From an optimization exercise on the open Yosys and OpenROAD flow, aimed at small area, a short achievable clock period and few clock cycles; shortcuts taken in it are not production practice.
At most, simulation tests tie the RTL to the original design; equivalence was not proved.
The series may have gaps, and a smaller design here may also do less where the tests do not look.
No functional check of the RTL was part of runs 2 and 4 to 8.
Power figures rest on the tool's default switching activity, not on a simulated workload.

==> flow/design.v <==
module ALU(ASrc, BSrc, aluOp, alures);
  input logic [31:0] ASrc;
  input logic [31:0] BSrc;
  input logic [3:0] aluOp;
  output logic [31:0] alures;
  always @(*) begin
    case (aluOp)
      4'b0000: alures = ASrc + BSrc;  
      4'b1000: alures = ASrc - BSrc;  
      4'b0001: alures = ASrc << BSrc[4:0];  
      4'b0010: alures = {31'b0, $signed(ASrc) < $signed(BSrc)};  
      4'b0011: alures = {31'b0, ASrc < BSrc};  
      4'b0100: alures = ASrc ^ BSrc;  
      4'b0101: alures = ASrc >> BSrc[4:0];  
      4'b1101: alures = $unsigned($signed(ASrc) >>> BSrc[4:0]);  
      4'b0111: alures = ASrc & BSrc;  
      4'b0110: alures = ASrc | BSrc;  
      default: alures = ASrc + BSrc;
    endcase
  end
endmodule
module addInst(address, newAddress);
  input logic [31:0] address;
  output logic [31:0] newAddress;
  always @(*)
    newAddress = address + 32'h4;
endmodule
module branchUnit(brOp, Ru1, Ru2, nextPcSrc);
  input logic [4:0] brOp;
  input logic [31:0] Ru1;
  input logic [31:0] Ru2;
  output logic nextPcSrc;
  always @(*)begin
    nextPcSrc = 0;
    if (brOp[4] == 1)
      nextPcSrc = 1;
    else if (brOp[4:3] == 2'b01) begin
      case(brOp)
        5'b01000:
          if (Ru1 == Ru2)
            nextPcSrc = 1;
        5'b01001:
          if (Ru1 != Ru2)
            nextPcSrc = 1;
        5'b01100:
          if ($signed(Ru1) < $signed(Ru2))
            nextPcSrc = 1;
        5'b01101:
          if ($signed(Ru1) >= $signed(Ru2))
            nextPcSrc = 1;
        5'b01110:
          if (Ru1 < Ru2)
            nextPcSrc = 1;
        5'b01111:
          if (Ru1 >= Ru2)
            nextPcSrc = 1;
        default: nextPcSrc = 0;
      endcase
    end
  end
endmodule
module controlUnit(opCode, funct3, funct7, RUWr, ALUOp, IMMSrc,	ALUASrc, ALUBSrc, DMWr, DMCtrl, BrOp,RUDataWrSrc);
  input logic [6:0] opCode;
  input logic [2:0] funct3;
  input logic [6:0] funct7;
  output logic RUWr;
  output logic [3:0] ALUOp;
  output logic [2:0] IMMSrc;
  output logic [1:0] ALUASrc;
  output logic ALUBSrc;
  output logic DMWr;
  output logic [2:0] DMCtrl;
  output logic [4:0] BrOp;
  output logic [1:0] RUDataWrSrc;
  always @(*) begin
    RUWr = 0;
    ALUOp = 4'b0000;
    IMMSrc = 3'b000;
    ALUASrc = 2'b00;
    ALUBSrc = 0;
    DMWr = 0;
    DMCtrl = funct3;
    BrOp = 5'b00000;
    RUDataWrSrc = 2'b00;
    case(opCode)
        7'b0110011: begin   
          RUWr= 1;
          ALUOp= {funct7[5],funct3};
  		  ALUASrc= 2'b00;
  		  ALUBSrc= 0;
  		  DMWr= 0;
          BrOp= 5'b00000;
  		  RUDataWrSrc = 2'b00;
        end
        7'b0010011: begin   
          RUWr= 1;
          ALUOp= {(funct3 == 3'b101) ? funct7[5] : 1'b0, funct3};
  		  IMMSrc= 3'b000;
  		  ALUASrc= 2'b00;
  		  ALUBSrc= 1;
  		  DMWr= 0;
          BrOp= 5'b00000;
          RUDataWrSrc= 2'b00;
        end
        7'b0000011: begin   
          RUWr= 1;
          ALUOp= 4'b0;
  		  IMMSrc= 3'b000;
  		  ALUASrc= 2'b00;
  		  ALUBSrc= 1;
  		  DMWr= 0;
          DMCtrl= funct3;
          BrOp= 5'b00000;
          RUDataWrSrc= 2'b01;
        end
        7'b0100011:begin   
          RUWr= 0;
          ALUOp= 4'b0000;
  		  IMMSrc= 3'b001;
  		  ALUASrc= 2'b00;
  		  ALUBSrc= 1;
  		  DMWr= 1;
          DMCtrl= funct3;
          BrOp= 5'b00000;
        end
        7'b1100011: begin   
          RUWr= 0;
          ALUOp= 4'b0000;
  		  IMMSrc= 3'b101;
  		  ALUASrc= 2'b01;
  		  ALUBSrc= 1;
  		  DMWr= 0;
          BrOp= {2'b01, funct3};
        end
        7'b1101111: begin  
          RUWr= 1;
          ALUOp= 4'b0000;
  		  IMMSrc= 3'b110;
  		  ALUASrc= 2'b01;
  		  ALUBSrc= 1;
  		  DMWr= 0;
          BrOp= 5'b10000;
          RUDataWrSrc= 2'b10;
        end
      7'b1100111: begin  
          RUWr= 1;
          ALUOp= 4'b0000;
  		  IMMSrc= 3'b000;
  		  ALUASrc= 2'b00;
  		  ALUBSrc= 1;
  		  DMWr= 0;
          BrOp= 5'b10000;
          RUDataWrSrc= 2'b10;
        end
      7'b0110111: begin   
          RUWr= 1;
          ALUOp= 4'b0000;
  		  IMMSrc= 3'b010;
  		  ALUASrc= 2'b10;
  		  ALUBSrc= 1;
  		  DMWr= 0;
          BrOp= 5'b00000;
          RUDataWrSrc= 2'b00;
        end
      7'b0010111: begin   
          RUWr= 1;
          ALUOp= 4'b0000;
  		  IMMSrc= 3'b010;
  		  ALUASrc= 2'b01;
  		  ALUBSrc= 1;
  		  DMWr= 0;
          BrOp= 5'b00000;
          RUDataWrSrc= 2'b00;
        end
      default: begin
          RUWr= 0;
        end
      endcase
  end
endmodule
module ImmGen(immSrc, data, immExt);
  input logic [2:0] immSrc;
  input logic [24:0] data;
  output logic [31:0] immExt;
  always@(*) begin
    case(immSrc)
        3'b000:immExt= {{20{data[24]}}, data[24:13]};  
        3'b001:immExt= {{20{data[24]}}, data[24:18], data[4:0]};  
        3'b101:immExt= {{19{data[24]}}, data[24], data[0], data[23:18], data[4:1], 1'b0};  
        3'b010:immExt= {data[24:5], 12'b0};  
        3'b110:immExt= {{11{data[24]}}, data[24], data[12:5], data[13], data[23:14], 1'b0};  
        default:immExt= {{20{data[24]}}, data[24:13]};
      endcase
  end
endmodule
module Mux2t1(data0, data1, select, dataOut);
  input logic select;
  input logic [31:0] data0;
  input logic [31:0] data1;
  output logic [31:0] dataOut;
  always @(*) begin
    if (select == 1) dataOut = data1;
    else dataOut = data0;
  end
endmodule
module Mux3t1(data0, data1, data2, select, dataOut);
  input logic [1:0] select;
  input logic [31:0] data0;
  input logic [31:0] data1;
  input logic [31:0] data2;
  output logic [31:0] dataOut;
  always @(*) begin
    case(select)
      2'b00: dataOut = data0;
      2'b01: dataOut = data1;
      2'b10: dataOut = data2;
      default: dataOut = data0;
    endcase
  end
endmodule
module progCount(addressIn, addressOut, clk, rst);
  input logic clk;
  input logic rst;
  input logic [31:0] addressIn;
  output logic [31:0] addressOut;
  always @(posedge clk or posedge rst) begin
    if (rst)
      addressOut <= 32'b0;
    else
      addressOut <= addressIn;
  end
endmodule
module RegisterFile (
    input logic clk,            
    input logic rst,            
    input logic we,             
    input logic [4:0] wrAddr,   
    input logic [4:0] rdAddr1,  
    input logic [4:0] rdAddr2,  
    input logic [31:0] wrData,  
    output logic [31:0] rdData1,
    output logic [31:0] rdData2 
);
logic [31:0] regFile [31:0];
integer i;
always_ff @(posedge clk or posedge rst) begin
    if (rst) begin  
        for (i = 0; i < 32; i = i + 1)
            regFile[i] <= 32'b0;
    end
    else if (we && wrAddr != 5'b0)  
        regFile[wrAddr] <= wrData;
end
assign rdData1 = (rdAddr1 == 5'b0) ? 32'b0 : regFile[rdAddr1]; 
assign rdData2 = (rdAddr2 == 5'b0) ? 32'b0 : regFile[rdAddr2]; 
endmodule
module loadStoreUnit(dmCtrl, dmWr, address, dataWr, memRdata, memWdata, memWstrb, dataRd);
  input logic [2:0] dmCtrl;
  input logic dmWr;
  input logic [31:0] address;
  input logic [31:0] dataWr;
  input logic [31:0] memRdata;
  output logic [31:0] memWdata;
  output logic [3:0] memWstrb;
  output logic [31:0] dataRd;
  logic [7:0] byteRd;
  logic [15:0] halfRd;
  always @(*) begin
    case(address[1:0])
      2'b00: byteRd = memRdata[7:0];
      2'b01: byteRd = memRdata[15:8];
      2'b10: byteRd = memRdata[23:16];
      default: byteRd = memRdata[31:24];
    endcase
    halfRd = address[1] ? memRdata[31:16] : memRdata[15:0];
    case(dmCtrl)   
      3'b000: dataRd = {{24{byteRd[7]}}, byteRd};
      3'b001: dataRd = {{16{halfRd[15]}}, halfRd};
      3'b010: dataRd = memRdata;
      3'b100: dataRd = {24'h0, byteRd};
      3'b101: dataRd = {16'h0, halfRd};
      default: dataRd = memRdata;
    endcase
  end
  always @(*) begin
    memWdata = dataWr;
    memWstrb = 4'b0000;
    case(dmCtrl[1:0])   
      2'b00: begin
        memWdata = {4{dataWr[7:0]}};
        memWstrb = 4'b0001 << address[1:0];
      end
      2'b01: begin
        memWdata = {2{dataWr[15:0]}};
        memWstrb = address[1] ? 4'b1100 : 4'b0011;
      end
      default: begin
        memWdata = dataWr;
        memWstrb = 4'b1111;
      end
    endcase
    if (dmWr == 0)
      memWstrb = 4'b0000;
  end
endmodule
module procMonoc(
  input  logic        clk,
  input  logic        rst,
  output logic [31:0] imem_addr,
  input  logic [31:0] imem_rdata,
  output logic [31:0] dmem_addr,
  output logic [31:0] dmem_wdata,
  output logic [3:0]  dmem_wstrb,
  output logic        dmem_we,
  input  logic [31:0] dmem_rdata);
  wire [31:0] addrPC;
  wire [31:0] addrOutPC;
  wire [31:0] addrOutAdd;
  wire [31:0] inst;
  wire RuWr;
  wire [3:0] ALUOp;
  wire [2:0] IMMSrc;
  wire [1:0] ALUASrc;
  wire ALUBSrc;
  wire DMWr;
  wire [2:0] DMCtrl;
  wire [4:0] BrOp;
  wire [1:0] RUDataWrSrc;
  wire [31:0] DataRd;
  wire [31:0] RU1;
  wire [31:0] RU2;
  wire [31:0] immExt;
  wire [31:0] dataA;
  wire [31:0] dataB;
  wire [31:0] dataOutAlu;
  wire [31:0] dataWr;
  wire [31:0] nextPcTarget;
  wire NextPcSrc;
  progCount PC(.addressIn(addrPC), .addressOut(addrOutPC), .clk(clk), .rst(rst));
  assign imem_addr = addrOutPC;
  assign inst = imem_rdata;
  controlUnit CU(.opCode(inst[6:0]), .funct3(inst[14:12]), .funct7(inst[31:25]), .RUWr(RuWr), .ALUOp(ALUOp), .IMMSrc(IMMSrc), .ALUASrc(ALUASrc), .ALUBSrc(ALUBSrc), .DMWr(DMWr), .DMCtrl(DMCtrl), .BrOp(BrOp), .RUDataWrSrc(RUDataWrSrc));
  addInst adder(.address(addrOutPC), .newAddress(addrOutAdd));
  assign nextPcTarget = {dataOutAlu[31:1], 1'b0};
  Mux2t1 MUXNextPC(.data0(addrOutAdd), .data1(nextPcTarget), .select(NextPcSrc), .dataOut(addrPC));
  RegisterFile RU(.clk(clk), .rst(rst), .we(RuWr), .wrAddr(inst[11:7]), .rdAddr1(inst[19:15]), .rdAddr2(inst[24:20]), .wrData(dataWr), .rdData1(RU1), .rdData2(RU2));
  ALU ALU(.ASrc(dataA), .BSrc(dataB), .aluOp(ALUOp), .alures(dataOutAlu));
  ImmGen IG(.immSrc(IMMSrc), .data(inst[31:7]), .immExt(immExt));
  Mux3t1 MUXA(.data0(RU1), .data1(addrOutPC), .data2(32'b0), .select(ALUASrc), .dataOut(dataA));
  Mux2t1 MUXB(.data0(RU2), .data1(immExt), .select(ALUBSrc), .dataOut(dataB));
  branchUnit BU(.brOp(BrOp), .Ru1(RU1), .Ru2(RU2), .nextPcSrc(NextPcSrc));
  loadStoreUnit DM(.dmCtrl(DMCtrl), .dmWr(DMWr), .address(dataOutAlu), .dataWr(RU2), .memRdata(dmem_rdata), .memWdata(dmem_wdata), .memWstrb(dmem_wstrb), .dataRd(DataRd));
  assign dmem_addr = dataOutAlu;
  assign dmem_we = DMWr;
  Mux3t1 MUXWB(.data0(dataOutAlu), .data1(DataRd), .data2(addrOutAdd), .select(RUDataWrSrc), .dataOut(dataWr));
endmodule
==> flow/run.sh <==
#!/bin/bash
# synth_recipe.tcl (not shown) runs the flow's synth.tcl, then flattens the netlist and writes it again
# the make line also repeats each setting of config.mk as NAME=value (left out here)
make -C /OpenROAD-flow-scripts/flow DESIGN_CONFIG=/design/flow/config.mk WORK_HOME=/design/flow/orfs CLKGATE_MAP_FILE= SYNTH_SCRIPT=/design/flow/synth_recipe.tcl finish
==> flow/config.mk <==
export PLATFORM = sky130hd
export DESIGN_NAME = procMonoc
export DESIGN_NICKNAME = procMonoc
export VERILOG_FILES = /design/flow/design.v
export SDC_FILE = /design/flow/constraint.sdc
export NUM_CORES = 4
export LEC_CHECK = 0
export CAP_MARGIN = 20
export CORE_MARGIN = 2
export CORE_UTILIZATION = 35
export SETUP_SLACK_MARGIN = 0.3
export SLEW_MARGIN = 20
==> flow/constraint.sdc <==
create_clock -name core_clock -period 12.5 [get_ports {clk}]
set_input_delay 2.5000 -clock core_clock [delete_from_list [all_inputs] [get_ports {clk}]]
set_output_delay 2.5000 -clock core_clock [all_outputs]
set_load 0.01 [all_outputs]
==> flow_metrics.env, run 1 <==
export IMPL_grt_pass1_wl_um=653400
export IMPL_synth_mux_area_frac=0.07024
export IMPL_skew_ps=64.20
export IMPL_hold_violations=0
export IMPL_grtUsageMet3=0.2143
export IMPL_drive_above_1_share=0.1704
export IMPL_synth_xor_area_share=0.006630
export IMPL_r2r_start="RU.regFile[15][0]"
export IMPL_power_density_nw_per_um2=119.9
export IMPL_ys_ff_latch=1023
export IMPL_dp_cells=10220
export IMPL_drc=0
export IMPL_grt_pass1_vias=72700
export IMPL_floorplan_initialDensity=0.3509
export IMPL_nets=8026
export IMPL_grt_busiest_layer="met2"
export IMPL_cts_tree="built"
export IMPL_clk_pin_slew_ps=70
export IMPL_routed_wl_um=491400
export IMPL_synth_area_sq_um=67370
export IMPL_final_cell_mix="dfrtp_1 (1023), nand2_1 (833), buf_4 (572)"
export IMPL_worst_slack_ps=326.1
export IMPL_synth_edff_count=0
export IMPL_multi_input_area_share=0.4917
export IMPL_regToRegSetupSlack_ps=4700
export IMPL_non_clock_inverter_count=173
export IMPL_gp_congestion=1.080
export IMPL_tap_cells=2526
export IMPL_multi_input_area_sq_um=38910
export IMPL_synth_compound_area_share=0.2945
export IMPL_place_ws_ps=71.25
export IMPL_synthTopCellsByCount="dfrtp_1 (1023), nand2_1 (836), clkbuf_1 (600)"
export IMPL_io_buffer_count=165
export IMPL_antenna_found_initial=37
export IMPL_groute_usage_overall=0.4831
export IMPL_crit_path_top_delay_cell="a2111oi_0"
export IMPL_worst_setup_path_start_kind="primary input"
export IMPL_nonClockBufferCount=772
export IMPL_path_max_fanout=35
export IMPL_core_area_sq_um=192000
export IMPL_clk_latency_ps=850
export IMPL_first_iter_violations=13120
export IMPL_fin_util=0.4121
export IMPL_bufAreaShareNonClock=0.08394
export IMPL_setup_tns_ps=0
export IMPL_ys_types=114
export IMPL_cts_repair_resized=3
export IMPL_r2r_end="RU.regFile[26][12]"
export IMPL_postLayoutCellArea_sq_um=79120
export IMPL_p_leak_nw=34.75
export IMPL_min_period_ps=12170
export IMPL_path_class="primary input to primary output"
export IMPL_ff_latch_area_sq_um=25600
export IMPL_synth_nets=7941
export IMPL_htree_levels=3
export IMPL_tightest_slew_ps=1278
export IMPL_nFillCells=19270
export IMPL_nClkBuffers=163
export IMPL_rsz0062_at_grt="yes"
export IMPL_synthFlopType="dfrtp_1"
export IMPL_synthCells=7738
export IMPL_num_multi_input_gates=5733
export IMPL_post_dp_cell_area_sq_um=74650
export IMPL_die_h_um=442.7
export IMPL_drv_cap=0
export IMPL_worstHoldPathType="register to register"
export IMPL_cp_common_cell="buf_4"
export IMPL_r2r_cells=28
export IMPL_largest_class="multi-input gates"
export IMPL_yosys_area_share_simple=0.1633
export IMPL_syn_to_final_growth_pct=17.44
export IMPL_crit_start="imem_rdata[15]"
export IMPL_synthAdderAreaFrac=0.02567
export IMPL_finalSetupViolations=0
export IMPL_firstDrtPassIters=10
export IMPL_clk_path_buf_depth=3
export IMPL_relSlewSlack=0.1409
export IMPL_post_cts_setup_buffer_count=0
export IMPL_post_dp_hpwl_um=346200
export IMPL_grt_max_degree=170
export IMPL_grt_overflow=0
export IMPL_ctsHoldBuffers=0
export IMPL_p_total_w=0.009486
export IMPL_pin_count=167
export IMPL_seq_area_frac_synth=0.3800
export IMPL_synth_top_area_cell="dfrtp_1"
export IMPL_area_share_sequential=0.3236
export IMPL_fin_crit_sh=0.9739
export IMPL_fin_hold_ws_ps=502.4
export IMPL_status="complete, no violations"
export IMPL_final_common_cell="dfrtp_1"
export IMPL_drv_slew=0
export IMPL_die_x_um=442.7
export IMPL_synth_most_common_cell="dfrtp_1"
export IMPL_grt_use_met1=0.5781
export IMPL_cp_arrival_ps=9670
export IMPL_vias_per_cell=7.458
export IMPL_clk_share=0.05135
export IMPL_crit_end="dmem_wstrb[0]"
export IMPL_synth_area_top_cells="dfrtp_1 (38%), a22oi_1 (5.9%), nand2_1 (4.7%)"
Testbench counts for the RTL of run 1, summed over its fixed seeds: cycles 212,512.
==> run 1: worst max-delay path: cells and delay by family <==
kind / cells / cell delay [ps]
compound gates: 10 / 2860
simple gates: 8 / 1940
buf+inv: 6 / 1780
fa+ha+maj: 1 / 490
==> run 1: report_power, final <==
part	switching (W)	leakage [nW]	internal [W]
combinational	0.00135	18.7	0.000614
sequential	0.000285	14.1	0.00347
clock	0.00166	1.97	0.00210
==> run 1: metal layers <==
layer | share of wire | up-vias
li1 | - | 29820
met1 | 0.36 | 38620
met2 | 0.39 | 7291
met3 | 0.14 | 2453
met4 | 0.11 | 12
met5 | 0.00038 | -
==> run 1: worst min path at each step <==
stage,slack [ps],to,startpoint,cells past startpoint
after CTS,500,RU.regFile[18][31],RU.regFile[18][31],2
after global routing,540,RU.regFile[2][8],RU.regFile[2][8],2
after global placement,480,RU.regFile[2][5],RU.regFile[2][5],2
after floorplan,450,RU.regFile[8][1],RU.regFile[8][1],2
final,500,RU.regFile[18][31],RU.regFile[18][31],2
after detailed placement,490,RU.regFile[18][31],RU.regFile[18][31],2
==> run 1: registers in the layout, summed over array words and instances (netlist names) <==
signal,count
PC.addressOut,31
RU.regFile,992
### Routed metal, one color a layer, run 1

The bar under the picture is 100 um long.
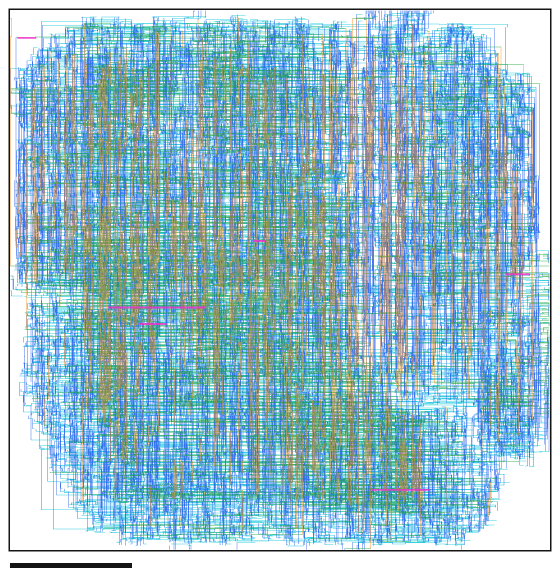
- M2: blue (wire length 193 mm)
- M1: cyan (wire length 176 mm)
- M4: orange (wire length 52.1 mm)
- M5: magenta (wire length 186 um)
- M3: green (wire length 69.8 mm)
DR WL/cell: 46.86 um
via count: 78200

### CTS result over the die, run 1

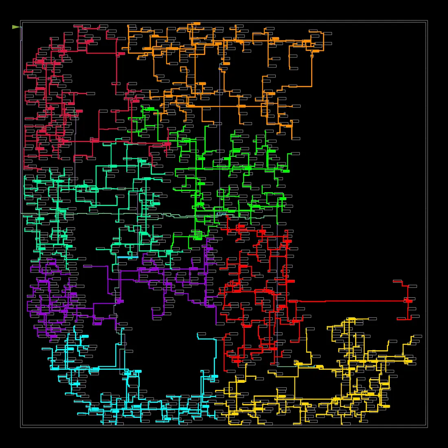
CTS sink cnt: 1023
sequential cell count: 1023
CTS root buffer: clkbuf_16
CTS buffer count: 120

### Routed clock nets over the placement, run 1

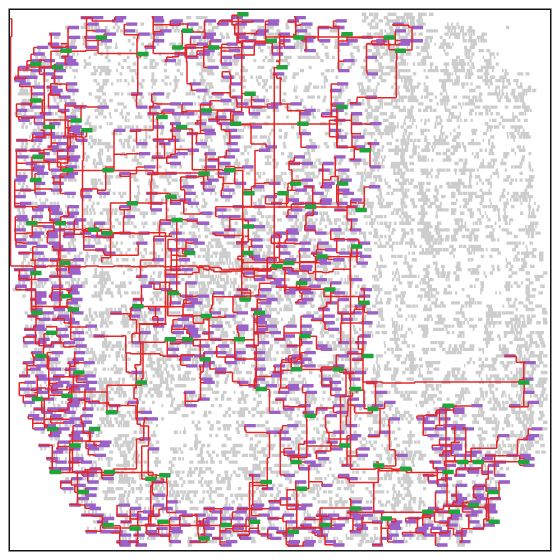
- clock-net drivers: green (count 120)
- clock wires: red (length 16200 um)
- flip-flops: purple (count 1023)
- flops lie: spread over the die

### Routed metal per tile, run 1

22 x 22 tiles, from white (low) to dark blue (high), scaled to the fullest tile. Values are wire area over tile area, all layers added.
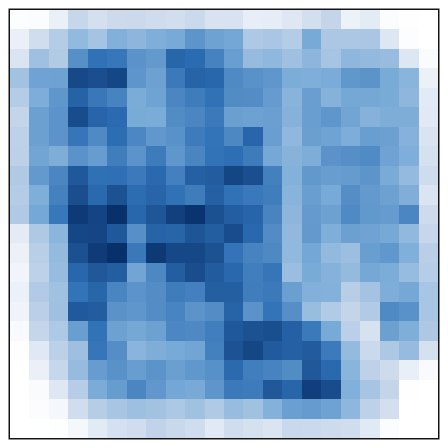

--- run 2 (changed files replaced; the others as in run 1) ---
removed: flow/run.sh
==> flow/design.v <==
module ALU(
  input  logic [31:0] a,
  input  logic [31:0] b,
  input  logic [3:0]  aluOp,
  output logic [31:0] sum,
  output logic        eq,
  output logic        lts,
  output logic        ltu,
  output logic [31:0] alures);
  logic [32:0] diff;
  assign sum  = a + b;
  assign diff = {1'b0, a} - {1'b0, b};
  assign eq   = a == b;
  assign ltu  = diff[32];
  assign lts  = (a[31] ^ b[31]) ? a[31] : diff[31];
  logic        shl;
  logic [31:0] shIn, shOut, shlOut;
  assign shl = aluOp[2:0] == 3'b001;
  always_comb
    for (int k = 0; k < 32; k = k + 1) shIn[k] = shl ? a[31 - k] : a[k];
  assign shOut = $unsigned($signed({aluOp[3] & a[31], shIn}) >>> b[4:0]);
  always_comb
    for (int k = 0; k < 32; k = k + 1) shlOut[k] = shOut[31 - k];
  always_comb begin
    case (aluOp[2:0])
      3'b000: alures = aluOp[3] ? diff[31:0] : sum;
      3'b001: alures = shlOut;
      3'b010: alures = {31'b0, lts};
      3'b011: alures = {31'b0, ltu};
      3'b100: alures = a ^ b;
      3'b101: alures = shOut;
      3'b110: alures = a | b;
      default: alures = a & b;
    endcase
  end
endmodule
module addInst(address, newAddress);
  input logic [31:0] address;
  output logic [31:0] newAddress;
  always @(*)
    newAddress = address + 32'h4;
endmodule
module branchUnit(
  input  logic [2:0] funct3,
  input  logic       eq,
  input  logic       lts,
  input  logic       ltu,
  output logic       taken);
  always_comb begin
    case (funct3)
      3'b000:  taken = eq;
      3'b001:  taken = ~eq;
      3'b100:  taken = lts;
      3'b101:  taken = ~lts;
      3'b110:  taken = ltu;
      3'b111:  taken = ~ltu;
      default: taken = 1'b0;
    endcase
  end
endmodule
module controlUnit(
  input  logic [31:0] inst,
  output logic        regWr,      
  output logic        isLoad,
  output logic        isStore,
  output logic        isBranch,
  output logic        isJal,
  output logic        isJalr,
  output logic        useRs2,     
  output logic [3:0]  aluOp,      
  output logic [1:0]  resSel);    
  logic [6:0] op;
  logic [2:0] f3;
  logic isLui, isAuipc, isOpImm, isOp;
  assign op = inst[6:0];
  assign f3 = inst[14:12];
  assign isLui    = op == 7'b0110111;
  assign isAuipc  = op == 7'b0010111;
  assign isJal    = op == 7'b1101111;
  assign isJalr   = op == 7'b1100111;
  assign isBranch = op == 7'b1100011;
  assign isLoad   = op == 7'b0000011;
  assign isStore  = op == 7'b0100011;
  assign isOpImm  = op == 7'b0010011;
  assign isOp     = op == 7'b0110011;
  assign regWr  = (isLui | isAuipc | isJal | isJalr | isLoad | isOpImm | isOp) && inst[11:7] != 5'd0;
  assign useRs2 = isOp | isBranch;
  assign aluOp  = isOp    ? {inst[30], f3} :
                  isOpImm ? {(f3 == 3'b101) & inst[30], f3} : 4'b0000;
  assign resSel = isLui ? 2'd1 : isAuipc ? 2'd2 : (isJal | isJalr) ? 2'd3 : 2'd0;
endmodule
module ImmGen(
  input  logic [31:0] inst,
  output logic [31:0] immExt);
  logic [6:0] op;
  assign op = inst[6:0];
  always_comb begin
    case (op)
      7'b0100011: immExt = {{20{inst[31]}}, inst[31:25], inst[11:7]};                        
      7'b1100011: immExt = {{19{inst[31]}}, inst[31], inst[7], inst[30:25], inst[11:8], 1'b0};  
      7'b0110111,
      7'b0010111: immExt = {inst[31:12], 12'b0};                                                
      7'b1101111: immExt = {{11{inst[31]}}, inst[31], inst[19:12], inst[20], inst[30:21], 1'b0};  
      default:    immExt = {{20{inst[31]}}, inst[31:20]};                                       
    endcase
  end
endmodule
module Mux2t1(data0, data1, select, dataOut);
  input logic select;
  input logic [31:0] data0;
  input logic [31:0] data1;
  output logic [31:0] dataOut;
  always @(*) begin
    if (select == 1) dataOut = data1;
    else dataOut = data0;
  end
endmodule
module Mux3t1(data0, data1, data2, select, dataOut);
  input logic [1:0] select;
  input logic [31:0] data0;
  input logic [31:0] data1;
  input logic [31:0] data2;
  output logic [31:0] dataOut;
  always @(*) begin
    case(select)
      2'b00: dataOut = data0;
      2'b01: dataOut = data1;
      2'b10: dataOut = data2;
      default: dataOut = data0;
    endcase
  end
endmodule
module progCount(addressIn, addressOut, clk, rst);
  input logic clk;
  input logic rst;
  input logic [31:0] addressIn;
  output logic [31:0] addressOut;
  always @(posedge clk or posedge rst) begin
    if (rst)
      addressOut <= 32'b0;
    else
      addressOut <= addressIn;
  end
endmodule
module RegisterFile (
    input  logic        clk,
    input  logic        we,
    input  logic [4:0]  wrAddr,
    input  logic [31:0] wrData,
    input  logic [4:0]  rdAddr1,
    input  logic [4:0]  rdAddr2,
    output logic [31:0] rdData1,
    output logic [31:0] rdData2);
  logic [31:1][31:0] regs;
  genvar i;
  for (i = 1; i < 32; i = i + 1) begin : g_reg
    always_ff @(posedge clk)
      if (we && wrAddr == i) regs[i] <= wrData;
  end
  always_comb begin
    rdData1 = 32'b0;
    rdData2 = 32'b0;
    for (int k = 1; k < 32; k = k + 1) begin
      rdData1 = rdData1 | ({32{rdAddr1 == k}} & regs[k]);
      rdData2 = rdData2 | ({32{rdAddr2 == k}} & regs[k]);
    end
  end
endmodule
module loadStoreUnit(
  input  logic [2:0]  funct3,
  input  logic        store,
  input  logic [1:0]  addrLo,
  input  logic [31:0] dataWr,
  input  logic [31:0] memRdata,
  output logic [31:0] memWdata,
  output logic [3:0]  memWstrb,
  output logic [31:0] dataRd);
  logic [7:0]  byteRd;
  logic [15:0] halfRd;
  always_comb begin
    case (addrLo)
      2'b00:   byteRd = memRdata[7:0];
      2'b01:   byteRd = memRdata[15:8];
      2'b10:   byteRd = memRdata[23:16];
      default: byteRd = memRdata[31:24];
    endcase
    halfRd = addrLo[1] ? memRdata[31:16] : memRdata[15:0];
    case (funct3)
      3'b000:  dataRd = {{24{byteRd[7]}}, byteRd};
      3'b001:  dataRd = {{16{halfRd[15]}}, halfRd};
      3'b100:  dataRd = {24'h0, byteRd};
      3'b101:  dataRd = {16'h0, halfRd};
      default: dataRd = memRdata;
    endcase
  end
  always_comb begin
    case (funct3[1:0])
      2'b00: begin
        memWdata = {4{dataWr[7:0]}};
        memWstrb = 4'b0001 << addrLo;
      end
      2'b01: begin
        memWdata = {2{dataWr[15:0]}};
        memWstrb = addrLo[1] ? 4'b1100 : 4'b0011;
      end
      default: begin
        memWdata = dataWr;
        memWstrb = 4'b1111;
      end
    endcase
    if (!store) memWstrb = 4'b0000;
  end
endmodule
module procMonoc(
  input  logic        clk,
  input  logic        rst,
  output logic [31:0] imem_addr,
  input  logic [31:0] imem_rdata,
  output logic [31:0] dmem_addr,
  output logic [31:0] dmem_wdata,
  output logic [3:0]  dmem_wstrb,
  output logic        dmem_we,
  input  logic [31:0] dmem_rdata);
  logic [31:0] pcE;       
  logic [31:0] aE;        
  logic [31:0] bE;        
  logic [31:0] cE;        
  logic [4:0]  rdE;
  logic        wrE, ldE, stE, brE, jalE, jalrE;
  logic [2:0]  f3E;
  logic [3:0]  aluOpE;
  logic [1:0]  resSelE;
  logic [31:0] sum, aluRes, pc4, tgt, res, ldData, wbData, npc;
  logic        eq, lts, ltu, taken;
  ALU alu(.a(aE), .b(bE), .aluOp(aluOpE), .sum(sum), .eq(eq), .lts(lts), .ltu(ltu), .alures(aluRes));
  branchUnit bu(.funct3(f3E), .eq(eq), .lts(lts), .ltu(ltu), .taken(taken));
  assign pc4 = pcE + 32'd4;
  assign tgt = pcE + cE;
  always_comb begin
    if (jalrE)                    npc = {sum[31:1], 1'b0};
    else if (jalE | (brE & taken)) npc = tgt;
    else                          npc = pc4;
  end
  assign imem_addr = npc;
  always_comb begin
    case (resSelE)
      2'd0: res = aluRes;
      2'd1: res = bE;
      2'd2: res = tgt;
      default: res = pc4;
    endcase
  end
  loadStoreUnit lsu(.funct3(f3E), .store(stE), .addrLo(sum[1:0]), .dataWr(cE), .memRdata(dmem_rdata),
                    .memWdata(dmem_wdata), .memWstrb(dmem_wstrb), .dataRd(ldData));
  assign dmem_addr = sum;
  assign dmem_we   = stE;
  assign wbData = ldE ? ldData : res;
  logic [31:0] inst, imm, rd1, rd2, rs1v, rs2v;
  logic        regWr, isLoad, isStore, isBranch, isJal, isJalr, useRs2;
  logic [3:0]  aluOp;
  logic [1:0]  resSel;
  assign inst = imem_rdata;
  controlUnit cu(.inst(inst), .regWr(regWr), .isLoad(isLoad), .isStore(isStore), .isBranch(isBranch),
                 .isJal(isJal), .isJalr(isJalr), .useRs2(useRs2), .aluOp(aluOp), .resSel(resSel));
  ImmGen ig(.inst(inst), .immExt(imm));
  RegisterFile rf(.clk(clk), .we(wrE), .wrAddr(rdE), .wrData(wbData),
                  .rdAddr1(inst[19:15]), .rdAddr2(inst[24:20]), .rdData1(rd1), .rdData2(rd2));
  assign rs1v = (wrE && rdE == inst[19:15]) ? wbData : rd1;
  assign rs2v = (wrE && rdE == inst[24:20]) ? wbData : rd2;
  always_ff @(posedge clk or posedge rst) begin
    if (rst) begin
      pcE   <= 32'hFFFF_FFFC;    
      wrE   <= 1'b0;
      stE   <= 1'b0;
      brE   <= 1'b0;
      jalE  <= 1'b0;
      jalrE <= 1'b0;
    end else begin
      pcE   <= npc;
      wrE   <= regWr;
      stE   <= isStore;
      brE   <= isBranch;
      jalE  <= isJal;
      jalrE <= isJalr;
    end
  end
  always_ff @(posedge clk) begin
    aE      <= rs1v;
    bE      <= useRs2 ? rs2v : imm;
    cE      <= isStore ? rs2v : imm;
    rdE     <= inst[11:7];
    ldE     <= isLoad;
    f3E     <= inst[14:12];
    aluOpE  <= aluOp;
    resSelE <= resSel;
  end
endmodule
==> flow/flow/run.sh <==
#!/bin/bash
# Layout: the standard flow (standard.sh, unchanged synthesis), with the
# timing repair aiming at a shorter period than the clock constraint: the
# repair's setup margin (SETUP_SLACK_MARGIN) is set from flow/margin.txt.
set -euo pipefail
cd "$(dirname "$0")/.."
MARGIN=$(cat flow/margin.txt)
sed -E "s/\"\\\$\{@:-finish\}\"/SETUP_SLACK_MARGIN=$MARGIN \"\${@:-finish}\"/" standard.sh > flow_std.sh
grep -q "SETUP_SLACK_MARGIN=$MARGIN " flow_std.sh
bash flow_std.sh > flow_make.log 2>&1
==> flow/flow/margin.txt <==
8
==> flow/standard.sh <==
#!/bin/bash
# synth_recipe.tcl (not shown) runs the flow's synth.tcl, then flattens the netlist and writes it again
# the make line also repeats each setting of config.mk as NAME=value (left out here)
make -C /OpenROAD-flow-scripts/flow DESIGN_CONFIG=/design/flow/config.mk WORK_HOME=/design/flow/orfs CLKGATE_MAP_FILE= SYNTH_SCRIPT=/design/flow/synth_recipe.tcl "${@:-finish}"
==> flow/config.mk <==
export PLATFORM = sky130hd
export DESIGN_NAME = procMonoc
export DESIGN_NICKNAME = procMonoc
export VERILOG_FILES = /design/flow/design.v
export SDC_FILE = /design/flow/constraint.sdc
export NUM_CORES = 4
export LEC_CHECK = 0
export CAP_MARGIN = 20
export CORE_MARGIN = 2
export CORE_UTILIZATION = 35
export SLEW_MARGIN = 20
### Routed metal per tile, run 2

21 x 21 tiles, from white (low) to dark blue (high), scaled to the fullest tile. Values are wire area over tile area, all layers added.
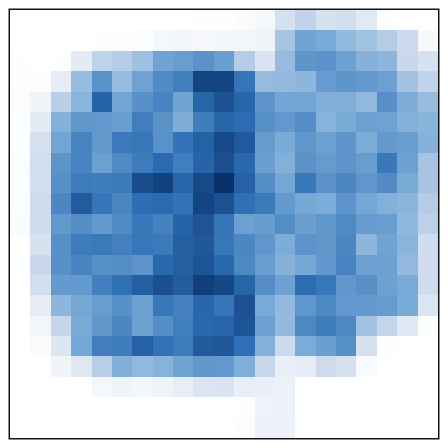
- tiles over half the peak: 49%
- nearly empty tiles: 22%
- densest ninth of the die: center
- mean over tiles: 0.41

==> run 2 against run 1 <==
The layout now fails its checks (capacitance limit, slew limit). Critical endpoint is now imem_addr[14]. Combinational power increased by 150%. Final cell count down 21%. Power up 42%. Worst setup slack better by 4600 ps. Fmax is 61% higher. Largest cell class is now flip-flops and latches. Clock skew rose by 37 ps. Largest power group unchanged. Die area shrank 10%.
==> flow_metrics.env, run 2 <==
export IMPL_synth_area_top_cells="edfxtp_1 (49%), a22oi_1 (7.5%), dfxtp_1 (3.7%)"
export IMPL_post_cts_setup_buffer_count=223
export IMPL_seq_area_frac_synth=0.5471
export IMPL_grtUsageMet3=0.1861
export IMPL_final_cell_mix="edfxtp_1 (992), a22oi_1 (605), nand2_1 (401)"
export IMPL_wl_met3_um=63050
export IMPL_grt_max_degree=60
export IMPL_first_iter_violations=13750
export IMPL_grt_pass1_vias=55020
export IMPL_p_total_w=0.01352
export IMPL_worst_slack_ps=4951
export IMPL_groute_usage_overall=0.3947
export IMPL_io_buffer_count=166
export IMPL_largest_reg_flops=992
export IMPL_routed_wl_um=368100
export IMPL_pwr_share_comb=0.359
export IMPL_post_dp_cell_area_sq_um=65980
export IMPL_failed_checks="capacitance limit, slew limit"
export IMPL_synth_xor_area_share=0.01642
export IMPL_clk_path_buf_depth=3
export IMPL_r2r_cells=31
export IMPL_tightest_slew_ps=1909
export IMPL_firstDrtPassIters=14
export IMPL_synth_nets=5525
export IMPL_clk_pin_slew_ps=60
export IMPL_path_class="register to primary output"
export IMPL_gp_congestion=1.038
export IMPL_nFillCells=15320
export IMPL_fin_hold_ws_ps=676.7
export IMPL_final_common_cell="edfxtp_1"
export IMPL_p_clk_w=0.00381
export IMPL_power_leader="sequential cells"
export IMPL_synthCells=5327
export IMPL_synth_area_sq_um=60270
export IMPL_switching_power_w=0.004910
export IMPL_cts_buffers=118
export IMPL_crit_path_top_delay_cell="fa_2"
export IMPL_dp_cells=7576
export IMPL_worst_setup_path_start_kind="register"
export IMPL_clock_sinks=1140
export IMPL_synthFlopType="edfxtp_1"
export IMPL_synth_top_area_cell="edfxtp_1"
export IMPL_wl_met1_um=116000
export IMPL_drv_slew=13
export IMPL_synth_compound_area_share=0.2247
export IMPL_postLayoutCellArea_sq_um=79180
export IMPL_nets=6060
export IMPL_p_leak_nw=27.48
export IMPL_drive_above_1_share=0.2924
export IMPL_status="failed layout checks"
export IMPL_clkPwrFrac=0.282
export IMPL_pg_comb_w=0.00485
export IMPL_vias_per_cell=7.377
export IMPL_hold_violations=0
export IMPL_highest_layer="met5"
export IMPL_drv_cap=2
export IMPL_relSlewSlack=-0.2728
export IMPL_path_max_fanout=5
export IMPL_place_ws_ps=4337
export IMPL_floorplan_initialDensity=0.3517
export IMPL_finalSetupViolations=0
### Routed metal, one color a layer, run 2

The bar under the picture is 100 um long.
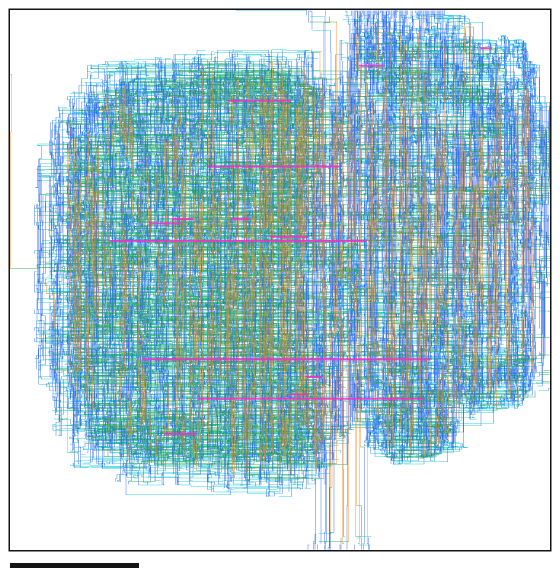
- M5: magenta (wire length 893 um)
- M4: orange (wire length 42.2 mm)
- M3: green (wire length 63.0 mm)
- M2: blue (wire length 146 mm)
- M1: cyan (wire length 116 mm)

==> run 2: cell count changes after synthesis, sizes merged, moves of 125 or more <==
| cell | previous run | this run |
|---|---|---|
| and3 | 362 | 30 |
| mux2 | 239 | 48 |
| o21ai | 390 | 205 |
| edfxtp | 0 | 992 |
| clkbuf | 600 | 315 |
| a221oi | 46 | 177 |
| o31ai | 164 | 25 |
| a22o | 36 | 161 |
| dfrtp | 1023 | 7 |
| o22ai | 289 | 22 |
| a31oi | 406 | 27 |
| nand2 | 837 | 434 |
==> run 2: final timing paths <==
path	start	to	slack (ps)
setup / recovery	bE[0]	imem_addr[14]	4950
min in group asynchronous	rst	jalrE	2150
setup reg to reg	bE[0]	rf.regs[637]	6830
hold reg to reg	pcE[0]	pcE[0]	680
max in group asynchronous	rst	pcE[0]	9770
hold / removal	pcE[0]	pcE[0]	680
==> run 2: cell type report <==
cell class	count	share of cell area
clock buffer	135	0.03864
sequential	1140	0.4181
multi-input combinational	3688	0.3821
clock inverter	87	0.01310
timing repair inverter	6	0.0006005
timing repair buffer	780	0.1026
inverter	128	0.007664
tap	2310	0.03650
antenna	25	0.0007901
### CTS result over the die, run 2

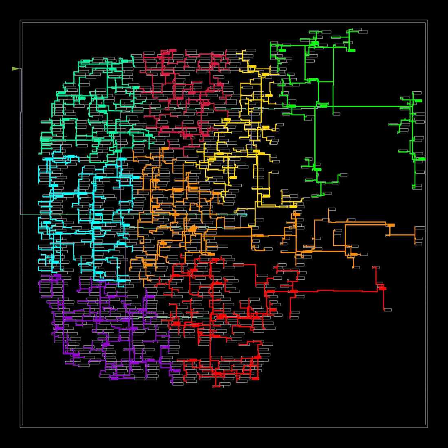

==> run 2 -> run 3 <==
--- a/flow/design.v
+++ b/flow/design.v
@@ -10,2 +10,3 @@
   logic [32:0] diff;
+  logic [31:0] shr;
   assign sum  = a + b;
@@ -15,10 +16,3 @@
   assign lts  = (a[31] ^ b[31]) ? a[31] : diff[31];
-  logic        shl;
-  logic [31:0] shIn, shOut, shlOut;
-  assign shl = aluOp[2:0] == 3'b001;
-  always_comb
-    for (int k = 0; k < 32; k = k + 1) shIn[k] = shl ? a[31 - k] : a[k];
-  assign shOut = $unsigned($signed({aluOp[3] & a[31], shIn}) >>> b[4:0]);
-  always_comb
-    for (int k = 0; k < 32; k = k + 1) shlOut[k] = shOut[31 - k];
+  assign shr  = $unsigned($signed({aluOp[3] & a[31], a}) >>> b[4:0]);
   always_comb begin
@@ -26,3 +20,3 @@
       3'b000: alures = aluOp[3] ? diff[31:0] : sum;
-      3'b001: alures = shlOut;
+      3'b001: alures = a << b[4:0];
       3'b010: alures = {31'b0, lts};
@@ -30,3 +24,3 @@
       3'b100: alures = a ^ b;
-      3'b101: alures = shOut;
+      3'b101: alures = shr;
       3'b110: alures = a | b;
==> flow/run.sh (new file) <==
#!/bin/bash
# synth_recipe.tcl (not shown) runs the flow's synth.tcl, then flattens the netlist and writes it again
# the make line also repeats each setting of config.mk as NAME=value (left out here)
make -C /OpenROAD-flow-scripts/flow DESIGN_CONFIG=/design/flow/config.mk WORK_HOME=/design/flow/orfs CLKGATE_MAP_FILE= SYNTH_SCRIPT=/design/flow/synth_recipe.tcl finish
--- a/flow/config.mk
+++ b/flow/config.mk
@@ -10,2 +10,3 @@
 export CORE_UTILIZATION = 35
+export SETUP_SLACK_MARGIN = 0.3
 export SLEW_MARGIN = 20
removed: flow/flow/run.sh
removed: flow/flow/margin.txt
removed: flow/standard.sh
### CTS result over the die, run 3

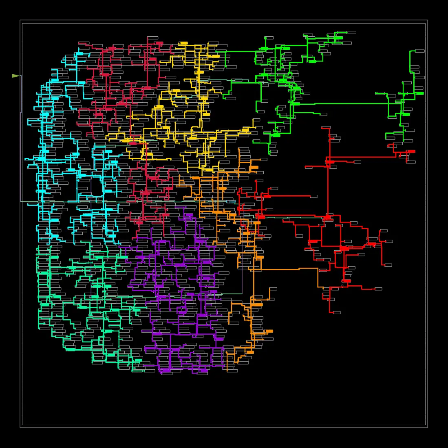
H-tree Lvls: 3
CTS buffer count: 114
sequential cell count: 1140
CTS sink cnt: 1140

==> run 3 against run 2 <==
Now clean on timing, DRC and antenna. Critical path type unchanged. Sequential share of layout area increased by 5.6 points. Worst setup slack got worse by 3200 ps. Critical path depth increased by 4. Register-to-register slack got worse by 1900 ps. Area after synthesis increased by 0.29%. Final cell count decreased by 5.8%. Fmax decreased by 29%. Die area increased by 0.28%. Wire length decreased by 9.0%. Global-route usage decreased by 2.8 points.
==> flow_metrics.env, run 3 <==
export IMPL_hp_start="pcE[0]"
export IMPL_worst_ep_required_time_ps=10000
export IMPL_pin_count=167
export IMPL_synth_xor_area_share=0.01695
export IMPL_crit_end="imem_addr[28]"
export IMPL_synth_area_top_cells="edfxtp_1 (49%), a22oi_1 (7.3%), dfxtp_1 (3.7%)"
export IMPL_nClkBuffers=135
export IMPL_num_multi_input_gates=3611
export IMPL_cp_arrival_ps=8200
export IMPL_final_common_cell="edfxtp_1"
export IMPL_non_clock_inverter_count=153
export IMPL_clock_root_buffer="clkbuf_16"
export IMPL_grt_max_degree=63
export IMPL_ys_types=100
export IMPL_worstHoldPathType="register to register"
export IMPL_synth_edff_count=992
export IMPL_rsz0062_at_grt="no"
export IMPL_ctsHoldBuffers=0
export IMPL_floorplan_initialDensity=0.3524
export IMPL_synth_top_family_by_area="compound AO/OA/AOI/OAI gates"
export IMPL_synth_top_cell_area_share=0.4928
export IMPL_path_cells="buf_4 > clkinv_1 > ha_1 > nor3_1 > nor2b_1 > o21ai_1 > a2111o_1 > a21oi_1 > nor4_1 > o31ai_1 > a21oi_1 > nor2_1 > nor2_1 > fa_1 > nand2_1 > o31ai_1 > nand2_1 > o31ai_1 > a31oi_1 > nand2_1 > o311ai_1 > clkdlybuf4s50_1"
export IMPL_power_density_nw_per_um2=170.6
export IMPL_antenna_found_initial=36
export IMPL_min_period_ps=10700
export IMPL_clk_latency_ps=820
export IMPL_synthTopCellsByCount="edfxtp_1 (992), a22oi_1 (586), nor2_1 (364)"
export IMPL_wl_per_cell_um=42.87
export IMPL_cts_repair_resized=0
export IMPL_die_x_um=419.6
export IMPL_hold_violations=0
export IMPL_p_leak_nw=23.53
export IMPL_synth_area_sq_um=60440
export IMPL_first_iter_violations=13360
export IMPL_drive_above_1_share=0.1200
export IMPL_layoutNonFillerInstCount=7818
export IMPL_area_share_sequential=0.4740
export IMPL_tap_cells=2310
export IMPL_p_total_w=0.01188
export IMPL_vias_per_cell=7.297
export IMPL_num_vias=57050
export IMPL_critPathCaptureType="primary output"
export IMPL_syn_to_final_growth_pct=15.14
export IMPL_largest_class="flip-flops and latches"
export IMPL_synth_compound_area_share=0.2271
export IMPL_finalSetupViolations=0
export IMPL_avgSynthCellArea_sq_um=11.39
export IMPL_rows=152
export IMPL_nFillCells=16330
export IMPL_fin_hold_ws_ps=641.1
export IMPL_io_buffer_count=166
export IMPL_nonClockBufferCount=364
export IMPL_firstDrtPassIters=14
export IMPL_die_h_um=419.6
export IMPL_synth_top_area_cell="edfxtp_1"
export IMPL_drc=0
export IMPL_fmax_mhz=93.46
export IMPL_hold_depth=2
export IMPL_ant_nets=0
export IMPL_synth_nets=5506
export IMPL_r2r_cells=24
export IMPL_setup_tns_ps=0
export IMPL_regToRegSetupSlack_ps=4910
export IMPL_grt_pass1_vias=51850
export IMPL_yosysWarnings=6
export IMPL_status="complete, no violations"
export IMPL_crit_family="compound AO/OA/AOI/OAI gates"
export IMPL_ff_latch_area_sq_um=32990
export IMPL_synth_most_common_cell="edfxtp_1"
export IMPL_grt_pass1_wl_um=444400
export IMPL_dieArea_sq_um=176000
export IMPL_async_flop_share=0.03246
export IMPL_relSlewSlack=0.1073
export IMPL_drv_slew=0
export IMPL_seq_area_frac_synth=0.5455
export IMPL_regMostFlops="rf.regs"
export IMPL_multi_input_area_share=0.3747
export IMPL_r2r_start="bE[4]"
export IMPL_synthCells=5307
export IMPL_multi_input_area_sq_um=26080
export IMPL_grt_overflow=0
export IMPL_largest_reg_flops=992
export IMPL_path_max_fanout=37
export IMPL_post_dp_hpwl_um=207600
export IMPL_drv_cap=0
export IMPL_ys_ff_latch=1140
export IMPL_synthAdderAreaFrac=0.02803
export IMPL_cp_slowest_stage_delay_ps=710
export IMPL_core_area_sq_um=171500
export IMPL_ir_drop_v=0.0001241
export IMPL_n_antenna_cell=31
export IMPL_routed_wl_um=335100
export IMPL_r2r_end="cE[31]"
export IMPL_cts_tree="built"
export IMPL_clk_share=0.05453
export IMPL_tightest_slew_ps=1339
export IMPL_clk_pin_slew_ps=70
export IMPL_cp_num_cells=22
export IMPL_gp_congestion=1.028
export IMPL_fin_crit_sh=0.8560
export IMPL_dp_cells=7575
export IMPL_crit_path_top_delay_cell="o311ai_1"
export IMPL_path_class="register to primary output"
export IMPL_clk_path_buf_depth=3
export IMPL_worst_setup_path_start_kind="register"
export IMPL_bufAreaShareNonClock=0.04593
export IMPL_groute_usage_overall=0.3666
export IMPL_min_to="pcE[0]"
export IMPL_path_buf_inv=3
export IMPL_synth_mux_area_frac=0.04569
export IMPL_yosys_area_share_simple=0.09924
export IMPL_post_cts_setup_buffer_count=0
export IMPL_skew_ps=90.55
export IMPL_synthFlopType="edfxtp_1"
export IMPL_nets=5583
export IMPL_final_cell_mix="edfxtp_1 (992), a22oi_1 (586), nand2_1 (336)"
export IMPL_crit_start="bE[4]"
Testbench counts for the RTL of run 3, summed over its fixed seeds: cycles 212,704.
### Routed metal, one color a layer, run 3

The bar under the picture is 100 um long.
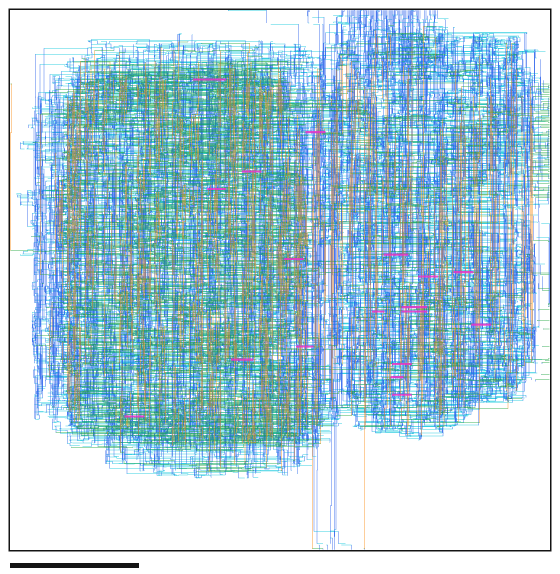
- M3: green (wire length 53.8 mm)
- M1: cyan (wire length 111 mm)
- M2: blue (wire length 137 mm)
- M4: orange (wire length 32.4 mm)
- M5: magenta (wire length 259 um)

-- run 3: routing by layer --
layer  global-route usage  wire length [um]  vias to the layer above
met5                    0               259                        -
met2               0.5300            137400                     6275
met3               0.1507             53800                     1782
met1               0.4367            111200                    27550
li1                     -                 -                    21410
met4               0.2689             32450                       36
-- run 3: cells by family (layout without fill, tap and decap cells) --
logic type | Yosys count | in the layout
buffers and inverters | 556 | 726
muxes | 199 | 199
AOI/OAI and AO/OA | 1896 | 1896
DFF | 1140 | 1140
and+or+nand+nor | 1266 | 1266
other | 0 | 31
adders and majority gates | 133 | 133
xor gates and xnor gates | 117 | 117
-- run 3: through the flow --
stage,setup slack (ps),util,area (sq um)
after CTS,2006,0.4049,69460
after global routing,1444,0.4055,69560
after global placement,2744,0.3826,65640
after floorplan,4990,-,60440
after detailed placement,2832,0.3828,65660
final,1800,0.4057,69600
-- run 3: where the power goes --
part | internal (W) | leakage, nW | total [W] | switching, W
Clock | 0.00198 | 1.83 | 0.00359 | 0.00160
Combinational | 0.00104 | 11.4 | 0.00342 | 0.00238
Sequential | 0.00468 | 10.3 | 0.00487 | 0.000187
### Routed clock nets over the placement, run 3

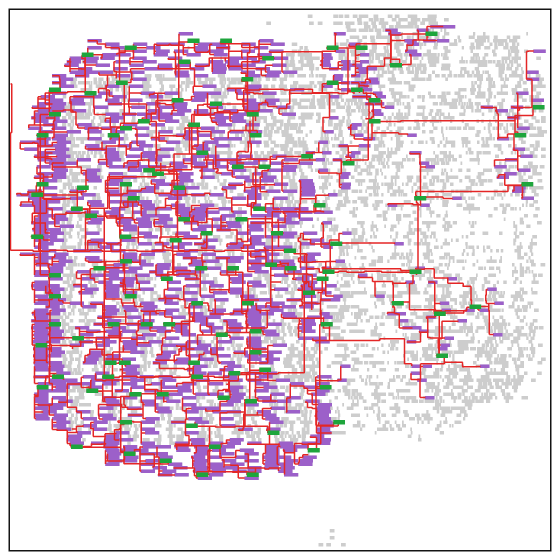

--- run 4 (changed files replaced; the others as in run 3) ---
removed: flow/run.sh
==> flow/design.v <==
module ALU(
  input  logic [31:0] a,
  input  logic [31:0] b,
  input  logic [3:0]  aluOp,
  output logic [31:0] alures);
  logic        sub, lts, ltu;
  logic [32:0] sum;
  assign sub = aluOp[3] | (aluOp[2:1] == 2'b01);
  assign sum = {1'b0, a} + {1'b0, b ^ {32{sub}}} + {32'b0, sub};
  assign ltu = ~sum[32];
  assign lts = (a[31] ^ b[31]) ? a[31] : sum[31];
  logic        shl;
  logic [31:0] shIn, shOut, shlOut;
  assign shl = aluOp[2:0] == 3'b001;
  always_comb
    for (int k = 0; k < 32; k = k + 1) shIn[k] = shl ? a[31 - k] : a[k];
  assign shOut = $unsigned($signed({aluOp[3] & a[31], shIn}) >>> b[4:0]);
  always_comb
    for (int k = 0; k < 32; k = k + 1) shlOut[k] = shOut[31 - k];
  always_comb begin
    case (aluOp[2:0])
      3'b000: alures = sum[31:0];
      3'b001: alures = shlOut;
      3'b010: alures = {31'b0, lts};
      3'b011: alures = {31'b0, ltu};
      3'b100: alures = a ^ b;
      3'b101: alures = shOut;
      3'b110: alures = a | b;
      default: alures = a & b;
    endcase
  end
endmodule
module addInst(address, newAddress);
  input logic [31:0] address;
  output logic [31:0] newAddress;
  always @(*)
    newAddress = address + 32'h4;
endmodule
module branchUnit(
  input  logic        isBranch,
  input  logic        isJal,
  input  logic [2:0]  funct3,
  input  logic [31:0] rs1,
  input  logic [31:0] rs2,
  output logic        taken);
  logic eq, lts, ltu, cond;
  assign eq  = rs1 == rs2;
  assign ltu = rs1 < rs2;
  assign lts = $signed(rs1) < $signed(rs2);
  always_comb begin
    case (funct3)
      3'b000:  cond = eq;
      3'b001:  cond = ~eq;
      3'b100:  cond = lts;
      3'b101:  cond = ~lts;
      3'b110:  cond = ltu;
      3'b111:  cond = ~ltu;
      default: cond = 1'b0;
    endcase
  end
  assign taken = isJal | (isBranch & cond);
endmodule
module controlUnit(
  input  logic [31:0] inst,
  output logic        regWr,      
  output logic        isLoad,
  output logic        isStore,
  output logic        isBranch,
  output logic        isJal,
  output logic        isJalr,
  output logic        isAuipc,
  output logic        useRs2,     
  output logic [3:0]  aluOp,      
  output logic        passB);     
  logic [6:0] op;
  logic [2:0] f3;
  logic isLui, isOpImm, isOp;
  assign op = inst[6:0];
  assign f3 = inst[14:12];
  assign isLui    = op == 7'b0110111;
  assign isAuipc  = op == 7'b0010111;
  assign isJal    = op == 7'b1101111;
  assign isJalr   = op == 7'b1100111;
  assign isBranch = op == 7'b1100011;
  assign isLoad   = op == 7'b0000011;
  assign isStore  = op == 7'b0100011;
  assign isOpImm  = op == 7'b0010011;
  assign isOp     = op == 7'b0110011;
  assign regWr  = (isLui | isAuipc | isJal | isJalr | isLoad | isOpImm | isOp) && inst[11:7] != 5'd0;
  assign useRs2 = isOp | isBranch;
  assign aluOp  = isOp    ? {inst[30], f3} :
                  isOpImm ? {(f3 == 3'b101) & inst[30], f3} : 4'b0000;
  assign passB  = isLui | isAuipc | isJal | isJalr;
endmodule
module ImmGen(
  input  logic [31:0] inst,
  output logic [31:0] immExt);
  logic [6:0] op;
  assign op = inst[6:0];
  always_comb begin
    case (op)
      7'b0100011: immExt = {{20{inst[31]}}, inst[31:25], inst[11:7]};                        
      7'b1100011: immExt = {{19{inst[31]}}, inst[31], inst[7], inst[30:25], inst[11:8], 1'b0};  
      7'b0110111,
      7'b0010111: immExt = {inst[31:12], 12'b0};                                                
      7'b1101111: immExt = {{11{inst[31]}}, inst[31], inst[19:12], inst[20], inst[30:21], 1'b0};  
      default:    immExt = {{20{inst[31]}}, inst[31:20]};                                       
    endcase
  end
endmodule
module Mux2t1(data0, data1, select, dataOut);
  input logic select;
  input logic [31:0] data0;
  input logic [31:0] data1;
  output logic [31:0] dataOut;
  always @(*) begin
    if (select == 1) dataOut = data1;
    else dataOut = data0;
  end
endmodule
module Mux3t1(data0, data1, data2, select, dataOut);
  input logic [1:0] select;
  input logic [31:0] data0;
  input logic [31:0] data1;
  input logic [31:0] data2;
  output logic [31:0] dataOut;
  always @(*) begin
    case(select)
      2'b00: dataOut = data0;
      2'b01: dataOut = data1;
      2'b10: dataOut = data2;
      default: dataOut = data0;
    endcase
  end
endmodule
module progCount(addressIn, addressOut, clk, rst);
  input logic clk;
  input logic rst;
  input logic [31:0] addressIn;
  output logic [31:0] addressOut;
  always @(posedge clk or posedge rst) begin
    if (rst)
      addressOut <= 32'b0;
    else
      addressOut <= addressIn;
  end
endmodule
module RegisterFile (
    input  logic        clk,
    input  logic        we,
    input  logic [4:0]  wrAddr,
    input  logic [31:0] wrData,
    input  logic [4:0]  rdAddr1,
    input  logic [4:0]  rdAddr2,
    output logic [31:0] rdData1,
    output logic [31:0] rdData2);
  logic [31:1][31:0] regs;
  genvar i;
  for (i = 1; i < 32; i = i + 1) begin : g_reg
    always_ff @(posedge clk)
      if (we && wrAddr == i) regs[i] <= wrData;
  end
  logic [31:0] sel1, sel2;
  always_comb
    for (int k = 0; k < 32; k = k + 1) begin
      sel1[k] = rdAddr1 == k;
      sel2[k] = rdAddr2 == k;
    end
  logic [10:0][31:0] g1, g2;
  genvar j;
  for (j = 0; j < 11; j = j + 1) begin : g_grp
    always_comb begin
      g1[j] = 32'b0;
      g2[j] = 32'b0;
      for (int m = 0; m < 3; m = m + 1)
        if (3 * j + m >= 1 && 3 * j + m < 32) begin
          g1[j] = g1[j] | ({32{sel1[3 * j + m]}} & regs[3 * j + m]);
          g2[j] = g2[j] | ({32{sel2[3 * j + m]}} & regs[3 * j + m]);
        end
    end
  end
  always_comb begin
    rdData1 = 32'b0;
    rdData2 = 32'b0;
    for (int k = 0; k < 11; k = k + 1) begin
      rdData1 = rdData1 | g1[k];
      rdData2 = rdData2 | g2[k];
    end
  end
endmodule
module loadStoreUnit(
  input  logic [2:0]  funct3,
  input  logic        store,
  input  logic [1:0]  addrLo,
  input  logic [31:0] dataWr,
  input  logic [31:0] memRdata,
  output logic [31:0] memWdata,
  output logic [3:0]  memWstrb,
  output logic [31:0] dataRd);
  logic [7:0]  byteRd;
  logic [15:0] halfRd;
  always_comb begin
    case (addrLo)
      2'b00:   byteRd = memRdata[7:0];
      2'b01:   byteRd = memRdata[15:8];
      2'b10:   byteRd = memRdata[23:16];
      default: byteRd = memRdata[31:24];
    endcase
    halfRd = addrLo[1] ? memRdata[31:16] : memRdata[15:0];
    case (funct3)
      3'b000:  dataRd = {{24{byteRd[7]}}, byteRd};
      3'b001:  dataRd = {{16{halfRd[15]}}, halfRd};
      3'b100:  dataRd = {24'h0, byteRd};
      3'b101:  dataRd = {16'h0, halfRd};
      default: dataRd = memRdata;
    endcase
  end
  always_comb begin
    case (funct3[1:0])
      2'b00: begin
        memWdata = {4{dataWr[7:0]}};
        memWstrb = 4'b0001 << addrLo;
      end
      2'b01: begin
        memWdata = {2{dataWr[15:0]}};
        memWstrb = addrLo[1] ? 4'b1100 : 4'b0011;
      end
      default: begin
        memWdata = dataWr;
        memWstrb = 4'b1111;
      end
    endcase
    if (!store) memWstrb = 4'b0000;
  end
endmodule
module procMonoc(
  input  logic        clk,
  input  logic        rst,
  output logic [31:0] imem_addr,
  input  logic [31:0] imem_rdata,
  output logic [31:0] dmem_addr,
  output logic [31:0] dmem_wdata,
  output logic [3:0]  dmem_wstrb,
  output logic        dmem_we,
  input  logic [31:0] dmem_rdata);
  logic [31:0] aE;        
  logic [31:0] bE;        
  logic [31:0] cE;        
  logic [31:0] addrE;     
  logic [31:0] tgtE;      
  logic [31:0] pc4E;      
  logic [4:0]  rdE;
  logic        wrE, ldE, stE, takenE, jalrE, passBE;
  logic [2:0]  f3E;
  logic [3:0]  aluOpE;
  logic [31:0] aluRes, ldData, wbData, npc;
  always_comb begin
    if (jalrE)       npc = {addrE[31:1], 1'b0};
    else if (takenE) npc = tgtE;
    else             npc = pc4E;
  end
  assign imem_addr = npc;
  ALU alu(.a(aE), .b(bE), .aluOp(aluOpE), .alures(aluRes));
  loadStoreUnit lsu(.funct3(f3E), .store(stE), .addrLo(addrE[1:0]), .dataWr(cE), .memRdata(dmem_rdata),
                    .memWdata(dmem_wdata), .memWstrb(dmem_wstrb), .dataRd(ldData));
  assign dmem_addr = addrE;
  assign dmem_we   = stE;
  assign wbData = ldE ? ldData : passBE ? bE : aluRes;
  logic [31:0] inst, imm, rd1, rd2, rs1v, rs2v, pc4, tgt, bOther;
  logic        regWr, isLoad, isStore, isBranch, isJal, isJalr, isAuipc, useRs2, passB, taken;
  logic [3:0]  aluOp;
  assign inst = imem_rdata;
  controlUnit cu(.inst(inst), .regWr(regWr), .isLoad(isLoad), .isStore(isStore), .isBranch(isBranch),
                 .isJal(isJal), .isJalr(isJalr), .isAuipc(isAuipc), .useRs2(useRs2), .aluOp(aluOp),
                 .passB(passB));
  ImmGen ig(.inst(inst), .immExt(imm));
  RegisterFile rf(.clk(clk), .we(wrE), .wrAddr(rdE), .wrData(wbData),
                  .rdAddr1(inst[19:15]), .rdAddr2(inst[24:20]), .rdData1(rd1), .rdData2(rd2));
  assign rs1v = (wrE && rdE == inst[19:15]) ? wbData : rd1;
  assign rs2v = (wrE && rdE == inst[24:20]) ? wbData : rd2;
  branchUnit bu(.isBranch(isBranch), .isJal(isJal), .funct3(inst[14:12]), .rs1(rs1v), .rs2(rs2v), .taken(taken));
  assign pc4    = npc + 32'd4;
  assign tgt    = npc + imm;
  assign bOther = (isJal | isJalr) ? pc4 : isAuipc ? tgt : imm;
  always_ff @(posedge clk or posedge rst) begin
    if (rst) begin
      pc4E   <= 32'b0;    
      takenE <= 1'b0;
      jalrE  <= 1'b0;
      wrE    <= 1'b0;
      stE    <= 1'b0;
    end else begin
      pc4E   <= pc4;
      takenE <= taken;
      jalrE  <= isJalr;
      wrE    <= regWr;
      stE    <= isStore;
    end
  end
  always_ff @(posedge clk) begin
    aE     <= rs1v;
    bE     <= useRs2 ? rs2v : bOther;
    cE     <= rs2v;
    addrE  <= rs1v + imm;
    tgtE   <= tgt;
    rdE    <= inst[11:7];
    ldE    <= isLoad;
    f3E    <= inst[14:12];
    aluOpE <= aluOp;
    passBE <= passB;
  end
endmodule
==> flow/flow/run.sh <==
#!/bin/bash
# Layout: the standard flow (standard.sh, unchanged synthesis), with the
# timing repair aiming at a shorter period than the clock constraint: the
# repair's setup margin (SETUP_SLACK_MARGIN) is set from flow/margin.txt.
set -euo pipefail
cd "$(dirname "$0")/.."
MARGIN=$(cat flow/margin.txt)
sed -E "s/\"\\\$\{@:-finish\}\"/SETUP_SLACK_MARGIN=$MARGIN \"\${@:-finish}\"/" standard.sh > flow_std.sh
grep -q "SETUP_SLACK_MARGIN=$MARGIN " flow_std.sh
bash flow_std.sh > flow_make.log 2>&1
==> flow/flow/margin.txt <==
8
==> flow/standard.sh <==
#!/bin/bash
# synth_recipe.tcl (not shown) runs the flow's synth.tcl, then flattens the netlist and writes it again
# the make line also repeats each setting of config.mk as NAME=value (left out here)
make -C /OpenROAD-flow-scripts/flow DESIGN_CONFIG=/design/flow/config.mk WORK_HOME=/design/flow/orfs CLKGATE_MAP_FILE= SYNTH_SCRIPT=/design/flow/synth_recipe.tcl "${@:-finish}"
==> flow/config.mk <==
export PLATFORM = sky130hd
export DESIGN_NAME = procMonoc
export DESIGN_NICKNAME = procMonoc
export VERILOG_FILES = /design/flow/design.v
export SDC_FILE = /design/flow/constraint.sdc
export NUM_CORES = 4
export LEC_CHECK = 0
export CAP_MARGIN = 20
export CORE_MARGIN = 2
export CORE_UTILIZATION = 35
export SLEW_MARGIN = 20
### Routed clock nets over the placement, run 4

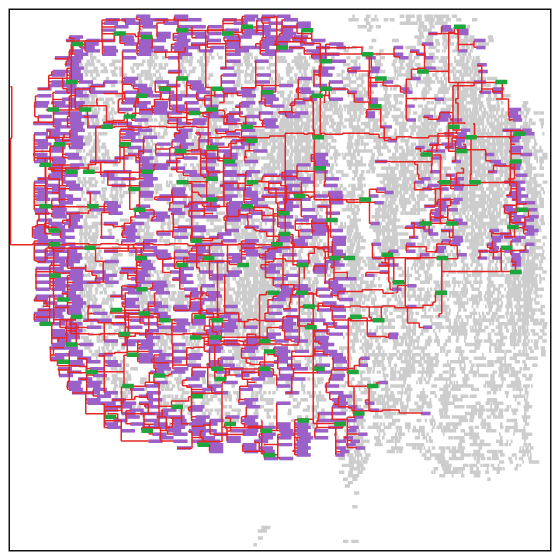
- clock-net drivers: green (count 130)
- flip-flops: purple (count 1202)
- clock wires: red (length 15200 um)
- flops lie: spread over the die

### CTS result over the die, run 4

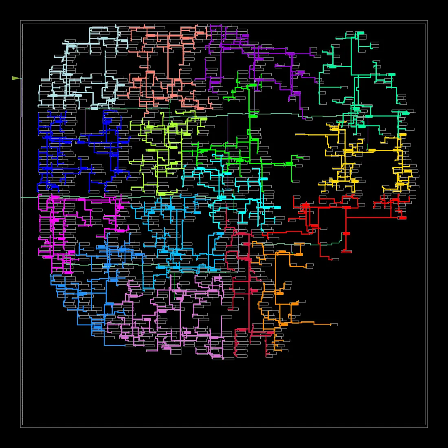
CTS sink cnt: 1202
H-tree Lvls: 4
sequential cell count: 1202
CTS buffer count: 130

==> run 4 against run 3 <==
Fmax rose by 70%. Final cell count grew 10%. Area after synthesis grew 2.7%. Still clean on timing, DRC and antenna. Worst hold slack better by 87 ps. Die area rose by 2.7%. Via count grew 11%. Count of clock-buffer cells in the layout grew 26. Clock skew shrank 31 ps. Non-clock buffer count is 642 higher. Sequential power grew 6.2%.
==> flow_metrics.env, run 4 <==
export IMPL_netSwitchingFraction=0.3510
export IMPL_non_clock_inverter_count=180
export IMPL_ys_ff_latch=1202
export IMPL_cp_slowest_stage_delay_ps=540
export IMPL_pwr_share_comb=0.351
export IMPL_r2r_start="aluOpE[1]"
export IMPL_worst_setup_path_start_kind="primary input"
export IMPL_status="complete, no violations"
export IMPL_p_leak_nw=30.44
export IMPL_cp_arrival_ps=6960
export IMPL_ir_drop_v=0.0001288
export IMPL_layoutNonFillerInstCount=8619
export IMPL_num_multi_input_gates=3621
export IMPL_antenna_found_initial=29
export IMPL_p_int_w=0.009076
export IMPL_yosysWarnings=6
export IMPL_path_max_fanout=6
export IMPL_postLayoutCellArea_sq_um=84500
export IMPL_bufAreaShareNonClock=0.1283
export IMPL_power_frac_seq=0.370
export IMPL_multi_input_area_sq_um=31480
export IMPL_post_dp_hpwl_um=203100
export IMPL_dieArea_sq_um=180800
export IMPL_crit_path_top_delay_cell="nor3_4"
export IMPL_synth_area_sq_um=62100
export IMPL_largest_class="flip-flops and latches"
export IMPL_place_ws_ps=3124
export IMPL_clk_share=0.05043
export IMPL_synthFlopType="edfxtp_1"
export IMPL_async_flop_share=0.02995
export IMPL_pin_count=167
export IMPL_gp_congestion=1.013
export IMPL_clkPwrFrac=0.279
export IMPL_cts_repair_resized=1333
export IMPL_setup_tns_ps=0
export IMPL_floorplan_initialDensity=0.3522
export IMPL_grt_pass1_vias=57440
export IMPL_p_seq_w=0.00517
export IMPL_tap_cells=2340
export IMPL_syn_to_final_growth_pct=36.07
export IMPL_crit_end="addrE[31]"
export IMPL_worst_slack_ps=6201
export IMPL_skew_ps=59.64
export IMPL_nClkBuffers=161
export IMPL_dp_cells=7677
export IMPL_hp_start="addrE[20]"
export IMPL_rsz0062_at_grt="yes"
export IMPL_path_buf_inv=4
export IMPL_first_iter_violations=14660
export IMPL_ctsHoldBuffers=0
export IMPL_synth_top_cell_area_share=0.4797
export IMPL_multi_input_area_share=0.3725
export IMPL_synth_edff_count=992
export IMPL_pg_comb_w=0.00490
export IMPL_min_to="pc4E[20]"
export IMPL_synth_top_area_cell="edfxtp_1"
export IMPL_firstDrtPassIters=15
export IMPL_r2r_end="addrE[31]"
export IMPL_clk_pin_slew_ps=60
export IMPL_wl_per_cell_um=43.32
export IMPL_relSlewSlack=0.1588
export IMPL_min_period_ps=6299
export IMPL_post_cts_setup_buffer_count=502
export IMPL_clk_latency_ps=820
export IMPL_area_share_sequential=0.4047
export IMPL_crit_family="compound AO/OA/AOI/OAI gates"
export IMPL_largest_reg_flops=992
export IMPL_drv_slew=0
export IMPL_ff_latch_area_sq_um=34200
export IMPL_fmax_mhz=158.8
export IMPL_grt_max_degree=69
export IMPL_num_vias=63250
export IMPL_nonClockBufferCount=1006
export IMPL_ant_nets=0
export IMPL_avgSynthCellArea_sq_um=11.58
export IMPL_p_clk_w=0.00391
export IMPL_core_area_sq_um=176300
export IMPL_tightest_slew_ps=1262
export IMPL_critPathCaptureType="register"
export IMPL_grt_pass1_wl_um=489300
export IMPL_fin_util=0.4793
export IMPL_regMostFlops="rf.regs"
export IMPL_n_antenna_cell=30
export IMPL_nets=6401
export IMPL_fin_crit_sh=0.5039
export IMPL_io_buffer_count=166
export IMPL_worstHoldPathType="register to register"
export IMPL_grt_overflow=0
export IMPL_vias_per_cell=7.339
export IMPL_power_density_nw_per_um2=165.5
export IMPL_hold_depth=4
export IMPL_crit_start="imem_rdata[17]"
export IMPL_hold_violations=0
export IMPL_rows=154
export IMPL_cp_num_cells=22
export IMPL_drv_cap=0
export IMPL_power_leader="sequential cells"
export IMPL_post_dp_cell_area_sq_um=68000
export IMPL_groute_usage_overall=0.3943
export IMPL_ys_types=107
export IMPL_p_total_w=0.01398
export IMPL_routed_wl_um=373400
export IMPL_synthTopCellsByCount="edfxtp_1 (992), a22oi_1 (590), nand2_1 (327)"
export IMPL_die_h_um=425.2
export IMPL_final_cell_mix="edfxtp_1 (992), a22oi_1 (582), buf_4 (527)"
export IMPL_path_cells="buf_12 > or3b_4 > buf_6 > nor2_4 > buf_12 > buf_16 > a22o_1 > a221oi_2 > nand4_1 > nor3_4 > a21oi_4 > ha_4 > a21oi_4 > o21ai_4 > a221oi_4 > o22ai_2 > o21ai_2 > a21boi_2 > nor4b_4 > o31ai_2 > o41ai_2 > xnor3_1"
export IMPL_synth_area_top_cells="edfxtp_1 (48%), a22oi_1 (7.1%), dfxtp_1 (5.6%)"
export IMPL_drive_above_1_share=0.3213
export IMPL_nFillCells=15340
export IMPL_final_common_cell="edfxtp_1"
export IMPL_clk_path_buf_depth=3
export IMPL_synth_most_common_cell="edfxtp_1"
export IMPL_r2r_cells=25
export IMPL_worst_ep_required_time_ps=13160
export IMPL_seq_area_frac_synth=0.5503
export IMPL_die_x_um=425.2
export IMPL_fin_hold_ws_ps=727.6
export IMPL_regToRegSetupSlack_ps=6300
export IMPL_switching_power_w=0.004908
export IMPL_path_class="primary input to register"
export IMPL_synthCells=5362
export IMPL_clock_root_buffer="clkbuf_16"
export IMPL_cts_tree="built"
export IMPL_finalSetupViolations=0
export IMPL_synth_nets=5622
export IMPL_drc=0
run 4: logic make-up after synthesis:
kind of cell,count (synthesis),share of synthesized area
muxes,194,0.03949
xor gates and xnor gates,137,0.01954
DFF,1202,0.5503
and+or+nand+nor,1230,0.09558
adders and majority gates,194,0.03945
buffers and inverters,558,0.03586
AOI/OAI and AO/OA,1847,0.2198
run 4: worst reg2reg max path: stages (launching register included):
cell and delay, ps:
dfxtp_2 360, buf_12 140, nor2b_4 130, nor2_4 220, buf_6 180, buf_12 160
xnor2_1 100, ha_1 520, nand2_1 260, nor3_4 330, nand4_1 350, a21oi_2 320
nor3_4 80, or2_4 280, o21a_4 220, ha_4 190, a211oi_4 290, o21ai_2 120
a311oi_4 360, o22ai_2 140, o21ai_2 200, a21boi_2 110, nor4b_4 280, o31ai_2 110
o41ai_2 330, xnor3_1 290
run 4: routing by layer:
layer  GRT usage  share of wire
met1      0.4499           0.33
met2      0.5334           0.38
met3      0.2253           0.18
met4      0.3055           0.11
met5     0.04630         0.0050
### Routed metal, one color a layer, run 4

The bar under the picture is 100 um long.
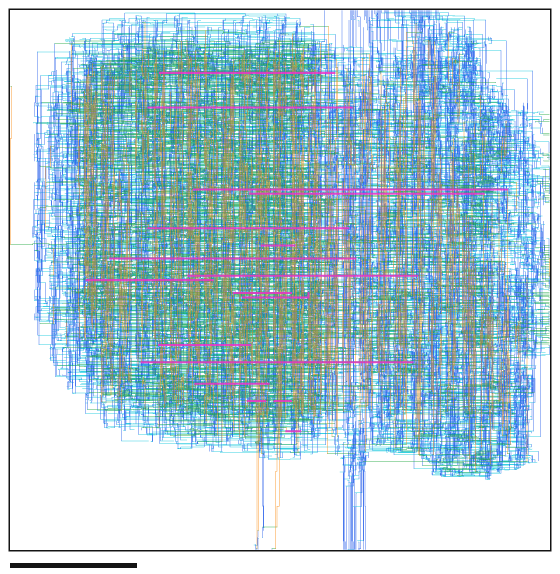

==> run 4 -> run 5 <==
--- a/flow/design.v
+++ b/flow/design.v
@@ -89,3 +89,3 @@
   assign regWr  = (isLui | isAuipc | isJal | isJalr | isLoad | isOpImm | isOp) && inst[11:7] != 5'd0;
-  assign useRs2 = isOp | isBranch;
+  assign useRs2 = isOp | isBranch | isStore;
   assign aluOp  = isOp    ? {inst[30], f3} :
@@ -247,8 +247,6 @@
   logic [31:0] bE;        
-  logic [31:0] cE;        
   logic [31:0] addrE;     
   logic [31:0] tgtE;      
-  logic [31:0] pc4E;      
   logic [4:0]  rdE;
-  logic        wrE, ldE, stE, takenE, jalrE, passBE;
+  logic        wrE, ldE, stE, notTakenE, jalrE, passBE;
   logic [2:0]  f3E;
@@ -257,5 +255,5 @@
   always_comb begin
-    if (jalrE)       npc = {addrE[31:1], 1'b0};
-    else if (takenE) npc = tgtE;
-    else             npc = pc4E;
+    if (jalrE)          npc = {addrE[31:1], 1'b0};
+    else if (notTakenE) npc = bE;
+    else                npc = tgtE;
   end
@@ -263,3 +261,3 @@
   ALU alu(.a(aE), .b(bE), .aluOp(aluOpE), .alures(aluRes));
-  loadStoreUnit lsu(.funct3(f3E), .store(stE), .addrLo(addrE[1:0]), .dataWr(cE), .memRdata(dmem_rdata),
+  loadStoreUnit lsu(.funct3(f3E), .store(stE), .addrLo(addrE[1:0]), .dataWr(bE), .memRdata(dmem_rdata),
                     .memWdata(dmem_wdata), .memWstrb(dmem_wstrb), .dataRd(ldData));
@@ -270,2 +268,3 @@
   logic        regWr, isLoad, isStore, isBranch, isJal, isJalr, isAuipc, useRs2, passB, taken;
+  logic        useB;
   logic [3:0]  aluOp;
@@ -283,8 +282,9 @@
   assign tgt    = npc + imm;
-  assign bOther = (isJal | isJalr) ? pc4 : isAuipc ? tgt : imm;
+  assign bOther = (isJal | isJalr | isBranch) ? pc4 : isAuipc ? tgt : imm;
+  assign useB   = useRs2 & ~isBranch;    
   always_ff @(posedge clk or posedge rst) begin
     if (rst) begin
-      pc4E   <= 32'b0;    
-      takenE <= 1'b0;
-      jalrE  <= 1'b0;
+      tgtE      <= 32'b0;    
+      notTakenE <= 1'b0;
+      jalrE     <= 1'b0;
       wrE    <= 1'b0;
@@ -292,5 +292,5 @@
     end else begin
-      pc4E   <= pc4;
-      takenE <= taken;
-      jalrE  <= isJalr;
+      tgtE      <= (isJal | isBranch) ? tgt : pc4;
+      notTakenE <= isBranch & ~taken;
+      jalrE     <= isJalr;
       wrE    <= regWr;
@@ -301,6 +301,4 @@
     aE     <= rs1v;
-    bE     <= useRs2 ? rs2v : bOther;
-    cE     <= rs2v;
+    bE     <= useB ? rs2v : bOther;
     addrE  <= rs1v + imm;
-    tgtE   <= tgt;
     rdE    <= inst[11:7];
--- a/flow/config.mk
+++ b/flow/config.mk
@@ -11 +11,2 @@
 export SLEW_MARGIN = 20
+export TNS_END_PERCENT = 0
### Routed metal, one color a layer, run 5

The bar under the picture is 100 um long.
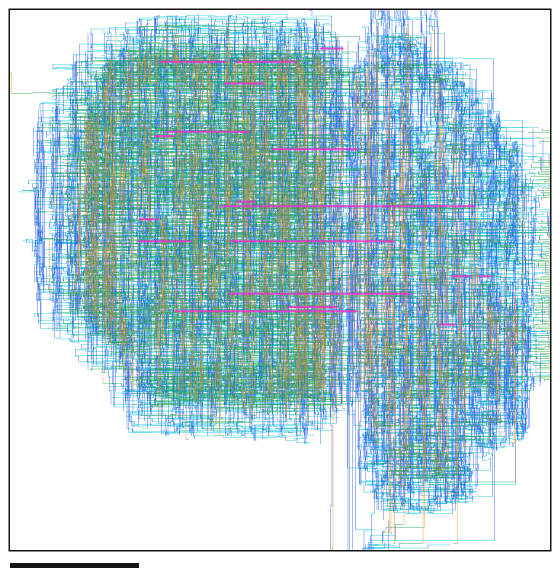
- M2: blue (wire length 130 mm)
- M3: green (wire length 62.6 mm)
- M1: cyan (wire length 113 mm)
- M5: magenta (wire length 1030 um)
- M4: orange (wire length 33.7 mm)

### Routed metal per tile, run 5

21 x 21 tiles, from white (low) to dark blue (high), scaled to the fullest tile. Values are wire area over tile area, all layers added.
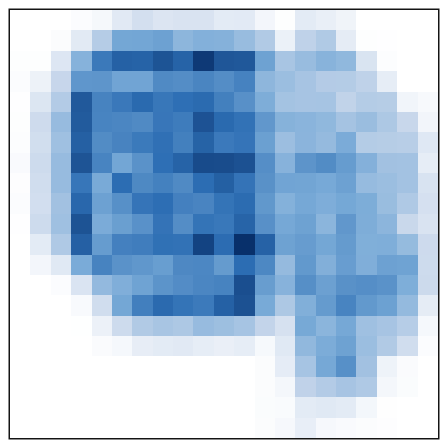
- fullest tile: 1.1
- tiles over half the peak: 35%
- nearly empty tiles: 24%
drt total wl: 340300 um
GRT Resource Usage Total: 0.3715
via count: 58760

==> run 5 against run 4 <==
Power fell by 13%. Cell area fell by 13%. Die area fell by 2.8%. Still clean on timing, DRC and antenna. Largest cell class unchanged. Sequential share of layout area rose by 4.1 points. Core utilization fell by 4.8 points. Critical endpoint is now notTakenE.
==> flow_metrics.env, run 5 <==
export IMPL_fin_crit_sh=0.5319
export IMPL_crit_end="notTakenE"
export IMPL_largest_reg_flops=992
export IMPL_non_clock_inverter_count=130
export IMPL_fmax_mhz=150.4
export IMPL_setup_tns_ps=0
export IMPL_highest_layer="met5"
export IMPL_grt_met2_usage=0.5012
export IMPL_bufAreaShareNonClock=0.07848
export IMPL_drv_slew=0
export IMPL_post_dp_cell_area_sq_um=66170
export IMPL_htree_levels=3
export IMPL_synthFlopType="edfxtp_1"
export IMPL_area_share_sequential=0.4456
export IMPL_r2r_cells=32
export IMPL_min_to="tgtE[31]"
export IMPL_power_frac_seq=0.397
export IMPL_avgSynthCellArea_sq_um=11.54
export IMPL_clock_root_buffer="clkbuf_16"
export IMPL_num_multi_input_gates=3595
export IMPL_path_max_fanout=11
export IMPL_core_area_sq_um=171400
export IMPL_post_cts_setup_buffer_count=163
export IMPL_ys_types=95
export IMPL_wl_met3_um=62590
export IMPL_p_clk_w=0.00352
export IMPL_postLayoutCellArea_sq_um=73850
export IMPL_first_iter_violations=14990
export IMPL_crit_start="imem_rdata[23]"
export IMPL_grt_pass1_vias=53000
export IMPL_status="complete, no violations"
export IMPL_skew_ps=101.9
export IMPL_p_leak_nw=25.42
export IMPL_nonClockBufferCount=602
export IMPL_power_density_nw_per_um2=165.2
export IMPL_worst_setup_path_start_kind="primary input"
export IMPL_fin_util=0.4310
export IMPL_cts_buffers=112
export IMPL_pg_comb_w=0.00384
export IMPL_ant_nets=0
export IMPL_synth_top_cell_area_share=0.4937
export IMPL_min_period_ps=6649
export IMPL_multi_input_area_share=0.3789
export IMPL_grt_max_degree=76
export IMPL_tightest_slew_ps=1376
export IMPL_hold_violations=0
export IMPL_firstDrtPassIters=14
export IMPL_worst_slack_ps=5851
export IMPL_gp_congestion=1.025
export IMPL_wl_met1_um=113200
export IMPL_r2r_start="aluOpE[2]"
export IMPL_ir_drop_v=0.0001327
export IMPL_route_met2_wl_um=129700
export IMPL_clk_latency_ps=810
export IMPL_async_flop_share=0.03163
export IMPL_grtUsageMet3=0.2014
export IMPL_dieArea_sq_um=175700
export IMPL_hold_depth=2
export IMPL_die_h_um=419.2
export IMPL_synthCells=5228
export IMPL_synthTopCellsByCount="edfxtp_1 (992), a22oi_1 (430), nor2_1 (353)"
export IMPL_grt_overflow=0
export IMPL_hp_start="addrE[31]"
export IMPL_synth_area_sq_um=60340
export IMPL_floorplan_initialDensity=0.3521
export IMPL_seq_area_frac_synth=0.5451
export IMPL_nets=5839
export IMPL_power_leader="sequential cells"
export IMPL_rsz0062_at_grt="yes"
export IMPL_synth_nets=5488
==> run 5: cell types whose count changed in the layout (fill, tap and decap cells not counted), sizes merged, moves of 27 or more <==
cell | previous run | this run
a22oi | 592 | 430
nand2 | 328 | 291
inv | 175 | 129
dfxtp | 174 | 110
buf | 888 | 435
nor2 | 302 | 353
a221oi | 180 | 262
clkdlybuf4s50 | 80 | 146
a21o | 93 | 62
clkbuf | 167 | 140
a22o | 151 | 246
==> run 5: critical path, cell delays in order <==
cell and delay, ps:
clkbuf_4 260, nand2b_4 260, buf_12 130, nor2_4 50, buf_4 210, buf_4 250, a22o_1 220, a221oi_1 230
nand4_1 140, nor3_1 1110, nand2_1 210, o21ai_1 320, ha_1 210, nand2_1 70, or4_1 510, xor2_1 150
nor2_1 120, a31oi_1 70, o21a_1 200
==> run 5: logic make-up (layout without fill, tap and decap cells) <==
logic type / after synthesis / in the layout / share of synthesized area
compound gates: 1853 / 1858 / 0.2269
xor+xnor: 143 / 143 / 0.02076
buf+inv: 503 / 937 / 0.03343
other cells: 0 / 18 / 0
simple gates: 1218 / 1221 / 0.09625
mux: 179 / 179 / 0.03695
fa+ha+maj: 194 / 194 / 0.04060
flops: 1138 / 1138 / 0.5451
### Routed clock nets over the placement, run 5

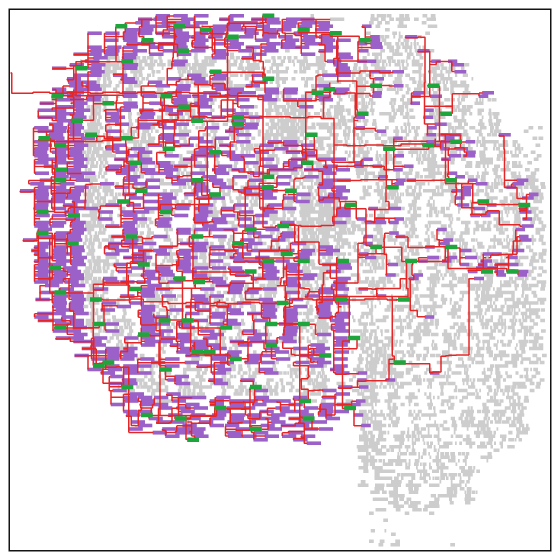

==> run 5 -> run 6 <==
==> flow/run.sh (new file) <==
#!/bin/bash
# synth_recipe.tcl (not shown) runs the flow's synth.tcl, then flattens the netlist and writes it again
# the make line also repeats each setting of config.mk as NAME=value (left out here)
make -C /OpenROAD-flow-scripts/flow DESIGN_CONFIG=/design/flow/config.mk WORK_HOME=/design/flow/orfs CLKGATE_MAP_FILE= SYNTH_SCRIPT=/design/flow/synth_recipe.tcl finish
--- a/flow/config.mk
+++ b/flow/config.mk
@@ -10,3 +10,3 @@
 export CORE_UTILIZATION = 35
+export SETUP_SLACK_MARGIN = 0.3
 export SLEW_MARGIN = 20
-export TNS_END_PERCENT = 0
removed: flow/flow/run.sh
removed: flow/flow/margin.txt
removed: flow/standard.sh
### Routed clock nets over the placement, run 6

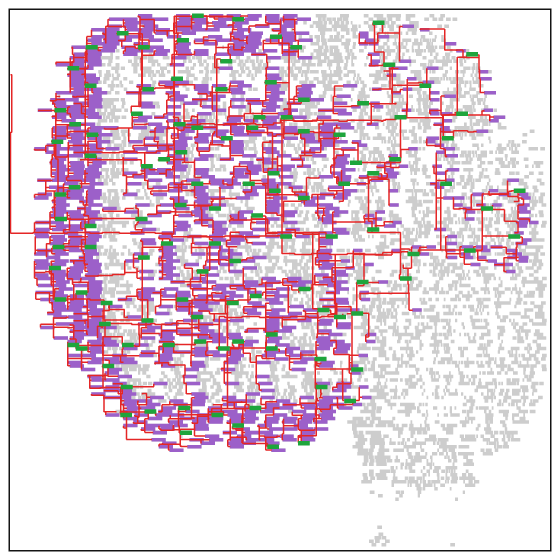
- flip-flops: purple (count 1138)
- clock wires: red (length 13500 um)
- clock-net drivers: green (count 114)
- routed clock nets: 115

### Routed metal per tile, run 6

21 x 21 tiles, from white (low) to dark blue (high), scaled to the fullest tile. Values are wire area over tile area, all layers added.
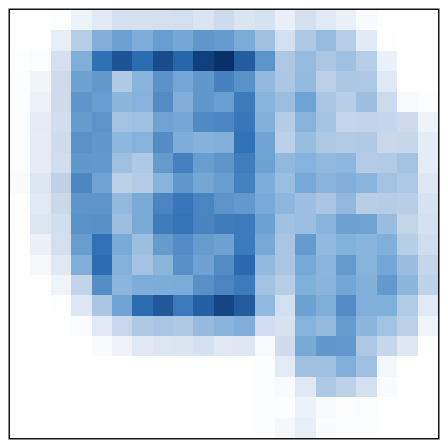
- mean over tiles: 0.34
- fullest tile: 1.1
- nearly empty tiles: 24%
- densest ninth of the die: center
via count: 56100
GRT Resource Usage Total: 0.3488
drt total wl: 317800 um
DR WL/cell: 40.87 um

==> run 6 against run 5 <==
Still clean on timing, DRC and antenna. Register-to-register slack worse by 2200 ps. Cell area down 5.5%. Power decreased by 4.3%. Clock skew is 20 ps lower. Largest cell class unchanged.
==> flow_metrics.env, run 6 <==
export IMPL_n_antenna_cell=16
export IMPL_p_int_w=0.007732
export IMPL_antenna_found_initial=16
export IMPL_grt_busiest_layer="met2"
export IMPL_dieArea_sq_um=175700
export IMPL_wl_met3_um=51380
export IMPL_route_met2_wl_um=126900
export IMPL_multi_input_area_sq_um=26330
export IMPL_clock_sinks=1138
export IMPL_wl_met1_um=110400
export IMPL_hold_depth=2
export IMPL_io_buffer_count=166
export IMPL_clkPwrFrac=0.302
export IMPL_vias_per_cell=7.213
export IMPL_cts_repair_resized=0
export IMPL_min_to="tgtE[31]"
export IMPL_floorplan_initialDensity=0.3521
export IMPL_nonClockBufferCount=383
export IMPL_gp_congestion=1.011
export IMPL_worst_ep_required_time_ps=13110
export IMPL_tap_cells=2310
export IMPL_r2r_cells=28
export IMPL_grt_use_met1=0.4319
export IMPL_synth_top_cell_area_share=0.4937
export IMPL_drv_cap=0
export IMPL_die_h_um=419.2
export IMPL_die_x_um=419.2
export IMPL_place_ws_ps=3058
export IMPL_drive_above_1_share=0.1114
export IMPL_synth_edff_count=992
export IMPL_clock_root_buffer="clkbuf_16"
export IMPL_non_clock_inverter_count=130
export IMPL_r2r_end="addrE[30]"
export IMPL_regMostFlops="rf.regs"
export IMPL_worst_setup_path_start_kind="primary input"
export IMPL_worst_slack_ps=3260
export IMPL_skew_ps=81.86
export IMPL_r2r_start="aluOpE[1]"
export IMPL_p_leak_nw=23.71
export IMPL_htree_levels=3
export IMPL_ff_latch_area_sq_um=32910
export IMPL_regToRegSetupSlack_ps=3870
export IMPL_clk_latency_ps=800
export IMPL_synth_top_area_cell="edfxtp_1"
export IMPL_synth_most_common_cell="edfxtp_1"
export IMPL_largest_class="flip-flops and latches"
export IMPL_post_dp_hpwl_um=196700
export IMPL_area_share_sequential=0.4716
export IMPL_yosysWarnings=6
export IMPL_pin_count=167
export IMPL_synth_area_top_cells="edfxtp_1 (49%), a22oi_1 (5.3%), ha_1 (4.0%)"
export IMPL_ir_drop_v=0.0001152
export IMPL_crit_start="imem_rdata[16]"
export IMPL_synthCells=5228
export IMPL_rows=152
export IMPL_synthTopCellsByCount="edfxtp_1 (992), a22oi_1 (430), nor2_1 (353)"
export IMPL_p_total_w=0.01168
export IMPL_cts_buffers=114
export IMPL_grt_overflow=0
export IMPL_ys_types=95
export IMPL_first_iter_violations=12890
export IMPL_clk_share=0.05475
export IMPL_p_seq_w=0.00486
export IMPL_synthFlopType="edfxtp_1"
export IMPL_finalSetupViolations=0
export IMPL_grt_met2_usage=0.4891
export IMPL_cts_tree="built"
export IMPL_multi_input_area_share=0.3773
export IMPL_clk_path_buf_depth=3
export IMPL_power_frac_seq=0.417
export IMPL_setup_tns_ps=0
export IMPL_nets=5614
export IMPL_largest_reg_flops=992
export IMPL_min_period_ps=9240
export IMPL_ctsHoldBuffers=0
export IMPL_pg_comb_w=0.00329
export IMPL_path_class="primary input to register"
export IMPL_power_density_nw_per_um2=167.3
export IMPL_status="complete, no violations"
export IMPL_nClkBuffers=132
export IMPL_drc=0
export IMPL_grt_max_degree=76
export IMPL_ant_nets=0
export IMPL_cp_arrival_ps=9850
export IMPL_nFlopsAndLatches=1138
export IMPL_crit_end="addrE[30]"
export IMPL_fin_hold_ws_ps=646.8
export IMPL_highest_layer="met5"
export IMPL_hold_violations=0
export IMPL_path_max_fanout=23
export IMPL_firstDrtPassIters=13
export IMPL_netSwitchingFraction=0.3377
export IMPL_ys_ff_latch=1138
export IMPL_nFillCells=16120
export IMPL_power_leader="sequential cells"
export IMPL_async_flop_share=0.03163
export IMPL_bufAreaShareNonClock=0.04734
export IMPL_seq_area_frac_synth=0.5451
export IMPL_synth_area_sq_um=60340
export IMPL_syn_to_final_growth_pct=15.63
export IMPL_clk_pin_slew_ps=60
export IMPL_drv_slew=0
export IMPL_fin_crit_sh=0.7392
export IMPL_synth_nets=5488
export IMPL_relSlewSlack=0.1346
export IMPL_p_clk_w=0.00352
export IMPL_grt_pass1_wl_um=426000
[run 6: cell families (layout without fill, tap and decap cells)]
logic type / Yosys count / count (layout) / synth area share
compound gates: 1853 / 1853 / 0.2269
xor+xnor: 143 / 143 / 0.02076
simple gates: 1218 / 1218 / 0.09625
fa+ha+maj: 194 / 194 / 0.04060
mux: 179 / 179 / 0.03695
other cells: 0 / 16 / 0
buf+inv: 503 / 726 / 0.03343
flops: 1138 / 1138 / 0.5451
[run 6: metrics by stage]
stage / cell area (sq um) / instances
detailed placement: 65870 / 7547
global placement: 65870 / 7547
floorplan: 60340 / 5228
finish: 69780 / 7777
global route: 69750 / 7765
CTS: 69690 / 7760
[run 6: critical path, stage by stage]
cell             delay, ps
clkdlybuf4s50_1        720
nand2b_1               720
nor2_4                 310
buf_4                  420
a22o_1                 310
a221oi_1               280
nand3_1                130
nor3_1                1020
nand2_1                120
o21a_1                 180
ha_1                   250
fa_1                   440
a21o_1                 180
a21oi_1                320
o21a_1                 210
o2111ai_1              230
a41o_1                 310
a21o_1                 220
a221oi_1               480
nand4b_1               200
a21boi_0               110
xor2_1                 150
### Routed metal, one color a layer, run 6

The bar under the picture is 100 um long.
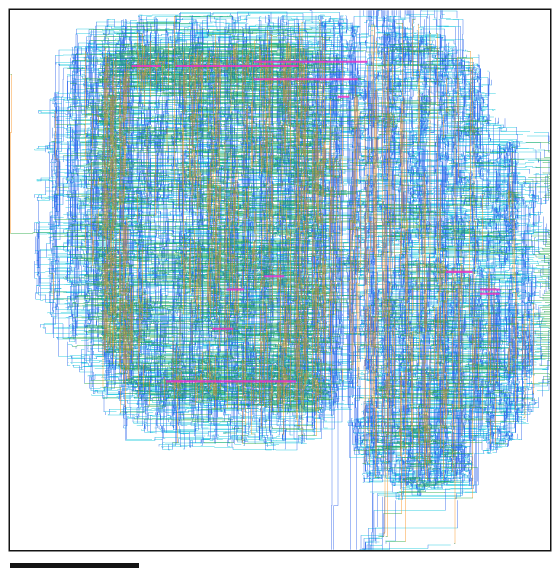

==> run 6 -> run 7 <==
--- a/flow/design.v
+++ b/flow/design.v
@@ -39,4 +39,2 @@
 module branchUnit(
-  input  logic        isBranch,
-  input  logic        isJal,
   input  logic [2:0]  funct3,
@@ -44,19 +42,13 @@
   input  logic [31:0] rs2,
-  output logic        taken);
-  logic eq, lts, ltu, cond;
-  assign eq  = rs1 == rs2;
-  assign ltu = rs1 < rs2;
-  assign lts = $signed(rs1) < $signed(rs2);
-  always_comb begin
-    case (funct3)
-      3'b000:  cond = eq;
-      3'b001:  cond = ~eq;
-      3'b100:  cond = lts;
-      3'b101:  cond = ~lts;
-      3'b110:  cond = ltu;
-      3'b111:  cond = ~ltu;
-      default: cond = 1'b0;
-    endcase
-  end
-  assign taken = isJal | (isBranch & cond);
+  output logic        p,
+  output logic        y,
+  output logic        z);
+  logic eqHi, eqLo, ltHi, ltLo;
+  assign eqHi = rs1[31:16] == rs2[31:16];
+  assign eqLo = rs1[15:0] == rs2[15:0];
+  assign ltLo = rs1[15:0] < rs2[15:0];
+  assign ltHi = {~funct3[1] ^ rs1[31], rs1[30:16]} < {~funct3[1] ^ rs2[31], rs2[30:16]};
+  assign p = funct3[2] & ltHi;
+  assign y = eqHi;
+  assign z = funct3[2] ? ltLo : eqLo;
 endmodule
@@ -247,13 +239,27 @@
   logic [31:0] bE;        
-  logic [31:0] addrE;     
+  logic [11:0] addrLoE;   
+  logic        carryE;    
+  logic        negE;      
   logic [31:0] tgtE;      
   logic [4:0]  rdE;
-  logic        wrE, ldE, stE, notTakenE, jalrE, passBE;
+  logic        wrE, ldE, stE, brE, jalrE, passBE;
+  logic        pE, yE, zE;  
   logic [2:0]  f3E;
   logic [3:0]  aluOpE;
-  logic [31:0] aluRes, ldData, wbData, npc;
+  logic [31:0] aluRes, ldData, wbData, npc, addr;
+  logic [19:0] addrHi;
+  logic        taken;
+  always_comb begin
+    case ({carryE, negE})
+      2'b10:   addrHi = aE[31:12] + 20'd1;
+      2'b01:   addrHi = aE[31:12] - 20'd1;
+      default: addrHi = aE[31:12];
+    endcase
+  end
+  assign addr = {addrHi, addrLoE};
+  assign taken = f3E[0] ^ (pE | (yE & zE));
   always_comb begin
-    if (jalrE)          npc = {addrE[31:1], 1'b0};
-    else if (notTakenE) npc = bE;
-    else                npc = tgtE;
+    if (jalrE)              npc = {addr[31:1], 1'b0};
+    else if (brE & ~taken)  npc = bE;
+    else                    npc = tgtE;
   end
@@ -261,5 +267,5 @@
   ALU alu(.a(aE), .b(bE), .aluOp(aluOpE), .alures(aluRes));
-  loadStoreUnit lsu(.funct3(f3E), .store(stE), .addrLo(addrE[1:0]), .dataWr(bE), .memRdata(dmem_rdata),
+  loadStoreUnit lsu(.funct3(f3E), .store(stE), .addrLo(addrLoE[1:0]), .dataWr(bE), .memRdata(dmem_rdata),
                     .memWdata(dmem_wdata), .memWstrb(dmem_wstrb), .dataRd(ldData));
-  assign dmem_addr = addrE;
+  assign dmem_addr = addr;
   assign dmem_we   = stE;
@@ -267,4 +273,5 @@
   logic [31:0] inst, imm, rd1, rd2, rs1v, rs2v, pc4, tgt, bOther;
-  logic        regWr, isLoad, isStore, isBranch, isJal, isJalr, isAuipc, useRs2, passB, taken;
-  logic        useB;
+  logic        regWr, isLoad, isStore, isBranch, isJal, isJalr, isAuipc, useRs2, passB;
+  logic        useB, p, y, z;
+  logic [12:0] addrLo;
   logic [3:0]  aluOp;
@@ -279,5 +286,12 @@
   assign rs2v = (wrE && rdE == inst[24:20]) ? wbData : rd2;
-  branchUnit bu(.isBranch(isBranch), .isJal(isJal), .funct3(inst[14:12]), .rs1(rs1v), .rs2(rs2v), .taken(taken));
+  branchUnit bu(.funct3(inst[14:12]), .rs1(rs1v), .rs2(rs2v), .p(p), .y(y), .z(z));
+  logic [11:0] imm12;
+  assign imm12  = {inst[31:25], (inst[5] & ~inst[6]) ? inst[11:7] : inst[24:20]};
+  assign addrLo = {1'b0, rs1v[11:0]} + {1'b0, imm12};
+  logic [31:0] tImm;
+  assign tImm = ~inst[2] ? {{19{inst[31]}}, inst[31], inst[7], inst[30:25], inst[11:8], 1'b0} :
+                 inst[3] ? {{11{inst[31]}}, inst[31], inst[19:12], inst[20], inst[30:21], 1'b0} :
+                           {inst[31:12], 12'b0};
   assign pc4    = npc + 32'd4;
-  assign tgt    = npc + imm;
+  assign tgt    = npc + tImm;
   assign bOther = (isJal | isJalr | isBranch) ? pc4 : isAuipc ? tgt : imm;
@@ -286,5 +300,5 @@
     if (rst) begin
-      tgtE      <= 32'b0;    
-      notTakenE <= 1'b0;
-      jalrE     <= 1'b0;
+      tgtE   <= 32'b0;    
+      brE    <= 1'b0;
+      jalrE  <= 1'b0;
       wrE    <= 1'b0;
@@ -292,5 +306,5 @@
     end else begin
-      tgtE      <= (isJal | isBranch) ? tgt : pc4;
-      notTakenE <= isBranch & ~taken;
-      jalrE     <= isJalr;
+      tgtE   <= (isJal | isBranch) ? tgt : pc4;
+      brE    <= isBranch;
+      jalrE  <= isJalr;
       wrE    <= regWr;
@@ -300,10 +314,15 @@
   always_ff @(posedge clk) begin
-    aE     <= rs1v;
-    bE     <= useB ? rs2v : bOther;
-    addrE  <= rs1v + imm;
-    rdE    <= inst[11:7];
-    ldE    <= isLoad;
-    f3E    <= inst[14:12];
-    aluOpE <= aluOp;
-    passBE <= passB;
+    aE      <= rs1v;
+    bE      <= useB ? rs2v : bOther;
+    addrLoE <= addrLo[11:0];
+    carryE  <= addrLo[12];
+    negE    <= inst[31];
+    pE      <= p;
+    yE      <= y;
+    zE      <= z;
+    rdE     <= inst[11:7];
+    ldE     <= isLoad;
+    f3E     <= inst[14:12];
+    aluOpE  <= aluOp;
+    passBE  <= passB;
   end
==> flow/flow/run.sh (new file) <==
#!/bin/bash
# Layout: the standard flow (standard.sh, unchanged synthesis), with the
# timing repair aiming at a shorter period than the clock constraint: the
# repair's setup margin (SETUP_SLACK_MARGIN) is set from flow/margin.txt.
set -euo pipefail
cd "$(dirname "$0")/.."
MARGIN=$(cat flow/margin.txt)
sed -E "s/\"\\\$\{@:-finish\}\"/SETUP_SLACK_MARGIN=$MARGIN \"\${@:-finish}\"/" standard.sh > flow_std.sh
grep -q "SETUP_SLACK_MARGIN=$MARGIN " flow_std.sh
bash flow_std.sh > flow_make.log 2>&1
==> flow/flow/margin.txt (new file) <==
8
==> flow/standard.sh (new file) <==
#!/bin/bash
# synth_recipe.tcl (not shown) runs the flow's synth.tcl, then flattens the netlist and writes it again
# the make line also repeats each setting of config.mk as NAME=value (left out here)
make -C /OpenROAD-flow-scripts/flow DESIGN_CONFIG=/design/flow/config.mk WORK_HOME=/design/flow/orfs CLKGATE_MAP_FILE= SYNTH_SCRIPT=/design/flow/synth_recipe.tcl "${@:-finish}"
--- a/flow/config.mk
+++ b/flow/config.mk
@@ -10,3 +10,3 @@
 export CORE_UTILIZATION = 35
-export SETUP_SLACK_MARGIN = 0.3
 export SLEW_MARGIN = 20
+export TNS_END_PERCENT = 0
removed: flow/run.sh
### Routed metal, one color a layer, run 7

The bar under the picture is 100 um long.
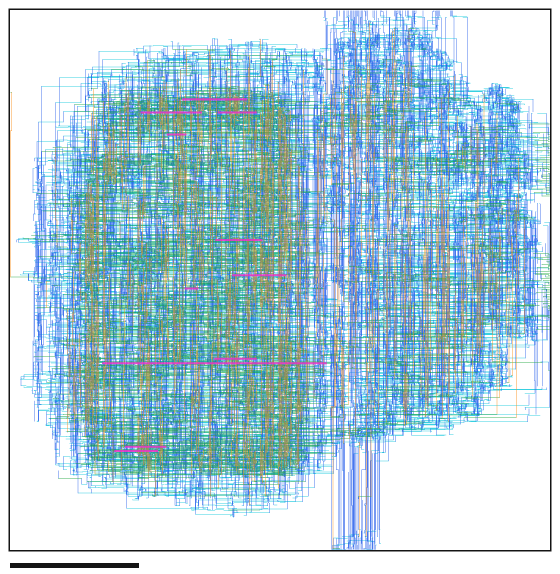
- M3: green (wire length 53.7 mm)
- M5: magenta (wire length 488 um)
- M1: cyan (wire length 112 mm)
- M2: blue (wire length 134 mm)
- M4: orange (wire length 31.3 mm)
DR WL/cell: 42.60 um
drt total wl: 331400 um
GRT Resource Usage Total: 0.3652

### Routed metal per tile, run 7

21 x 21 tiles, from white (low) to dark blue (high), scaled to the fullest tile. Values are wire area over tile area, all layers added.
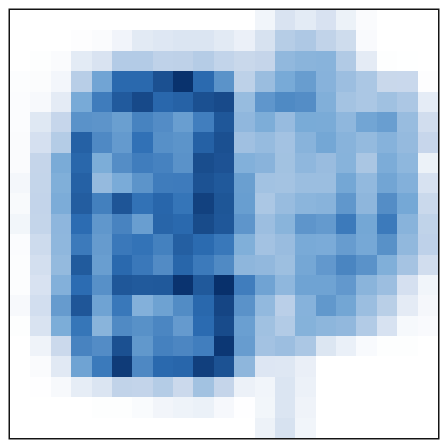
- emptiest ninth of the die: lower right
- mean over tiles: 0.36
- fullest tile: 0.97
- tiles over half the peak: 34%
- nearly empty tiles: 20%
via count: 56960

==> run 7 against run 6 <==
Clock skew down 31 ps. Worst setup slack better by 2700 ps. Critical path depth down 7. Combinational power up 13%. Largest cell class unchanged. Highest routed layer unchanged.
==> flow_metrics.env, run 7 <==
export IMPL_status="complete, no violations"
export IMPL_grt_pass1_wl_um=442500
export IMPL_die_h_um=417.6
export IMPL_route_met2_wl_um=134100
export IMPL_power_leader="sequential cells"
export IMPL_ctsHoldBuffers=0
export IMPL_io_buffer_count=166
export IMPL_synth_edff_count=992
export IMPL_r2r_start="aluOpE[0]"
export IMPL_dp_cells=7483
export IMPL_cts_tree="built"
export IMPL_crit_family="compound AO/OA/AOI/OAI gates"
export IMPL_synth_area_sq_um=59880
export IMPL_clock_sinks=1123
export IMPL_finalSetupViolations=0
export IMPL_clkPwrFrac=0.293
export IMPL_wl_met3_um=53670
export IMPL_post_dp_hpwl_um=202300
export IMPL_power_frac_seq=0.398
export IMPL_synth_area_top_cells="edfxtp_1 (50%), a22oi_1 (5.7%), ha_1 (4.0%)"
export IMPL_largest_reg_flops=992
export IMPL_clk_pin_slew_ps=70
export IMPL_nets=5713
export IMPL_ys_types=88
export IMPL_drc=0
export IMPL_seq_area_frac_synth=0.5442
export IMPL_synthFlopType="edfxtp_1"
export IMPL_cp_num_cells=15
export IMPL_hold_depth=2
export IMPL_yosysWarnings=5
export IMPL_worstHoldPathType="register to register"
export IMPL_path_max_fanout=5
export IMPL_synthTopCellsByCount="edfxtp_1 (992), a22oi_1 (453), nor2_1 (377)"
export IMPL_synth_most_common_cell="edfxtp_1"
export IMPL_pwr_share_comb=0.309
export IMPL_drv_slew=0
export IMPL_vias_per_cell=7.322
export IMPL_wl_met1_um=111800
export IMPL_cp_arrival_ps=4070
export IMPL_core_area_sq_um=169700
export IMPL_crit_end="imem_addr[31]"
export IMPL_cp_slowest_stage_delay_ps=350
export IMPL_hold_violations=0
export IMPL_path_buf_inv=4
export IMPL_floorplan_initialDensity=0.3530
export IMPL_p_seq_w=0.00478
export IMPL_grt_met2_usage=0.5204
export IMPL_netSwitchingFraction=0.3483
export IMPL_r2r_cells=25
export IMPL_ys_ff_latch=1123
export IMPL_fin_crit_sh=0.5254
export IMPL_avgSynthCellArea_sq_um=11.39
export IMPL_antenna_found_initial=14
export IMPL_fin_util=0.4171
export IMPL_dieArea_sq_um=174400
export IMPL_regMostFlops="rf.regs"
export IMPL_grt_use_met1=0.4384
export IMPL_fin_hold_ws_ps=708.2
export IMPL_clock_root_buffer="clkbuf_16"
export IMPL_cts_buffers=116
export IMPL_synthCells=5257
export IMPL_worst_ep_required_time_ps=10000
export IMPL_pin_count=167
export IMPL_gp_congestion=1.036
export IMPL_regToRegSetupSlack_ps=6200
export IMPL_rows=151
export IMPL_r2r_end="carryE"
export IMPL_path_class="register to primary output"
export IMPL_switching_power_w=0.004182
export IMPL_p_int_w=0.007823
export IMPL_crit_start="carryE"
export IMPL_synth_top_area_cell="edfxtp_1"
export IMPL_synth_top_cell_area_share=0.4974
export IMPL_ant_nets=0
export IMPL_firstDrtPassIters=14
export IMPL_post_dp_cell_area_sq_um=65580
export IMPL_critPathCaptureType="primary output"
export IMPL_p_leak_nw=24.28
export IMPL_grtUsageMet3=0.1609
export IMPL_grt_overflow=0
export IMPL_tightest_slew_ps=1290
export IMPL_min_period_ps=6568
export IMPL_worst_setup_path_start_kind="register"
export IMPL_die_x_um=417.6
export IMPL_layoutNonFillerInstCount=7779
export IMPL_place_ws_ps=3965
export IMPL_grt_pass1_vias=52780
export IMPL_highest_layer="met5"
export IMPL_clk_path_buf_depth=3
export IMPL_grt_busiest_layer="met2"
export IMPL_rsz0062_at_grt="yes"
export IMPL_synth_nets=5517
export IMPL_min_to="tgtE[0]"
export IMPL_syn_to_final_growth_pct=18.17
export IMPL_drv_cap=0
export IMPL_path_cells="inv_2 > ha_4 > buf_12 > ha_4 > o21a_1 > a211o_1 > a211o_1 > o211ai_1 > a311oi_2 > xnor2_1 > or3_4 > nand2_4 > o21bai_4 > inv_4 > buf_6"
export IMPL_final_cell_mix="edfxtp_1 (992), a22oi_1 (451), nand2_1 (287)"
export IMPL_ir_drop_v=0.0001128
export IMPL_nFillCells=15880
export IMPL_final_common_cell="edfxtp_1"
export IMPL_power_density_nw_per_um2=169.6
export IMPL_fmax_mhz=152.3
export IMPL_hp_start="tgtE[0]"
export IMPL_crit_path_top_delay_cell="or3_4"
export IMPL_drive_above_1_share=0.1480
export IMPL_relSlewSlack=0.1178
export IMPL_setup_tns_ps=0
export IMPL_skew_ps=50.74
export IMPL_first_iter_violations=13100
export IMPL_htree_levels=3
export IMPL_async_flop_share=0.03206
export IMPL_worst_slack_ps=5932
export IMPL_clk_latency_ps=780
export IMPL_pg_comb_w=0.00371
export IMPL_postLayoutCellArea_sq_um=70770
export IMPL_p_clk_w=0.00351
export IMPL_grt_max_degree=54
export IMPL_p_total_w=0.01200
[run 7: changes by cell type after synthesis, moves of 23 or more]
| cell | delta |
|---|---|
| o21ai_1 | -52 |
| o21ai_0 | +84 |
| a22oi_1 | +23 |
| a21oi_1 | +29 |
| nor2_1 | +24 |
| mux2i_1 | -29 |
[run 7: layout make-up]
class	instances	area [sq um]	share of cell area
well taps	2218	2775	0.03922
clock inverters	76	762.0	0.01077
diodes	8	20.02	0.0002829
multi-input cells	3608	26960	0.3810
repair buffers	470	4113	0.05812
inverters	134	505.5	0.007143
clock buffers	142	3022	0.04270
flip-flops and latches	1123	32610	0.4608
[run 7: cell families after synthesis]
kind of cell / synth area share
fa+ha+maj: 0.04103
flops: 0.5442
mux: 0.03232
buf+inv: 0.03406
compound gates: 0.2302
xor+xnor: 0.02194
simple gates: 0.09624
[run 7: repair_timing]
item | CTS | global route
buffers inserted | 35 | 31
pin swaps | 30 | 30
endpoints found under the setup margin | 1188 | 1189
hold endpoints to repair | 0 | 0
resized for setup | 144 | 129
cloned | 3 | 1
### CTS result over the die, run 7

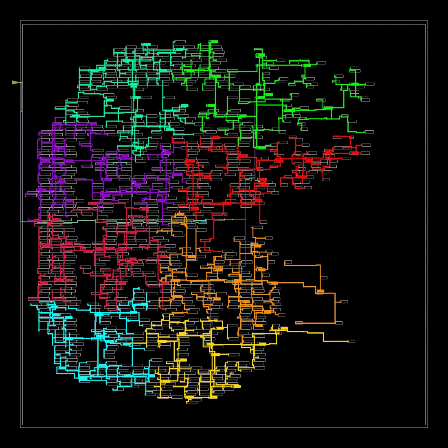

==> run 7 -> run 8 <==
--- a/flow/design.v
+++ b/flow/design.v
@@ -32,7 +32,7 @@
 endmodule
-module addInst(address, newAddress);
-  input logic [31:0] address;
-  output logic [31:0] newAddress;
-  always @(*)
-    newAddress = address + 32'h4;
+module addInst(
+  input  logic [11:0] a,
+  input  logic [11:0] b,
+  output logic [12:0] sum);
+  assign sum = {1'b0, a} + {1'b0, b};
 endmodule
@@ -102,24 +102,26 @@
 endmodule
-module Mux2t1(data0, data1, select, dataOut);
-  input logic select;
-  input logic [31:0] data0;
-  input logic [31:0] data1;
-  output logic [31:0] dataOut;
-  always @(*) begin
-    if (select == 1) dataOut = data1;
-    else dataOut = data0;
-  end
+module nextAddr(
+  input  logic [31:0] pc,
+  input  logic [31:0] imm,
+  output logic [31:0] pc4,
+  output logic [31:0] tgt);
+  assign pc4 = pc + 32'd4;
+  assign tgt = pc + imm;
 endmodule
-module Mux3t1(data0, data1, data2, select, dataOut);
-  input logic [1:0] select;
-  input logic [31:0] data0;
-  input logic [31:0] data1;
-  input logic [31:0] data2;
-  output logic [31:0] dataOut;
-  always @(*) begin
-    case(select)
-      2'b00: dataOut = data0;
-      2'b01: dataOut = data1;
-      2'b10: dataOut = data2;
-      default: dataOut = data0;
+module addrHigh(
+  input  logic [19:0] a,
+  input  logic        carry,
+  input  logic        neg,
+  output logic [19:0] hi);
+  logic [19:0] inc, dec;
+  always_comb
+    for (int k = 0; k < 20; k = k + 1) begin
+      inc[k] = a[k] ^ (k == 0 ? 1'b1 : &(a & ((20'd1 << k) - 20'd1)));
+      dec[k] = a[k] ^ (k == 0 ? 1'b1 : ~|(a & ((20'd1 << k) - 20'd1)));
+    end
+  always_comb begin
+    case ({carry, neg})
+      2'b10:   hi = inc;
+      2'b01:   hi = dec;
+      default: hi = a;
     endcase
@@ -251,9 +253,3 @@
   logic        taken;
-  always_comb begin
-    case ({carryE, negE})
-      2'b10:   addrHi = aE[31:12] + 20'd1;
-      2'b01:   addrHi = aE[31:12] - 20'd1;
-      default: addrHi = aE[31:12];
-    endcase
-  end
+  addrHigh ah(.a(aE[31:12]), .carry(carryE), .neg(negE), .hi(addrHi));
   assign addr = {addrHi, addrLoE};
@@ -289,3 +285,3 @@
   assign imm12  = {inst[31:25], (inst[5] & ~inst[6]) ? inst[11:7] : inst[24:20]};
-  assign addrLo = {1'b0, rs1v[11:0]} + {1'b0, imm12};
+  addInst alo(.a(rs1v[11:0]), .b(imm12), .sum(addrLo));
   logic [31:0] tImm;
@@ -294,4 +290,3 @@
                            {inst[31:12], 12'b0};
-  assign pc4    = npc + 32'd4;
-  assign tgt    = npc + tImm;
+  nextAddr na(.pc(npc), .imm(tImm), .pc4(pc4), .tgt(tgt));
   assign bOther = (isJal | isJalr | isBranch) ? pc4 : isAuipc ? tgt : imm;
--- a/flow/config.mk
+++ b/flow/config.mk
@@ -11,2 +11,3 @@
 export SLEW_MARGIN = 20
+export SYNTH_HIERARCHICAL = 1
 export TNS_END_PERCENT = 0
### CTS result over the die, run 8

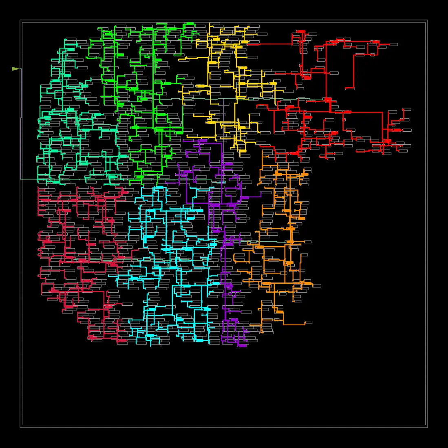
CTS sink cnt: 1123
sequential cell count: 1123
H-tree Lvls: 3
CTS buffer count: 114

==> run 8 against run 7 <==
Critical path type is now primary input to register. Combinational power grew about 10%. Cell area grew 9.0%. Clock skew grew 40 ps. First-iteration DRC count shrank 7.5%. Wire length grew 5.4%. Still clean on timing, DRC and antenna.
==> flow_metrics.env, run 8 <==
export IMPL_status="complete, no violations"
export IMPL_ir_drop_v=0.0001213
export IMPL_nets=5988
export IMPL_seq_area_frac_synth=0.5208
export IMPL_routed_wl_um=349300
export IMPL_synth_top_cell_area_share=0.4760
export IMPL_power_leader="sequential cells"
export IMPL_yosysWarnings=12
export IMPL_drv_slew=0
export IMPL_p_clk_w=0.00375
export IMPL_power_density_nw_per_um2=163.8
export IMPL_pwr_share_comb=0.323
export IMPL_synth_top_family_by_area="compound AO/OA/AOI/OAI gates"
export IMPL_synth_xor_area_share=0.01860
export IMPL_ys_ff_latch=1123
export IMPL_avgSynthCellArea_sq_um=11.52
export IMPL_synth_most_common_cell="edfxtp_1"
export IMPL_grt_max_degree=70
export IMPL_tightest_slew_ps=1189
export IMPL_worst_setup_path_start_kind="primary input"
export IMPL_wl_per_cell_um=42.52
export IMPL_cts_tree="built"
export IMPL_route_met2_wl_um=141600
export IMPL_hp_start="rf.regs[862]"
export IMPL_p_total_w=0.01263
export IMPL_setup_tns_ps=0
export IMPL_regToRegSetupSlack_ps=6750
export IMPL_clk_pin_slew_ps=70
export IMPL_dieArea_sq_um=182200
export IMPL_cts_repair_resized=673
export IMPL_hold_violations=0
export IMPL_die_x_um=426.8
export IMPL_clkPwrFrac=0.297
export IMPL_wl_met1_um=116100
export IMPL_worst_slack_ps=6622
export IMPL_largest_reg_flops=992
export IMPL_path_cells="clkbuf_4 > clkbuf_16 > and3_1 > buf_4 > and3_1 > a2111oi_0 > nand3_1 > or4_1 > mux2_2 > ha_1 > a221o_1 > o21ai_0 > o2111a_1"
export IMPL_synth_nets=5680
export IMPL_synthTopCellsByCount="edfxtp_1 (992), a22oi_1 (736), and3_1 (304)"
export IMPL_path_max_fanout=12
export IMPL_r2r_end="addrLoE[11]"
export IMPL_post_dp_cell_area_sq_um=67680
export IMPL_fin_hold_ws_ps=782.2
export IMPL_synthAdderAreaFrac=0.03655
export IMPL_gp_congestion=1.016
export IMPL_clk_latency_ps=810
export IMPL_firstDrtPassIters=10
export IMPL_crit_end="pE"
export IMPL_antenna_found_initial=36
export IMPL_synth_area_top_cells="edfxtp_1 (48%), a22oi_1 (8.8%), ha_1 (3.6%)"
export IMPL_clk_path_buf_depth=3
export IMPL_grt_use_met1=0.4288
export IMPL_fmax_mhz=170.1
export IMPL_synth_compound_area_share=0.1896
export IMPL_postLayoutCellArea_sq_um=77110
export IMPL_floorplan_initialDensity=0.3515
export IMPL_finalSetupViolations=0
export IMPL_pin_count=167
export IMPL_switching_power_w=0.004372
export IMPL_synth_edff_count=992
export IMPL_grt_pass1_vias=54800
export IMPL_relSlewSlack=0.2027
export IMPL_min_period_ps=5878
export IMPL_vias_per_cell=7.238
export IMPL_num_vias=59460
export IMPL_regMostFlops="rf.regs"
export IMPL_clock_root_buffer="clkbuf_16"
export IMPL_synthCells=5433
export IMPL_wl_met3_um=57580
export IMPL_synthFlopType="edfxtp_1"
export IMPL_r2r_cells=20
export IMPL_path_buf_inv=3
export IMPL_synth_mux_area_frac=0.05958
export IMPL_synth_top_area_cell="edfxtp_1"
export IMPL_final_cell_mix="edfxtp_1 (992), a22oi_1 (720), and3_1 (297)"
export IMPL_grt_busiest_layer="met2"
export IMPL_pg_comb_w=0.00408
export IMPL_ant_nets=0
export IMPL_ys_types=130
export IMPL_path_class="primary input to register"
export IMPL_rows=155
export IMPL_die_h_um=426.8
export IMPL_skew_ps=90.73
export IMPL_fin_crit_sh=0.4702
export IMPL_min_to="aE[30]"
export IMPL_cp_common_cell="and3_1"
export IMPL_grt_met2_usage=0.5269
export IMPL_hold_depth=3
export IMPL_core_area_sq_um=178000
export IMPL_crit_start="imem_rdata[19]"
export IMPL_io_buffer_count=166
export IMPL_netSwitchingFraction=0.3461
export IMPL_crit_path_top_delay_cell="a2111oi_0"
export IMPL_dp_cells=7756
export IMPL_grt_pass1_wl_um=458800
export IMPL_critPathCaptureType="register"
export IMPL_worstHoldPathType="register to register"
export IMPL_first_iter_violations=12120
export IMPL_final_common_cell="edfxtp_1"
export IMPL_highest_layer="met5"
export IMPL_grt_overflow=0
export IMPL_syn_to_final_growth_pct=23.22
export IMPL_ctsHoldBuffers=0
export IMPL_cp_num_cells=13
export IMPL_crit_family="compound AO/OA/AOI/OAI gates"
export IMPL_cp_slowest_stage_delay_ps=810
export IMPL_drive_above_1_share=0.2233
export IMPL_yosys_area_share_simple=0.1330
export IMPL_worst_ep_required_time_ps=13170
export IMPL_post_dp_hpwl_um=200600
export IMPL_post_cts_setup_buffer_count=162
export IMPL_layoutNonFillerInstCount=8215
export IMPL_power_frac_seq=0.380
export IMPL_p_leak_nw=28.06
### Routed metal per tile, run 8

21 x 21 tiles, from white (low) to dark blue (high), scaled to the fullest tile. Values are wire area over tile area, all layers added.
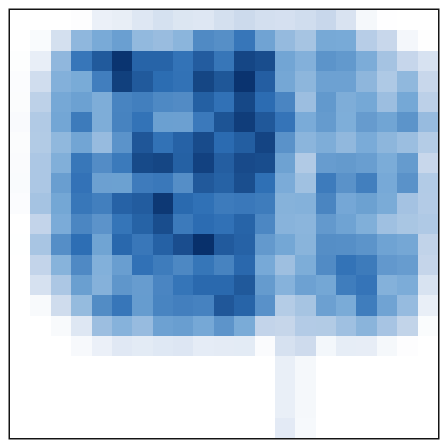
- fullest tile: 0.92
- densest ninth of the die: center
- tiles over half the peak: 43%
- emptiest ninth of the die: lower left
- nearly empty tiles: 23%
- mean over tiles: 0.36

## run 8: cell count changes after synthesis, sizes merged, moves of 60 or more
cell	before	now
and3	19	305
a22oi	453	736
a221oi	251	9
a22o	232	18
nor2	377	200
mux2	11	130
o21ai	238	123
a2111oi	6	104
or4	7	74
buf	83	143
## run 8: per-module statistics from Yosys (local to each module, per instance)
| module | copies in the design | cell area, sq um | flip-flops and latches |
|---|---|---|---|
| loadStoreUnit | 1 | 1184 | 0 |
| ALU | 1 | 6756 | 0 |
| controlUnit | 1 | 182.7 | 0 |
| branchUnit | 1 | 824.5 | 0 |
| procMonoc | 1 | 7093 | 131 |
| RegisterFile | 1 | 42680 | 992 |
| ImmGen | 1 | 392.9 | 0 |
| nextAddr | 1 | 2200 | 0 |
| addInst | 1 | 625.6 | 0 |
| addrHigh | 1 | 640.6 | 0 |
## run 8: area by class of cell
cell class | count | area (sq um)
Tap cell | 2355 | 2947
Fill cell | 16440 | 100900
Inverter | 149 | 576.8
Multi-Input combinational cell | 3737 | 29940
Clock inverter | 73 | 1003
Timing Repair Buffer | 616 | 6899
Clock buffer | 142 | 3052
Antenna cell | 20 | 50.05
Sequential cell | 1123 | 32640
### Routed metal, one color a layer, run 8

The bar under the picture is 100 um long.
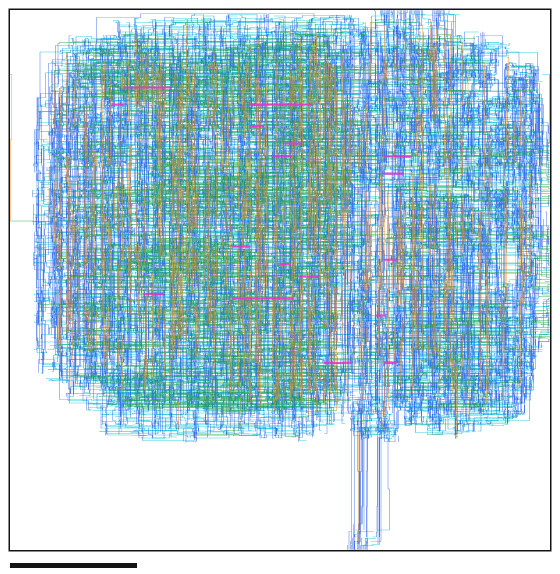

==> run 8 -> run 9 <==
--- a/flow/design.v
+++ b/flow/design.v
@@ -3,7 +3,9 @@
   input  logic [31:0] b,
-  input  logic [3:0]  aluOp,
+  input  logic        sub,       
+  input  logic        sra,       
+  input  logic        shl,       
+  input  logic        rAdd, rSlt, rSltu, rXor, rOr, rAnd, rShr, rShl, rB,
   output logic [31:0] alures);
-  logic        sub, lts, ltu;
+  logic        lts, ltu;
   logic [32:0] sum;
-  assign sub = aluOp[3] | (aluOp[2:1] == 2'b01);
   assign sum = {1'b0, a} + {1'b0, b ^ {32{sub}}} + {32'b0, sub};
@@ -11,22 +13,16 @@
   assign lts = (a[31] ^ b[31]) ? a[31] : sum[31];
-  logic        shl;
   logic [31:0] shIn, shOut, shlOut;
-  assign shl = aluOp[2:0] == 3'b001;
   always_comb
     for (int k = 0; k < 32; k = k + 1) shIn[k] = shl ? a[31 - k] : a[k];
-  assign shOut = $unsigned($signed({aluOp[3] & a[31], shIn}) >>> b[4:0]);
+  assign shOut = $unsigned($signed({sra & a[31], shIn}) >>> b[4:0]);
   always_comb
     for (int k = 0; k < 32; k = k + 1) shlOut[k] = shOut[31 - k];
-  always_comb begin
-    case (aluOp[2:0])
-      3'b000: alures = sum[31:0];
-      3'b001: alures = shlOut;
-      3'b010: alures = {31'b0, lts};
-      3'b011: alures = {31'b0, ltu};
-      3'b100: alures = a ^ b;
-      3'b101: alures = shOut;
-      3'b110: alures = a | b;
-      default: alures = a & b;
-    endcase
-  end
+  assign alures = ({32{rAdd}} & sum[31:0]) |
+                  ({32{rXor}} & (a ^ b)) |
+                  ({32{rOr}}  & (a | b)) |
+                  ({32{rAnd}} & (a & b)) |
+                  ({32{rShr}} & shOut) |
+                  ({32{rShl}} & shlOut) |
+                  ({32{rB}}   & b) |
+                  {31'b0, (rSlt & lts) | (rSltu & ltu)};
 endmodule
@@ -246,6 +242,6 @@
   logic [4:0]  rdE;
-  logic        wrE, ldE, stE, brE, jalrE, passBE;
+  logic        wrE, ldE, stE, brE, jalrE;
+  logic        subE, sraE, shlE, rAddE, rSltE, rSltuE, rXorE, rOrE, rAndE, rShrE, rShlE, rBE;
   logic        pE, yE, zE;  
   logic [2:0]  f3E;
-  logic [3:0]  aluOpE;
   logic [31:0] aluRes, ldData, wbData, npc, addr;
@@ -262,3 +258,4 @@
   assign imem_addr = npc;
-  ALU alu(.a(aE), .b(bE), .aluOp(aluOpE), .alures(aluRes));
+  ALU alu(.a(aE), .b(bE), .sub(subE), .sra(sraE), .shl(shlE), .rAdd(rAddE), .rSlt(rSltE), .rSltu(rSltuE),
+          .rXor(rXorE), .rOr(rOrE), .rAnd(rAndE), .rShr(rShrE), .rShl(rShlE), .rB(rBE), .alures(aluRes));
   loadStoreUnit lsu(.funct3(f3E), .store(stE), .addrLo(addrLoE[1:0]), .dataWr(bE), .memRdata(dmem_rdata),
@@ -267,3 +264,3 @@
   assign dmem_we   = stE;
-  assign wbData = ldE ? ldData : passBE ? bE : aluRes;
+  assign wbData = ({32{ldE}} & ldData) | aluRes;
   logic [31:0] inst, imm, rd1, rd2, rs1v, rs2v, pc4, tgt, bOther;
@@ -320,4 +317,14 @@
     f3E     <= inst[14:12];
-    aluOpE  <= aluOp;
-    passBE  <= passB;
+    subE    <= aluOp[3] | (aluOp[2:1] == 2'b01);
+    sraE    <= aluOp[3];
+    shlE    <= aluOp[2:0] == 3'b001;
+    rAddE   <= ~passB & ~isLoad & aluOp[2:0] == 3'b000;
+    rSltE   <= aluOp[2:0] == 3'b010;
+    rSltuE  <= aluOp[2:0] == 3'b011;
+    rXorE   <= aluOp[2:0] == 3'b100;
+    rShrE   <= aluOp[2:0] == 3'b101;
+    rOrE    <= aluOp[2:0] == 3'b110;
+    rAndE   <= aluOp[2:0] == 3'b111;
+    rShlE   <= aluOp[2:0] == 3'b001;
+    rBE     <= passB;
   end
### Routed metal, one color a layer, run 9

The bar under the picture is 100 um long.
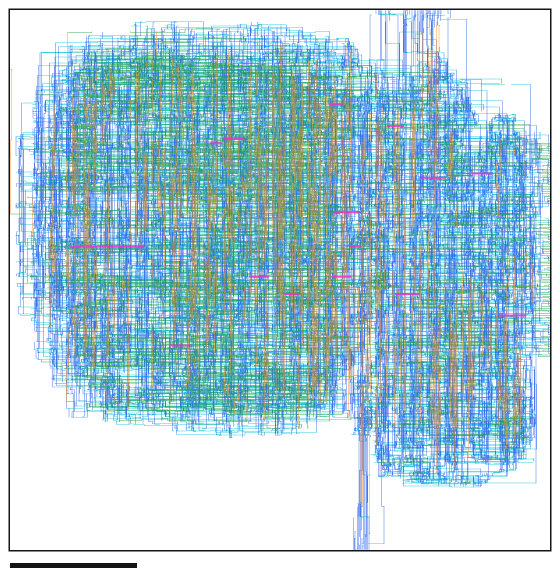
- M1: cyan (wire length 117 mm)
- M2: blue (wire length 139 mm)
- M5: magenta (wire length 254 um)
- M3: green (wire length 57.5 mm)
- M4: orange (wire length 30.4 mm)

==> run 9 against run 8 <==
Non-clock buffer count fell by 72. Via count rose by 0.52%. Critical path depth rose by 4. Count of clock-buffer cells in the layout fell by 3. Largest power group unchanged. Sequential power rose by 1%. Flip-flop and latch count rose by 6. Sequential share of layout area rose by 0.86 points. Wire length fell by 1.4%. First-iteration DRC count rose by 5.3%. Clock skew fell by 14 ps. Worst hold slack improved by 60 ps. Core utilization fell by 0.71 points.
==> flow_metrics.env, run 9 <==
export IMPL_worstHoldPathType="register to register"
export IMPL_num_vias=59770
export IMPL_grt_busiest_layer="met2"
export IMPL_drive_above_1_share=0.2054
export IMPL_seq_area_frac_synth=0.5232
export IMPL_syn_to_final_growth_pct=21.29
export IMPL_post_cts_setup_buffer_count=159
export IMPL_synth_mux_area_frac=0.04961
export IMPL_nFlopsAndLatches=1129
export IMPL_yosys_area_share_simple=0.1347
export IMPL_worst_slack_ps=6684
export IMPL_cts_repair_resized=647
export IMPL_avgSynthCellArea_sq_um=11.37
export IMPL_clock_root_buffer="clkbuf_16"
export IMPL_clk_path_buf_depth=3
export IMPL_nFillCells=16550
export IMPL_bufAreaShareNonClock=0.07647
export IMPL_synth_nets=5752
export IMPL_drv_cap=0
export IMPL_place_ws_ps=4720
export IMPL_p_leak_nw=27.40
export IMPL_n_antenna_cell=39
export IMPL_clock_sinks=1129
export IMPL_nets=6015
export IMPL_regMostFlops="rf.regs"
export IMPL_highest_layer="met5"
export IMPL_synthTopCellsByCount="edfxtp_1 (992), a22oi_1 (731), nand2_1 (341)"
export IMPL_r2r_end="zE"
export IMPL_regToRegSetupSlack_ps=6820
export IMPL_synth_top_area_cell="edfxtp_1"
export IMPL_die_x_um=426.7
export IMPL_final_common_cell="edfxtp_1"
export IMPL_grt_use_met1=0.4366
export IMPL_grt_max_degree=70
export IMPL_cp_num_cells=17
export IMPL_r2r_cells=16
export IMPL_synthAdderAreaFrac=0.03798
export IMPL_synth_top_family_by_area="compound AO/OA/AOI/OAI gates"
export IMPL_tightest_slew_ps=1163
export IMPL_nonClockBufferCount=544
export IMPL_path_class="primary input to register"
export IMPL_ir_drop_v=0.0001349
export IMPL_area_share_sequential=0.4319
export IMPL_non_clock_inverter_count=211
export IMPL_crit_end="zE"
export IMPL_antenna_found_initial=39
export IMPL_grt_met2_usage=0.5190
export IMPL_vias_per_cell=7.244
export IMPL_wl_per_cell_um=41.76
export IMPL_crit_start="imem_rdata[20]"
export IMPL_pin_count=167
export IMPL_cp_slowest_stage_delay_ps=660
export IMPL_worst_ep_required_time_ps=13180
export IMPL_cts_tree="built"
export IMPL_drv_slew=0
export IMPL_crit_family="simple AND/OR/NAND/NOR gates"
export IMPL_path_buf_inv=5
export IMPL_firstDrtPassIters=10
export IMPL_groute_usage_overall=0.3640
export IMPL_clk_pin_slew_ps=60
export IMPL_gp_congestion=1.027
export IMPL_grt_overflow=0
export IMPL_hold_violations=0
export IMPL_wl_met3_um=57480
export IMPL_cp_common_cell="buf_12"
export IMPL_synthFlopType="edfxtp_1"
export IMPL_status="complete, no violations"
export IMPL_grtUsageMet3=0.1703
export IMPL_final_cell_mix="edfxtp_1 (992), a22oi_1 (717), nand2_1 (338)"
export IMPL_min_period_ps=5816
export IMPL_grt_pass1_vias=54590
export IMPL_ctsHoldBuffers=0
export IMPL_worst_setup_path_start_kind="primary input"
export IMPL_ff_latch_area_sq_um=32760
export IMPL_rows=155
export IMPL_fmax_mhz=172.0
export IMPL_io_buffer_count=166
export IMPL_cp_arrival_ps=6490
export IMPL_ys_types=119
export IMPL_core_area_sq_um=178000
export IMPL_multi_input_area_share=0.3888
export IMPL_finalSetupViolations=0
export IMPL_setup_tns_ps=0
export IMPL_synth_top_cell_area_share=0.4764
export IMPL_grt_pass1_wl_um=457800
export IMPL_clk_latency_ps=800
export IMPL_path_max_fanout=28
export IMPL_crit_path_top_delay_cell="or4_4"
export IMPL_largest_reg_flops=992
export IMPL_htree_levels=3
export IMPL_clk_share=0.05021
export IMPL_synth_area_top_cells="edfxtp_1 (48%), a22oi_1 (8.8%), ha_1 (3.7%)"
export IMPL_async_flop_share=0.03189
export IMPL_largest_class="flip-flops and latches"
export IMPL_ant_nets=0
export IMPL_power_density_nw_per_um2=166.5
export IMPL_routed_wl_um=344600
export IMPL_synth_edff_count=992
export IMPL_post_dp_hpwl_um=199300
export IMPL_first_iter_violations=12750
export IMPL_relSlewSlack=0.2229
Testbench counts for the RTL of run 9, summed over its fixed seeds: cycles 212,704.
### Routed clock nets over the placement, run 9

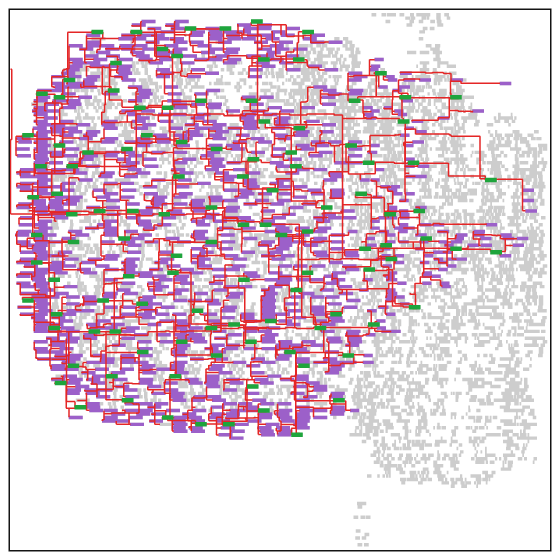
- clock-net drivers: green (count 114)
- flip-flops: purple (count 1129)
- clock wires: red (length 14200 um)
- routed clock nets: 115

[run 9: stage by stage]
stage | instances | total power [W] | util | hold slack (ps) | cell area (sq um)
floorplan | 5498 | 0.006726 | - | 600.6 | 62920
global placement | 7756 | 0.008196 | 0.3770 | 831.1 | 67120
detailed placement | 7756 | 0.008212 | 0.3770 | 797.2 | 67120
CTS | 8183 | 0.01227 | 0.4223 | 813.0 | 75180
global route | 8225 | 0.01285 | 0.4256 | 871.0 | 75770
finish | 8251 | 0.01262 | 0.4260 | 842.1 | 75840
[run 9: worst min path at each step]
| stage | start | endpoint | cells after the start | slack, ps |
|---|---|---|---|---|
| after detailed placement | rf.regs[819] | aE[19] | 4 | 800 |
| after global placement | rf.regs[819] | aE[19] | 4 | 830 |
| after floorplan | ldE | bE[30] | 2 | 600 |
| after global routing | tgtE[2] | tgtE[2] | 4 | 870 |
| final | tgtE[2] | tgtE[2] | 4 | 840 |
| after CTS | tgtE[2] | tgtE[2] | 4 | 810 |
[run 9: power breakdown]
group	total (W)	internal [W]	leakage, nW	switching, W
registers	0.00486	0.00469	10.2	0.000171
logic	0.00417	0.00136	15.3	0.00281
clock network	0.00359	0.00201	1.85	0.00159

what the ideal ports hide:
The flow's constraints put no driver on any port. The routed layouts listed below were extracted and timed again, unchanged, in two steps.
Step 1: set_driving_cell puts a clkbuf_16 on clk and a buf_2 on each other input, an assumption about the parent block.
Step 2, shift: input delay + t, output delay - t, t = (earliest + latest rising clock arrival at the registers) / 2. This alone moves slack from input paths to output paths.
Slacks: no drivers / after step 1 / after step 2; pairs: no drivers / after step 1.
run | t, ns | setup WS [ns] | hold slack, ns | pins driven straight from the clock port
run 1 | 0.907 | 0.326 / 0.298 / 0.298 | 0.502 / 0.502 / 0.502 | 1
run 2 | 0.886 | 4.951 / 4.865 / 5.751 | 0.677 / 0.677 / 0.677 | 1
run 3 | 0.852 | 1.800 / 1.721 / 2.573 | 0.641 / 0.641 / 0.641 | 1
run 4 | 0.871 | 6.201 / 6.124 / 5.253 | 0.728 / 0.728 / 0.728 | 1
run 5 | 0.842 | 5.851 / 5.761 / 4.919 | 0.679 / 0.679 / 0.679 | 1
run 6 | 0.838 | 3.260 / 3.228 / 2.390 | 0.647 / 0.647 / 0.647 | 1
run 7 | 0.832 | 5.932 / 5.858 / 5.058 | 0.708 / 0.708 / 0.708 | 1
run 8 | 0.842 | 6.622 / 6.674 / 5.833 | 0.782 / 0.782 / 0.782 | 1
run 9 | 0.839 | 6.684 / 6.702 / 5.887 | 0.842 / 0.842 / 0.842 | 1
For run 4, which loses most, drivers alone change the setup slack by -0.077 ns; drivers and shift together by -0.948 ns.
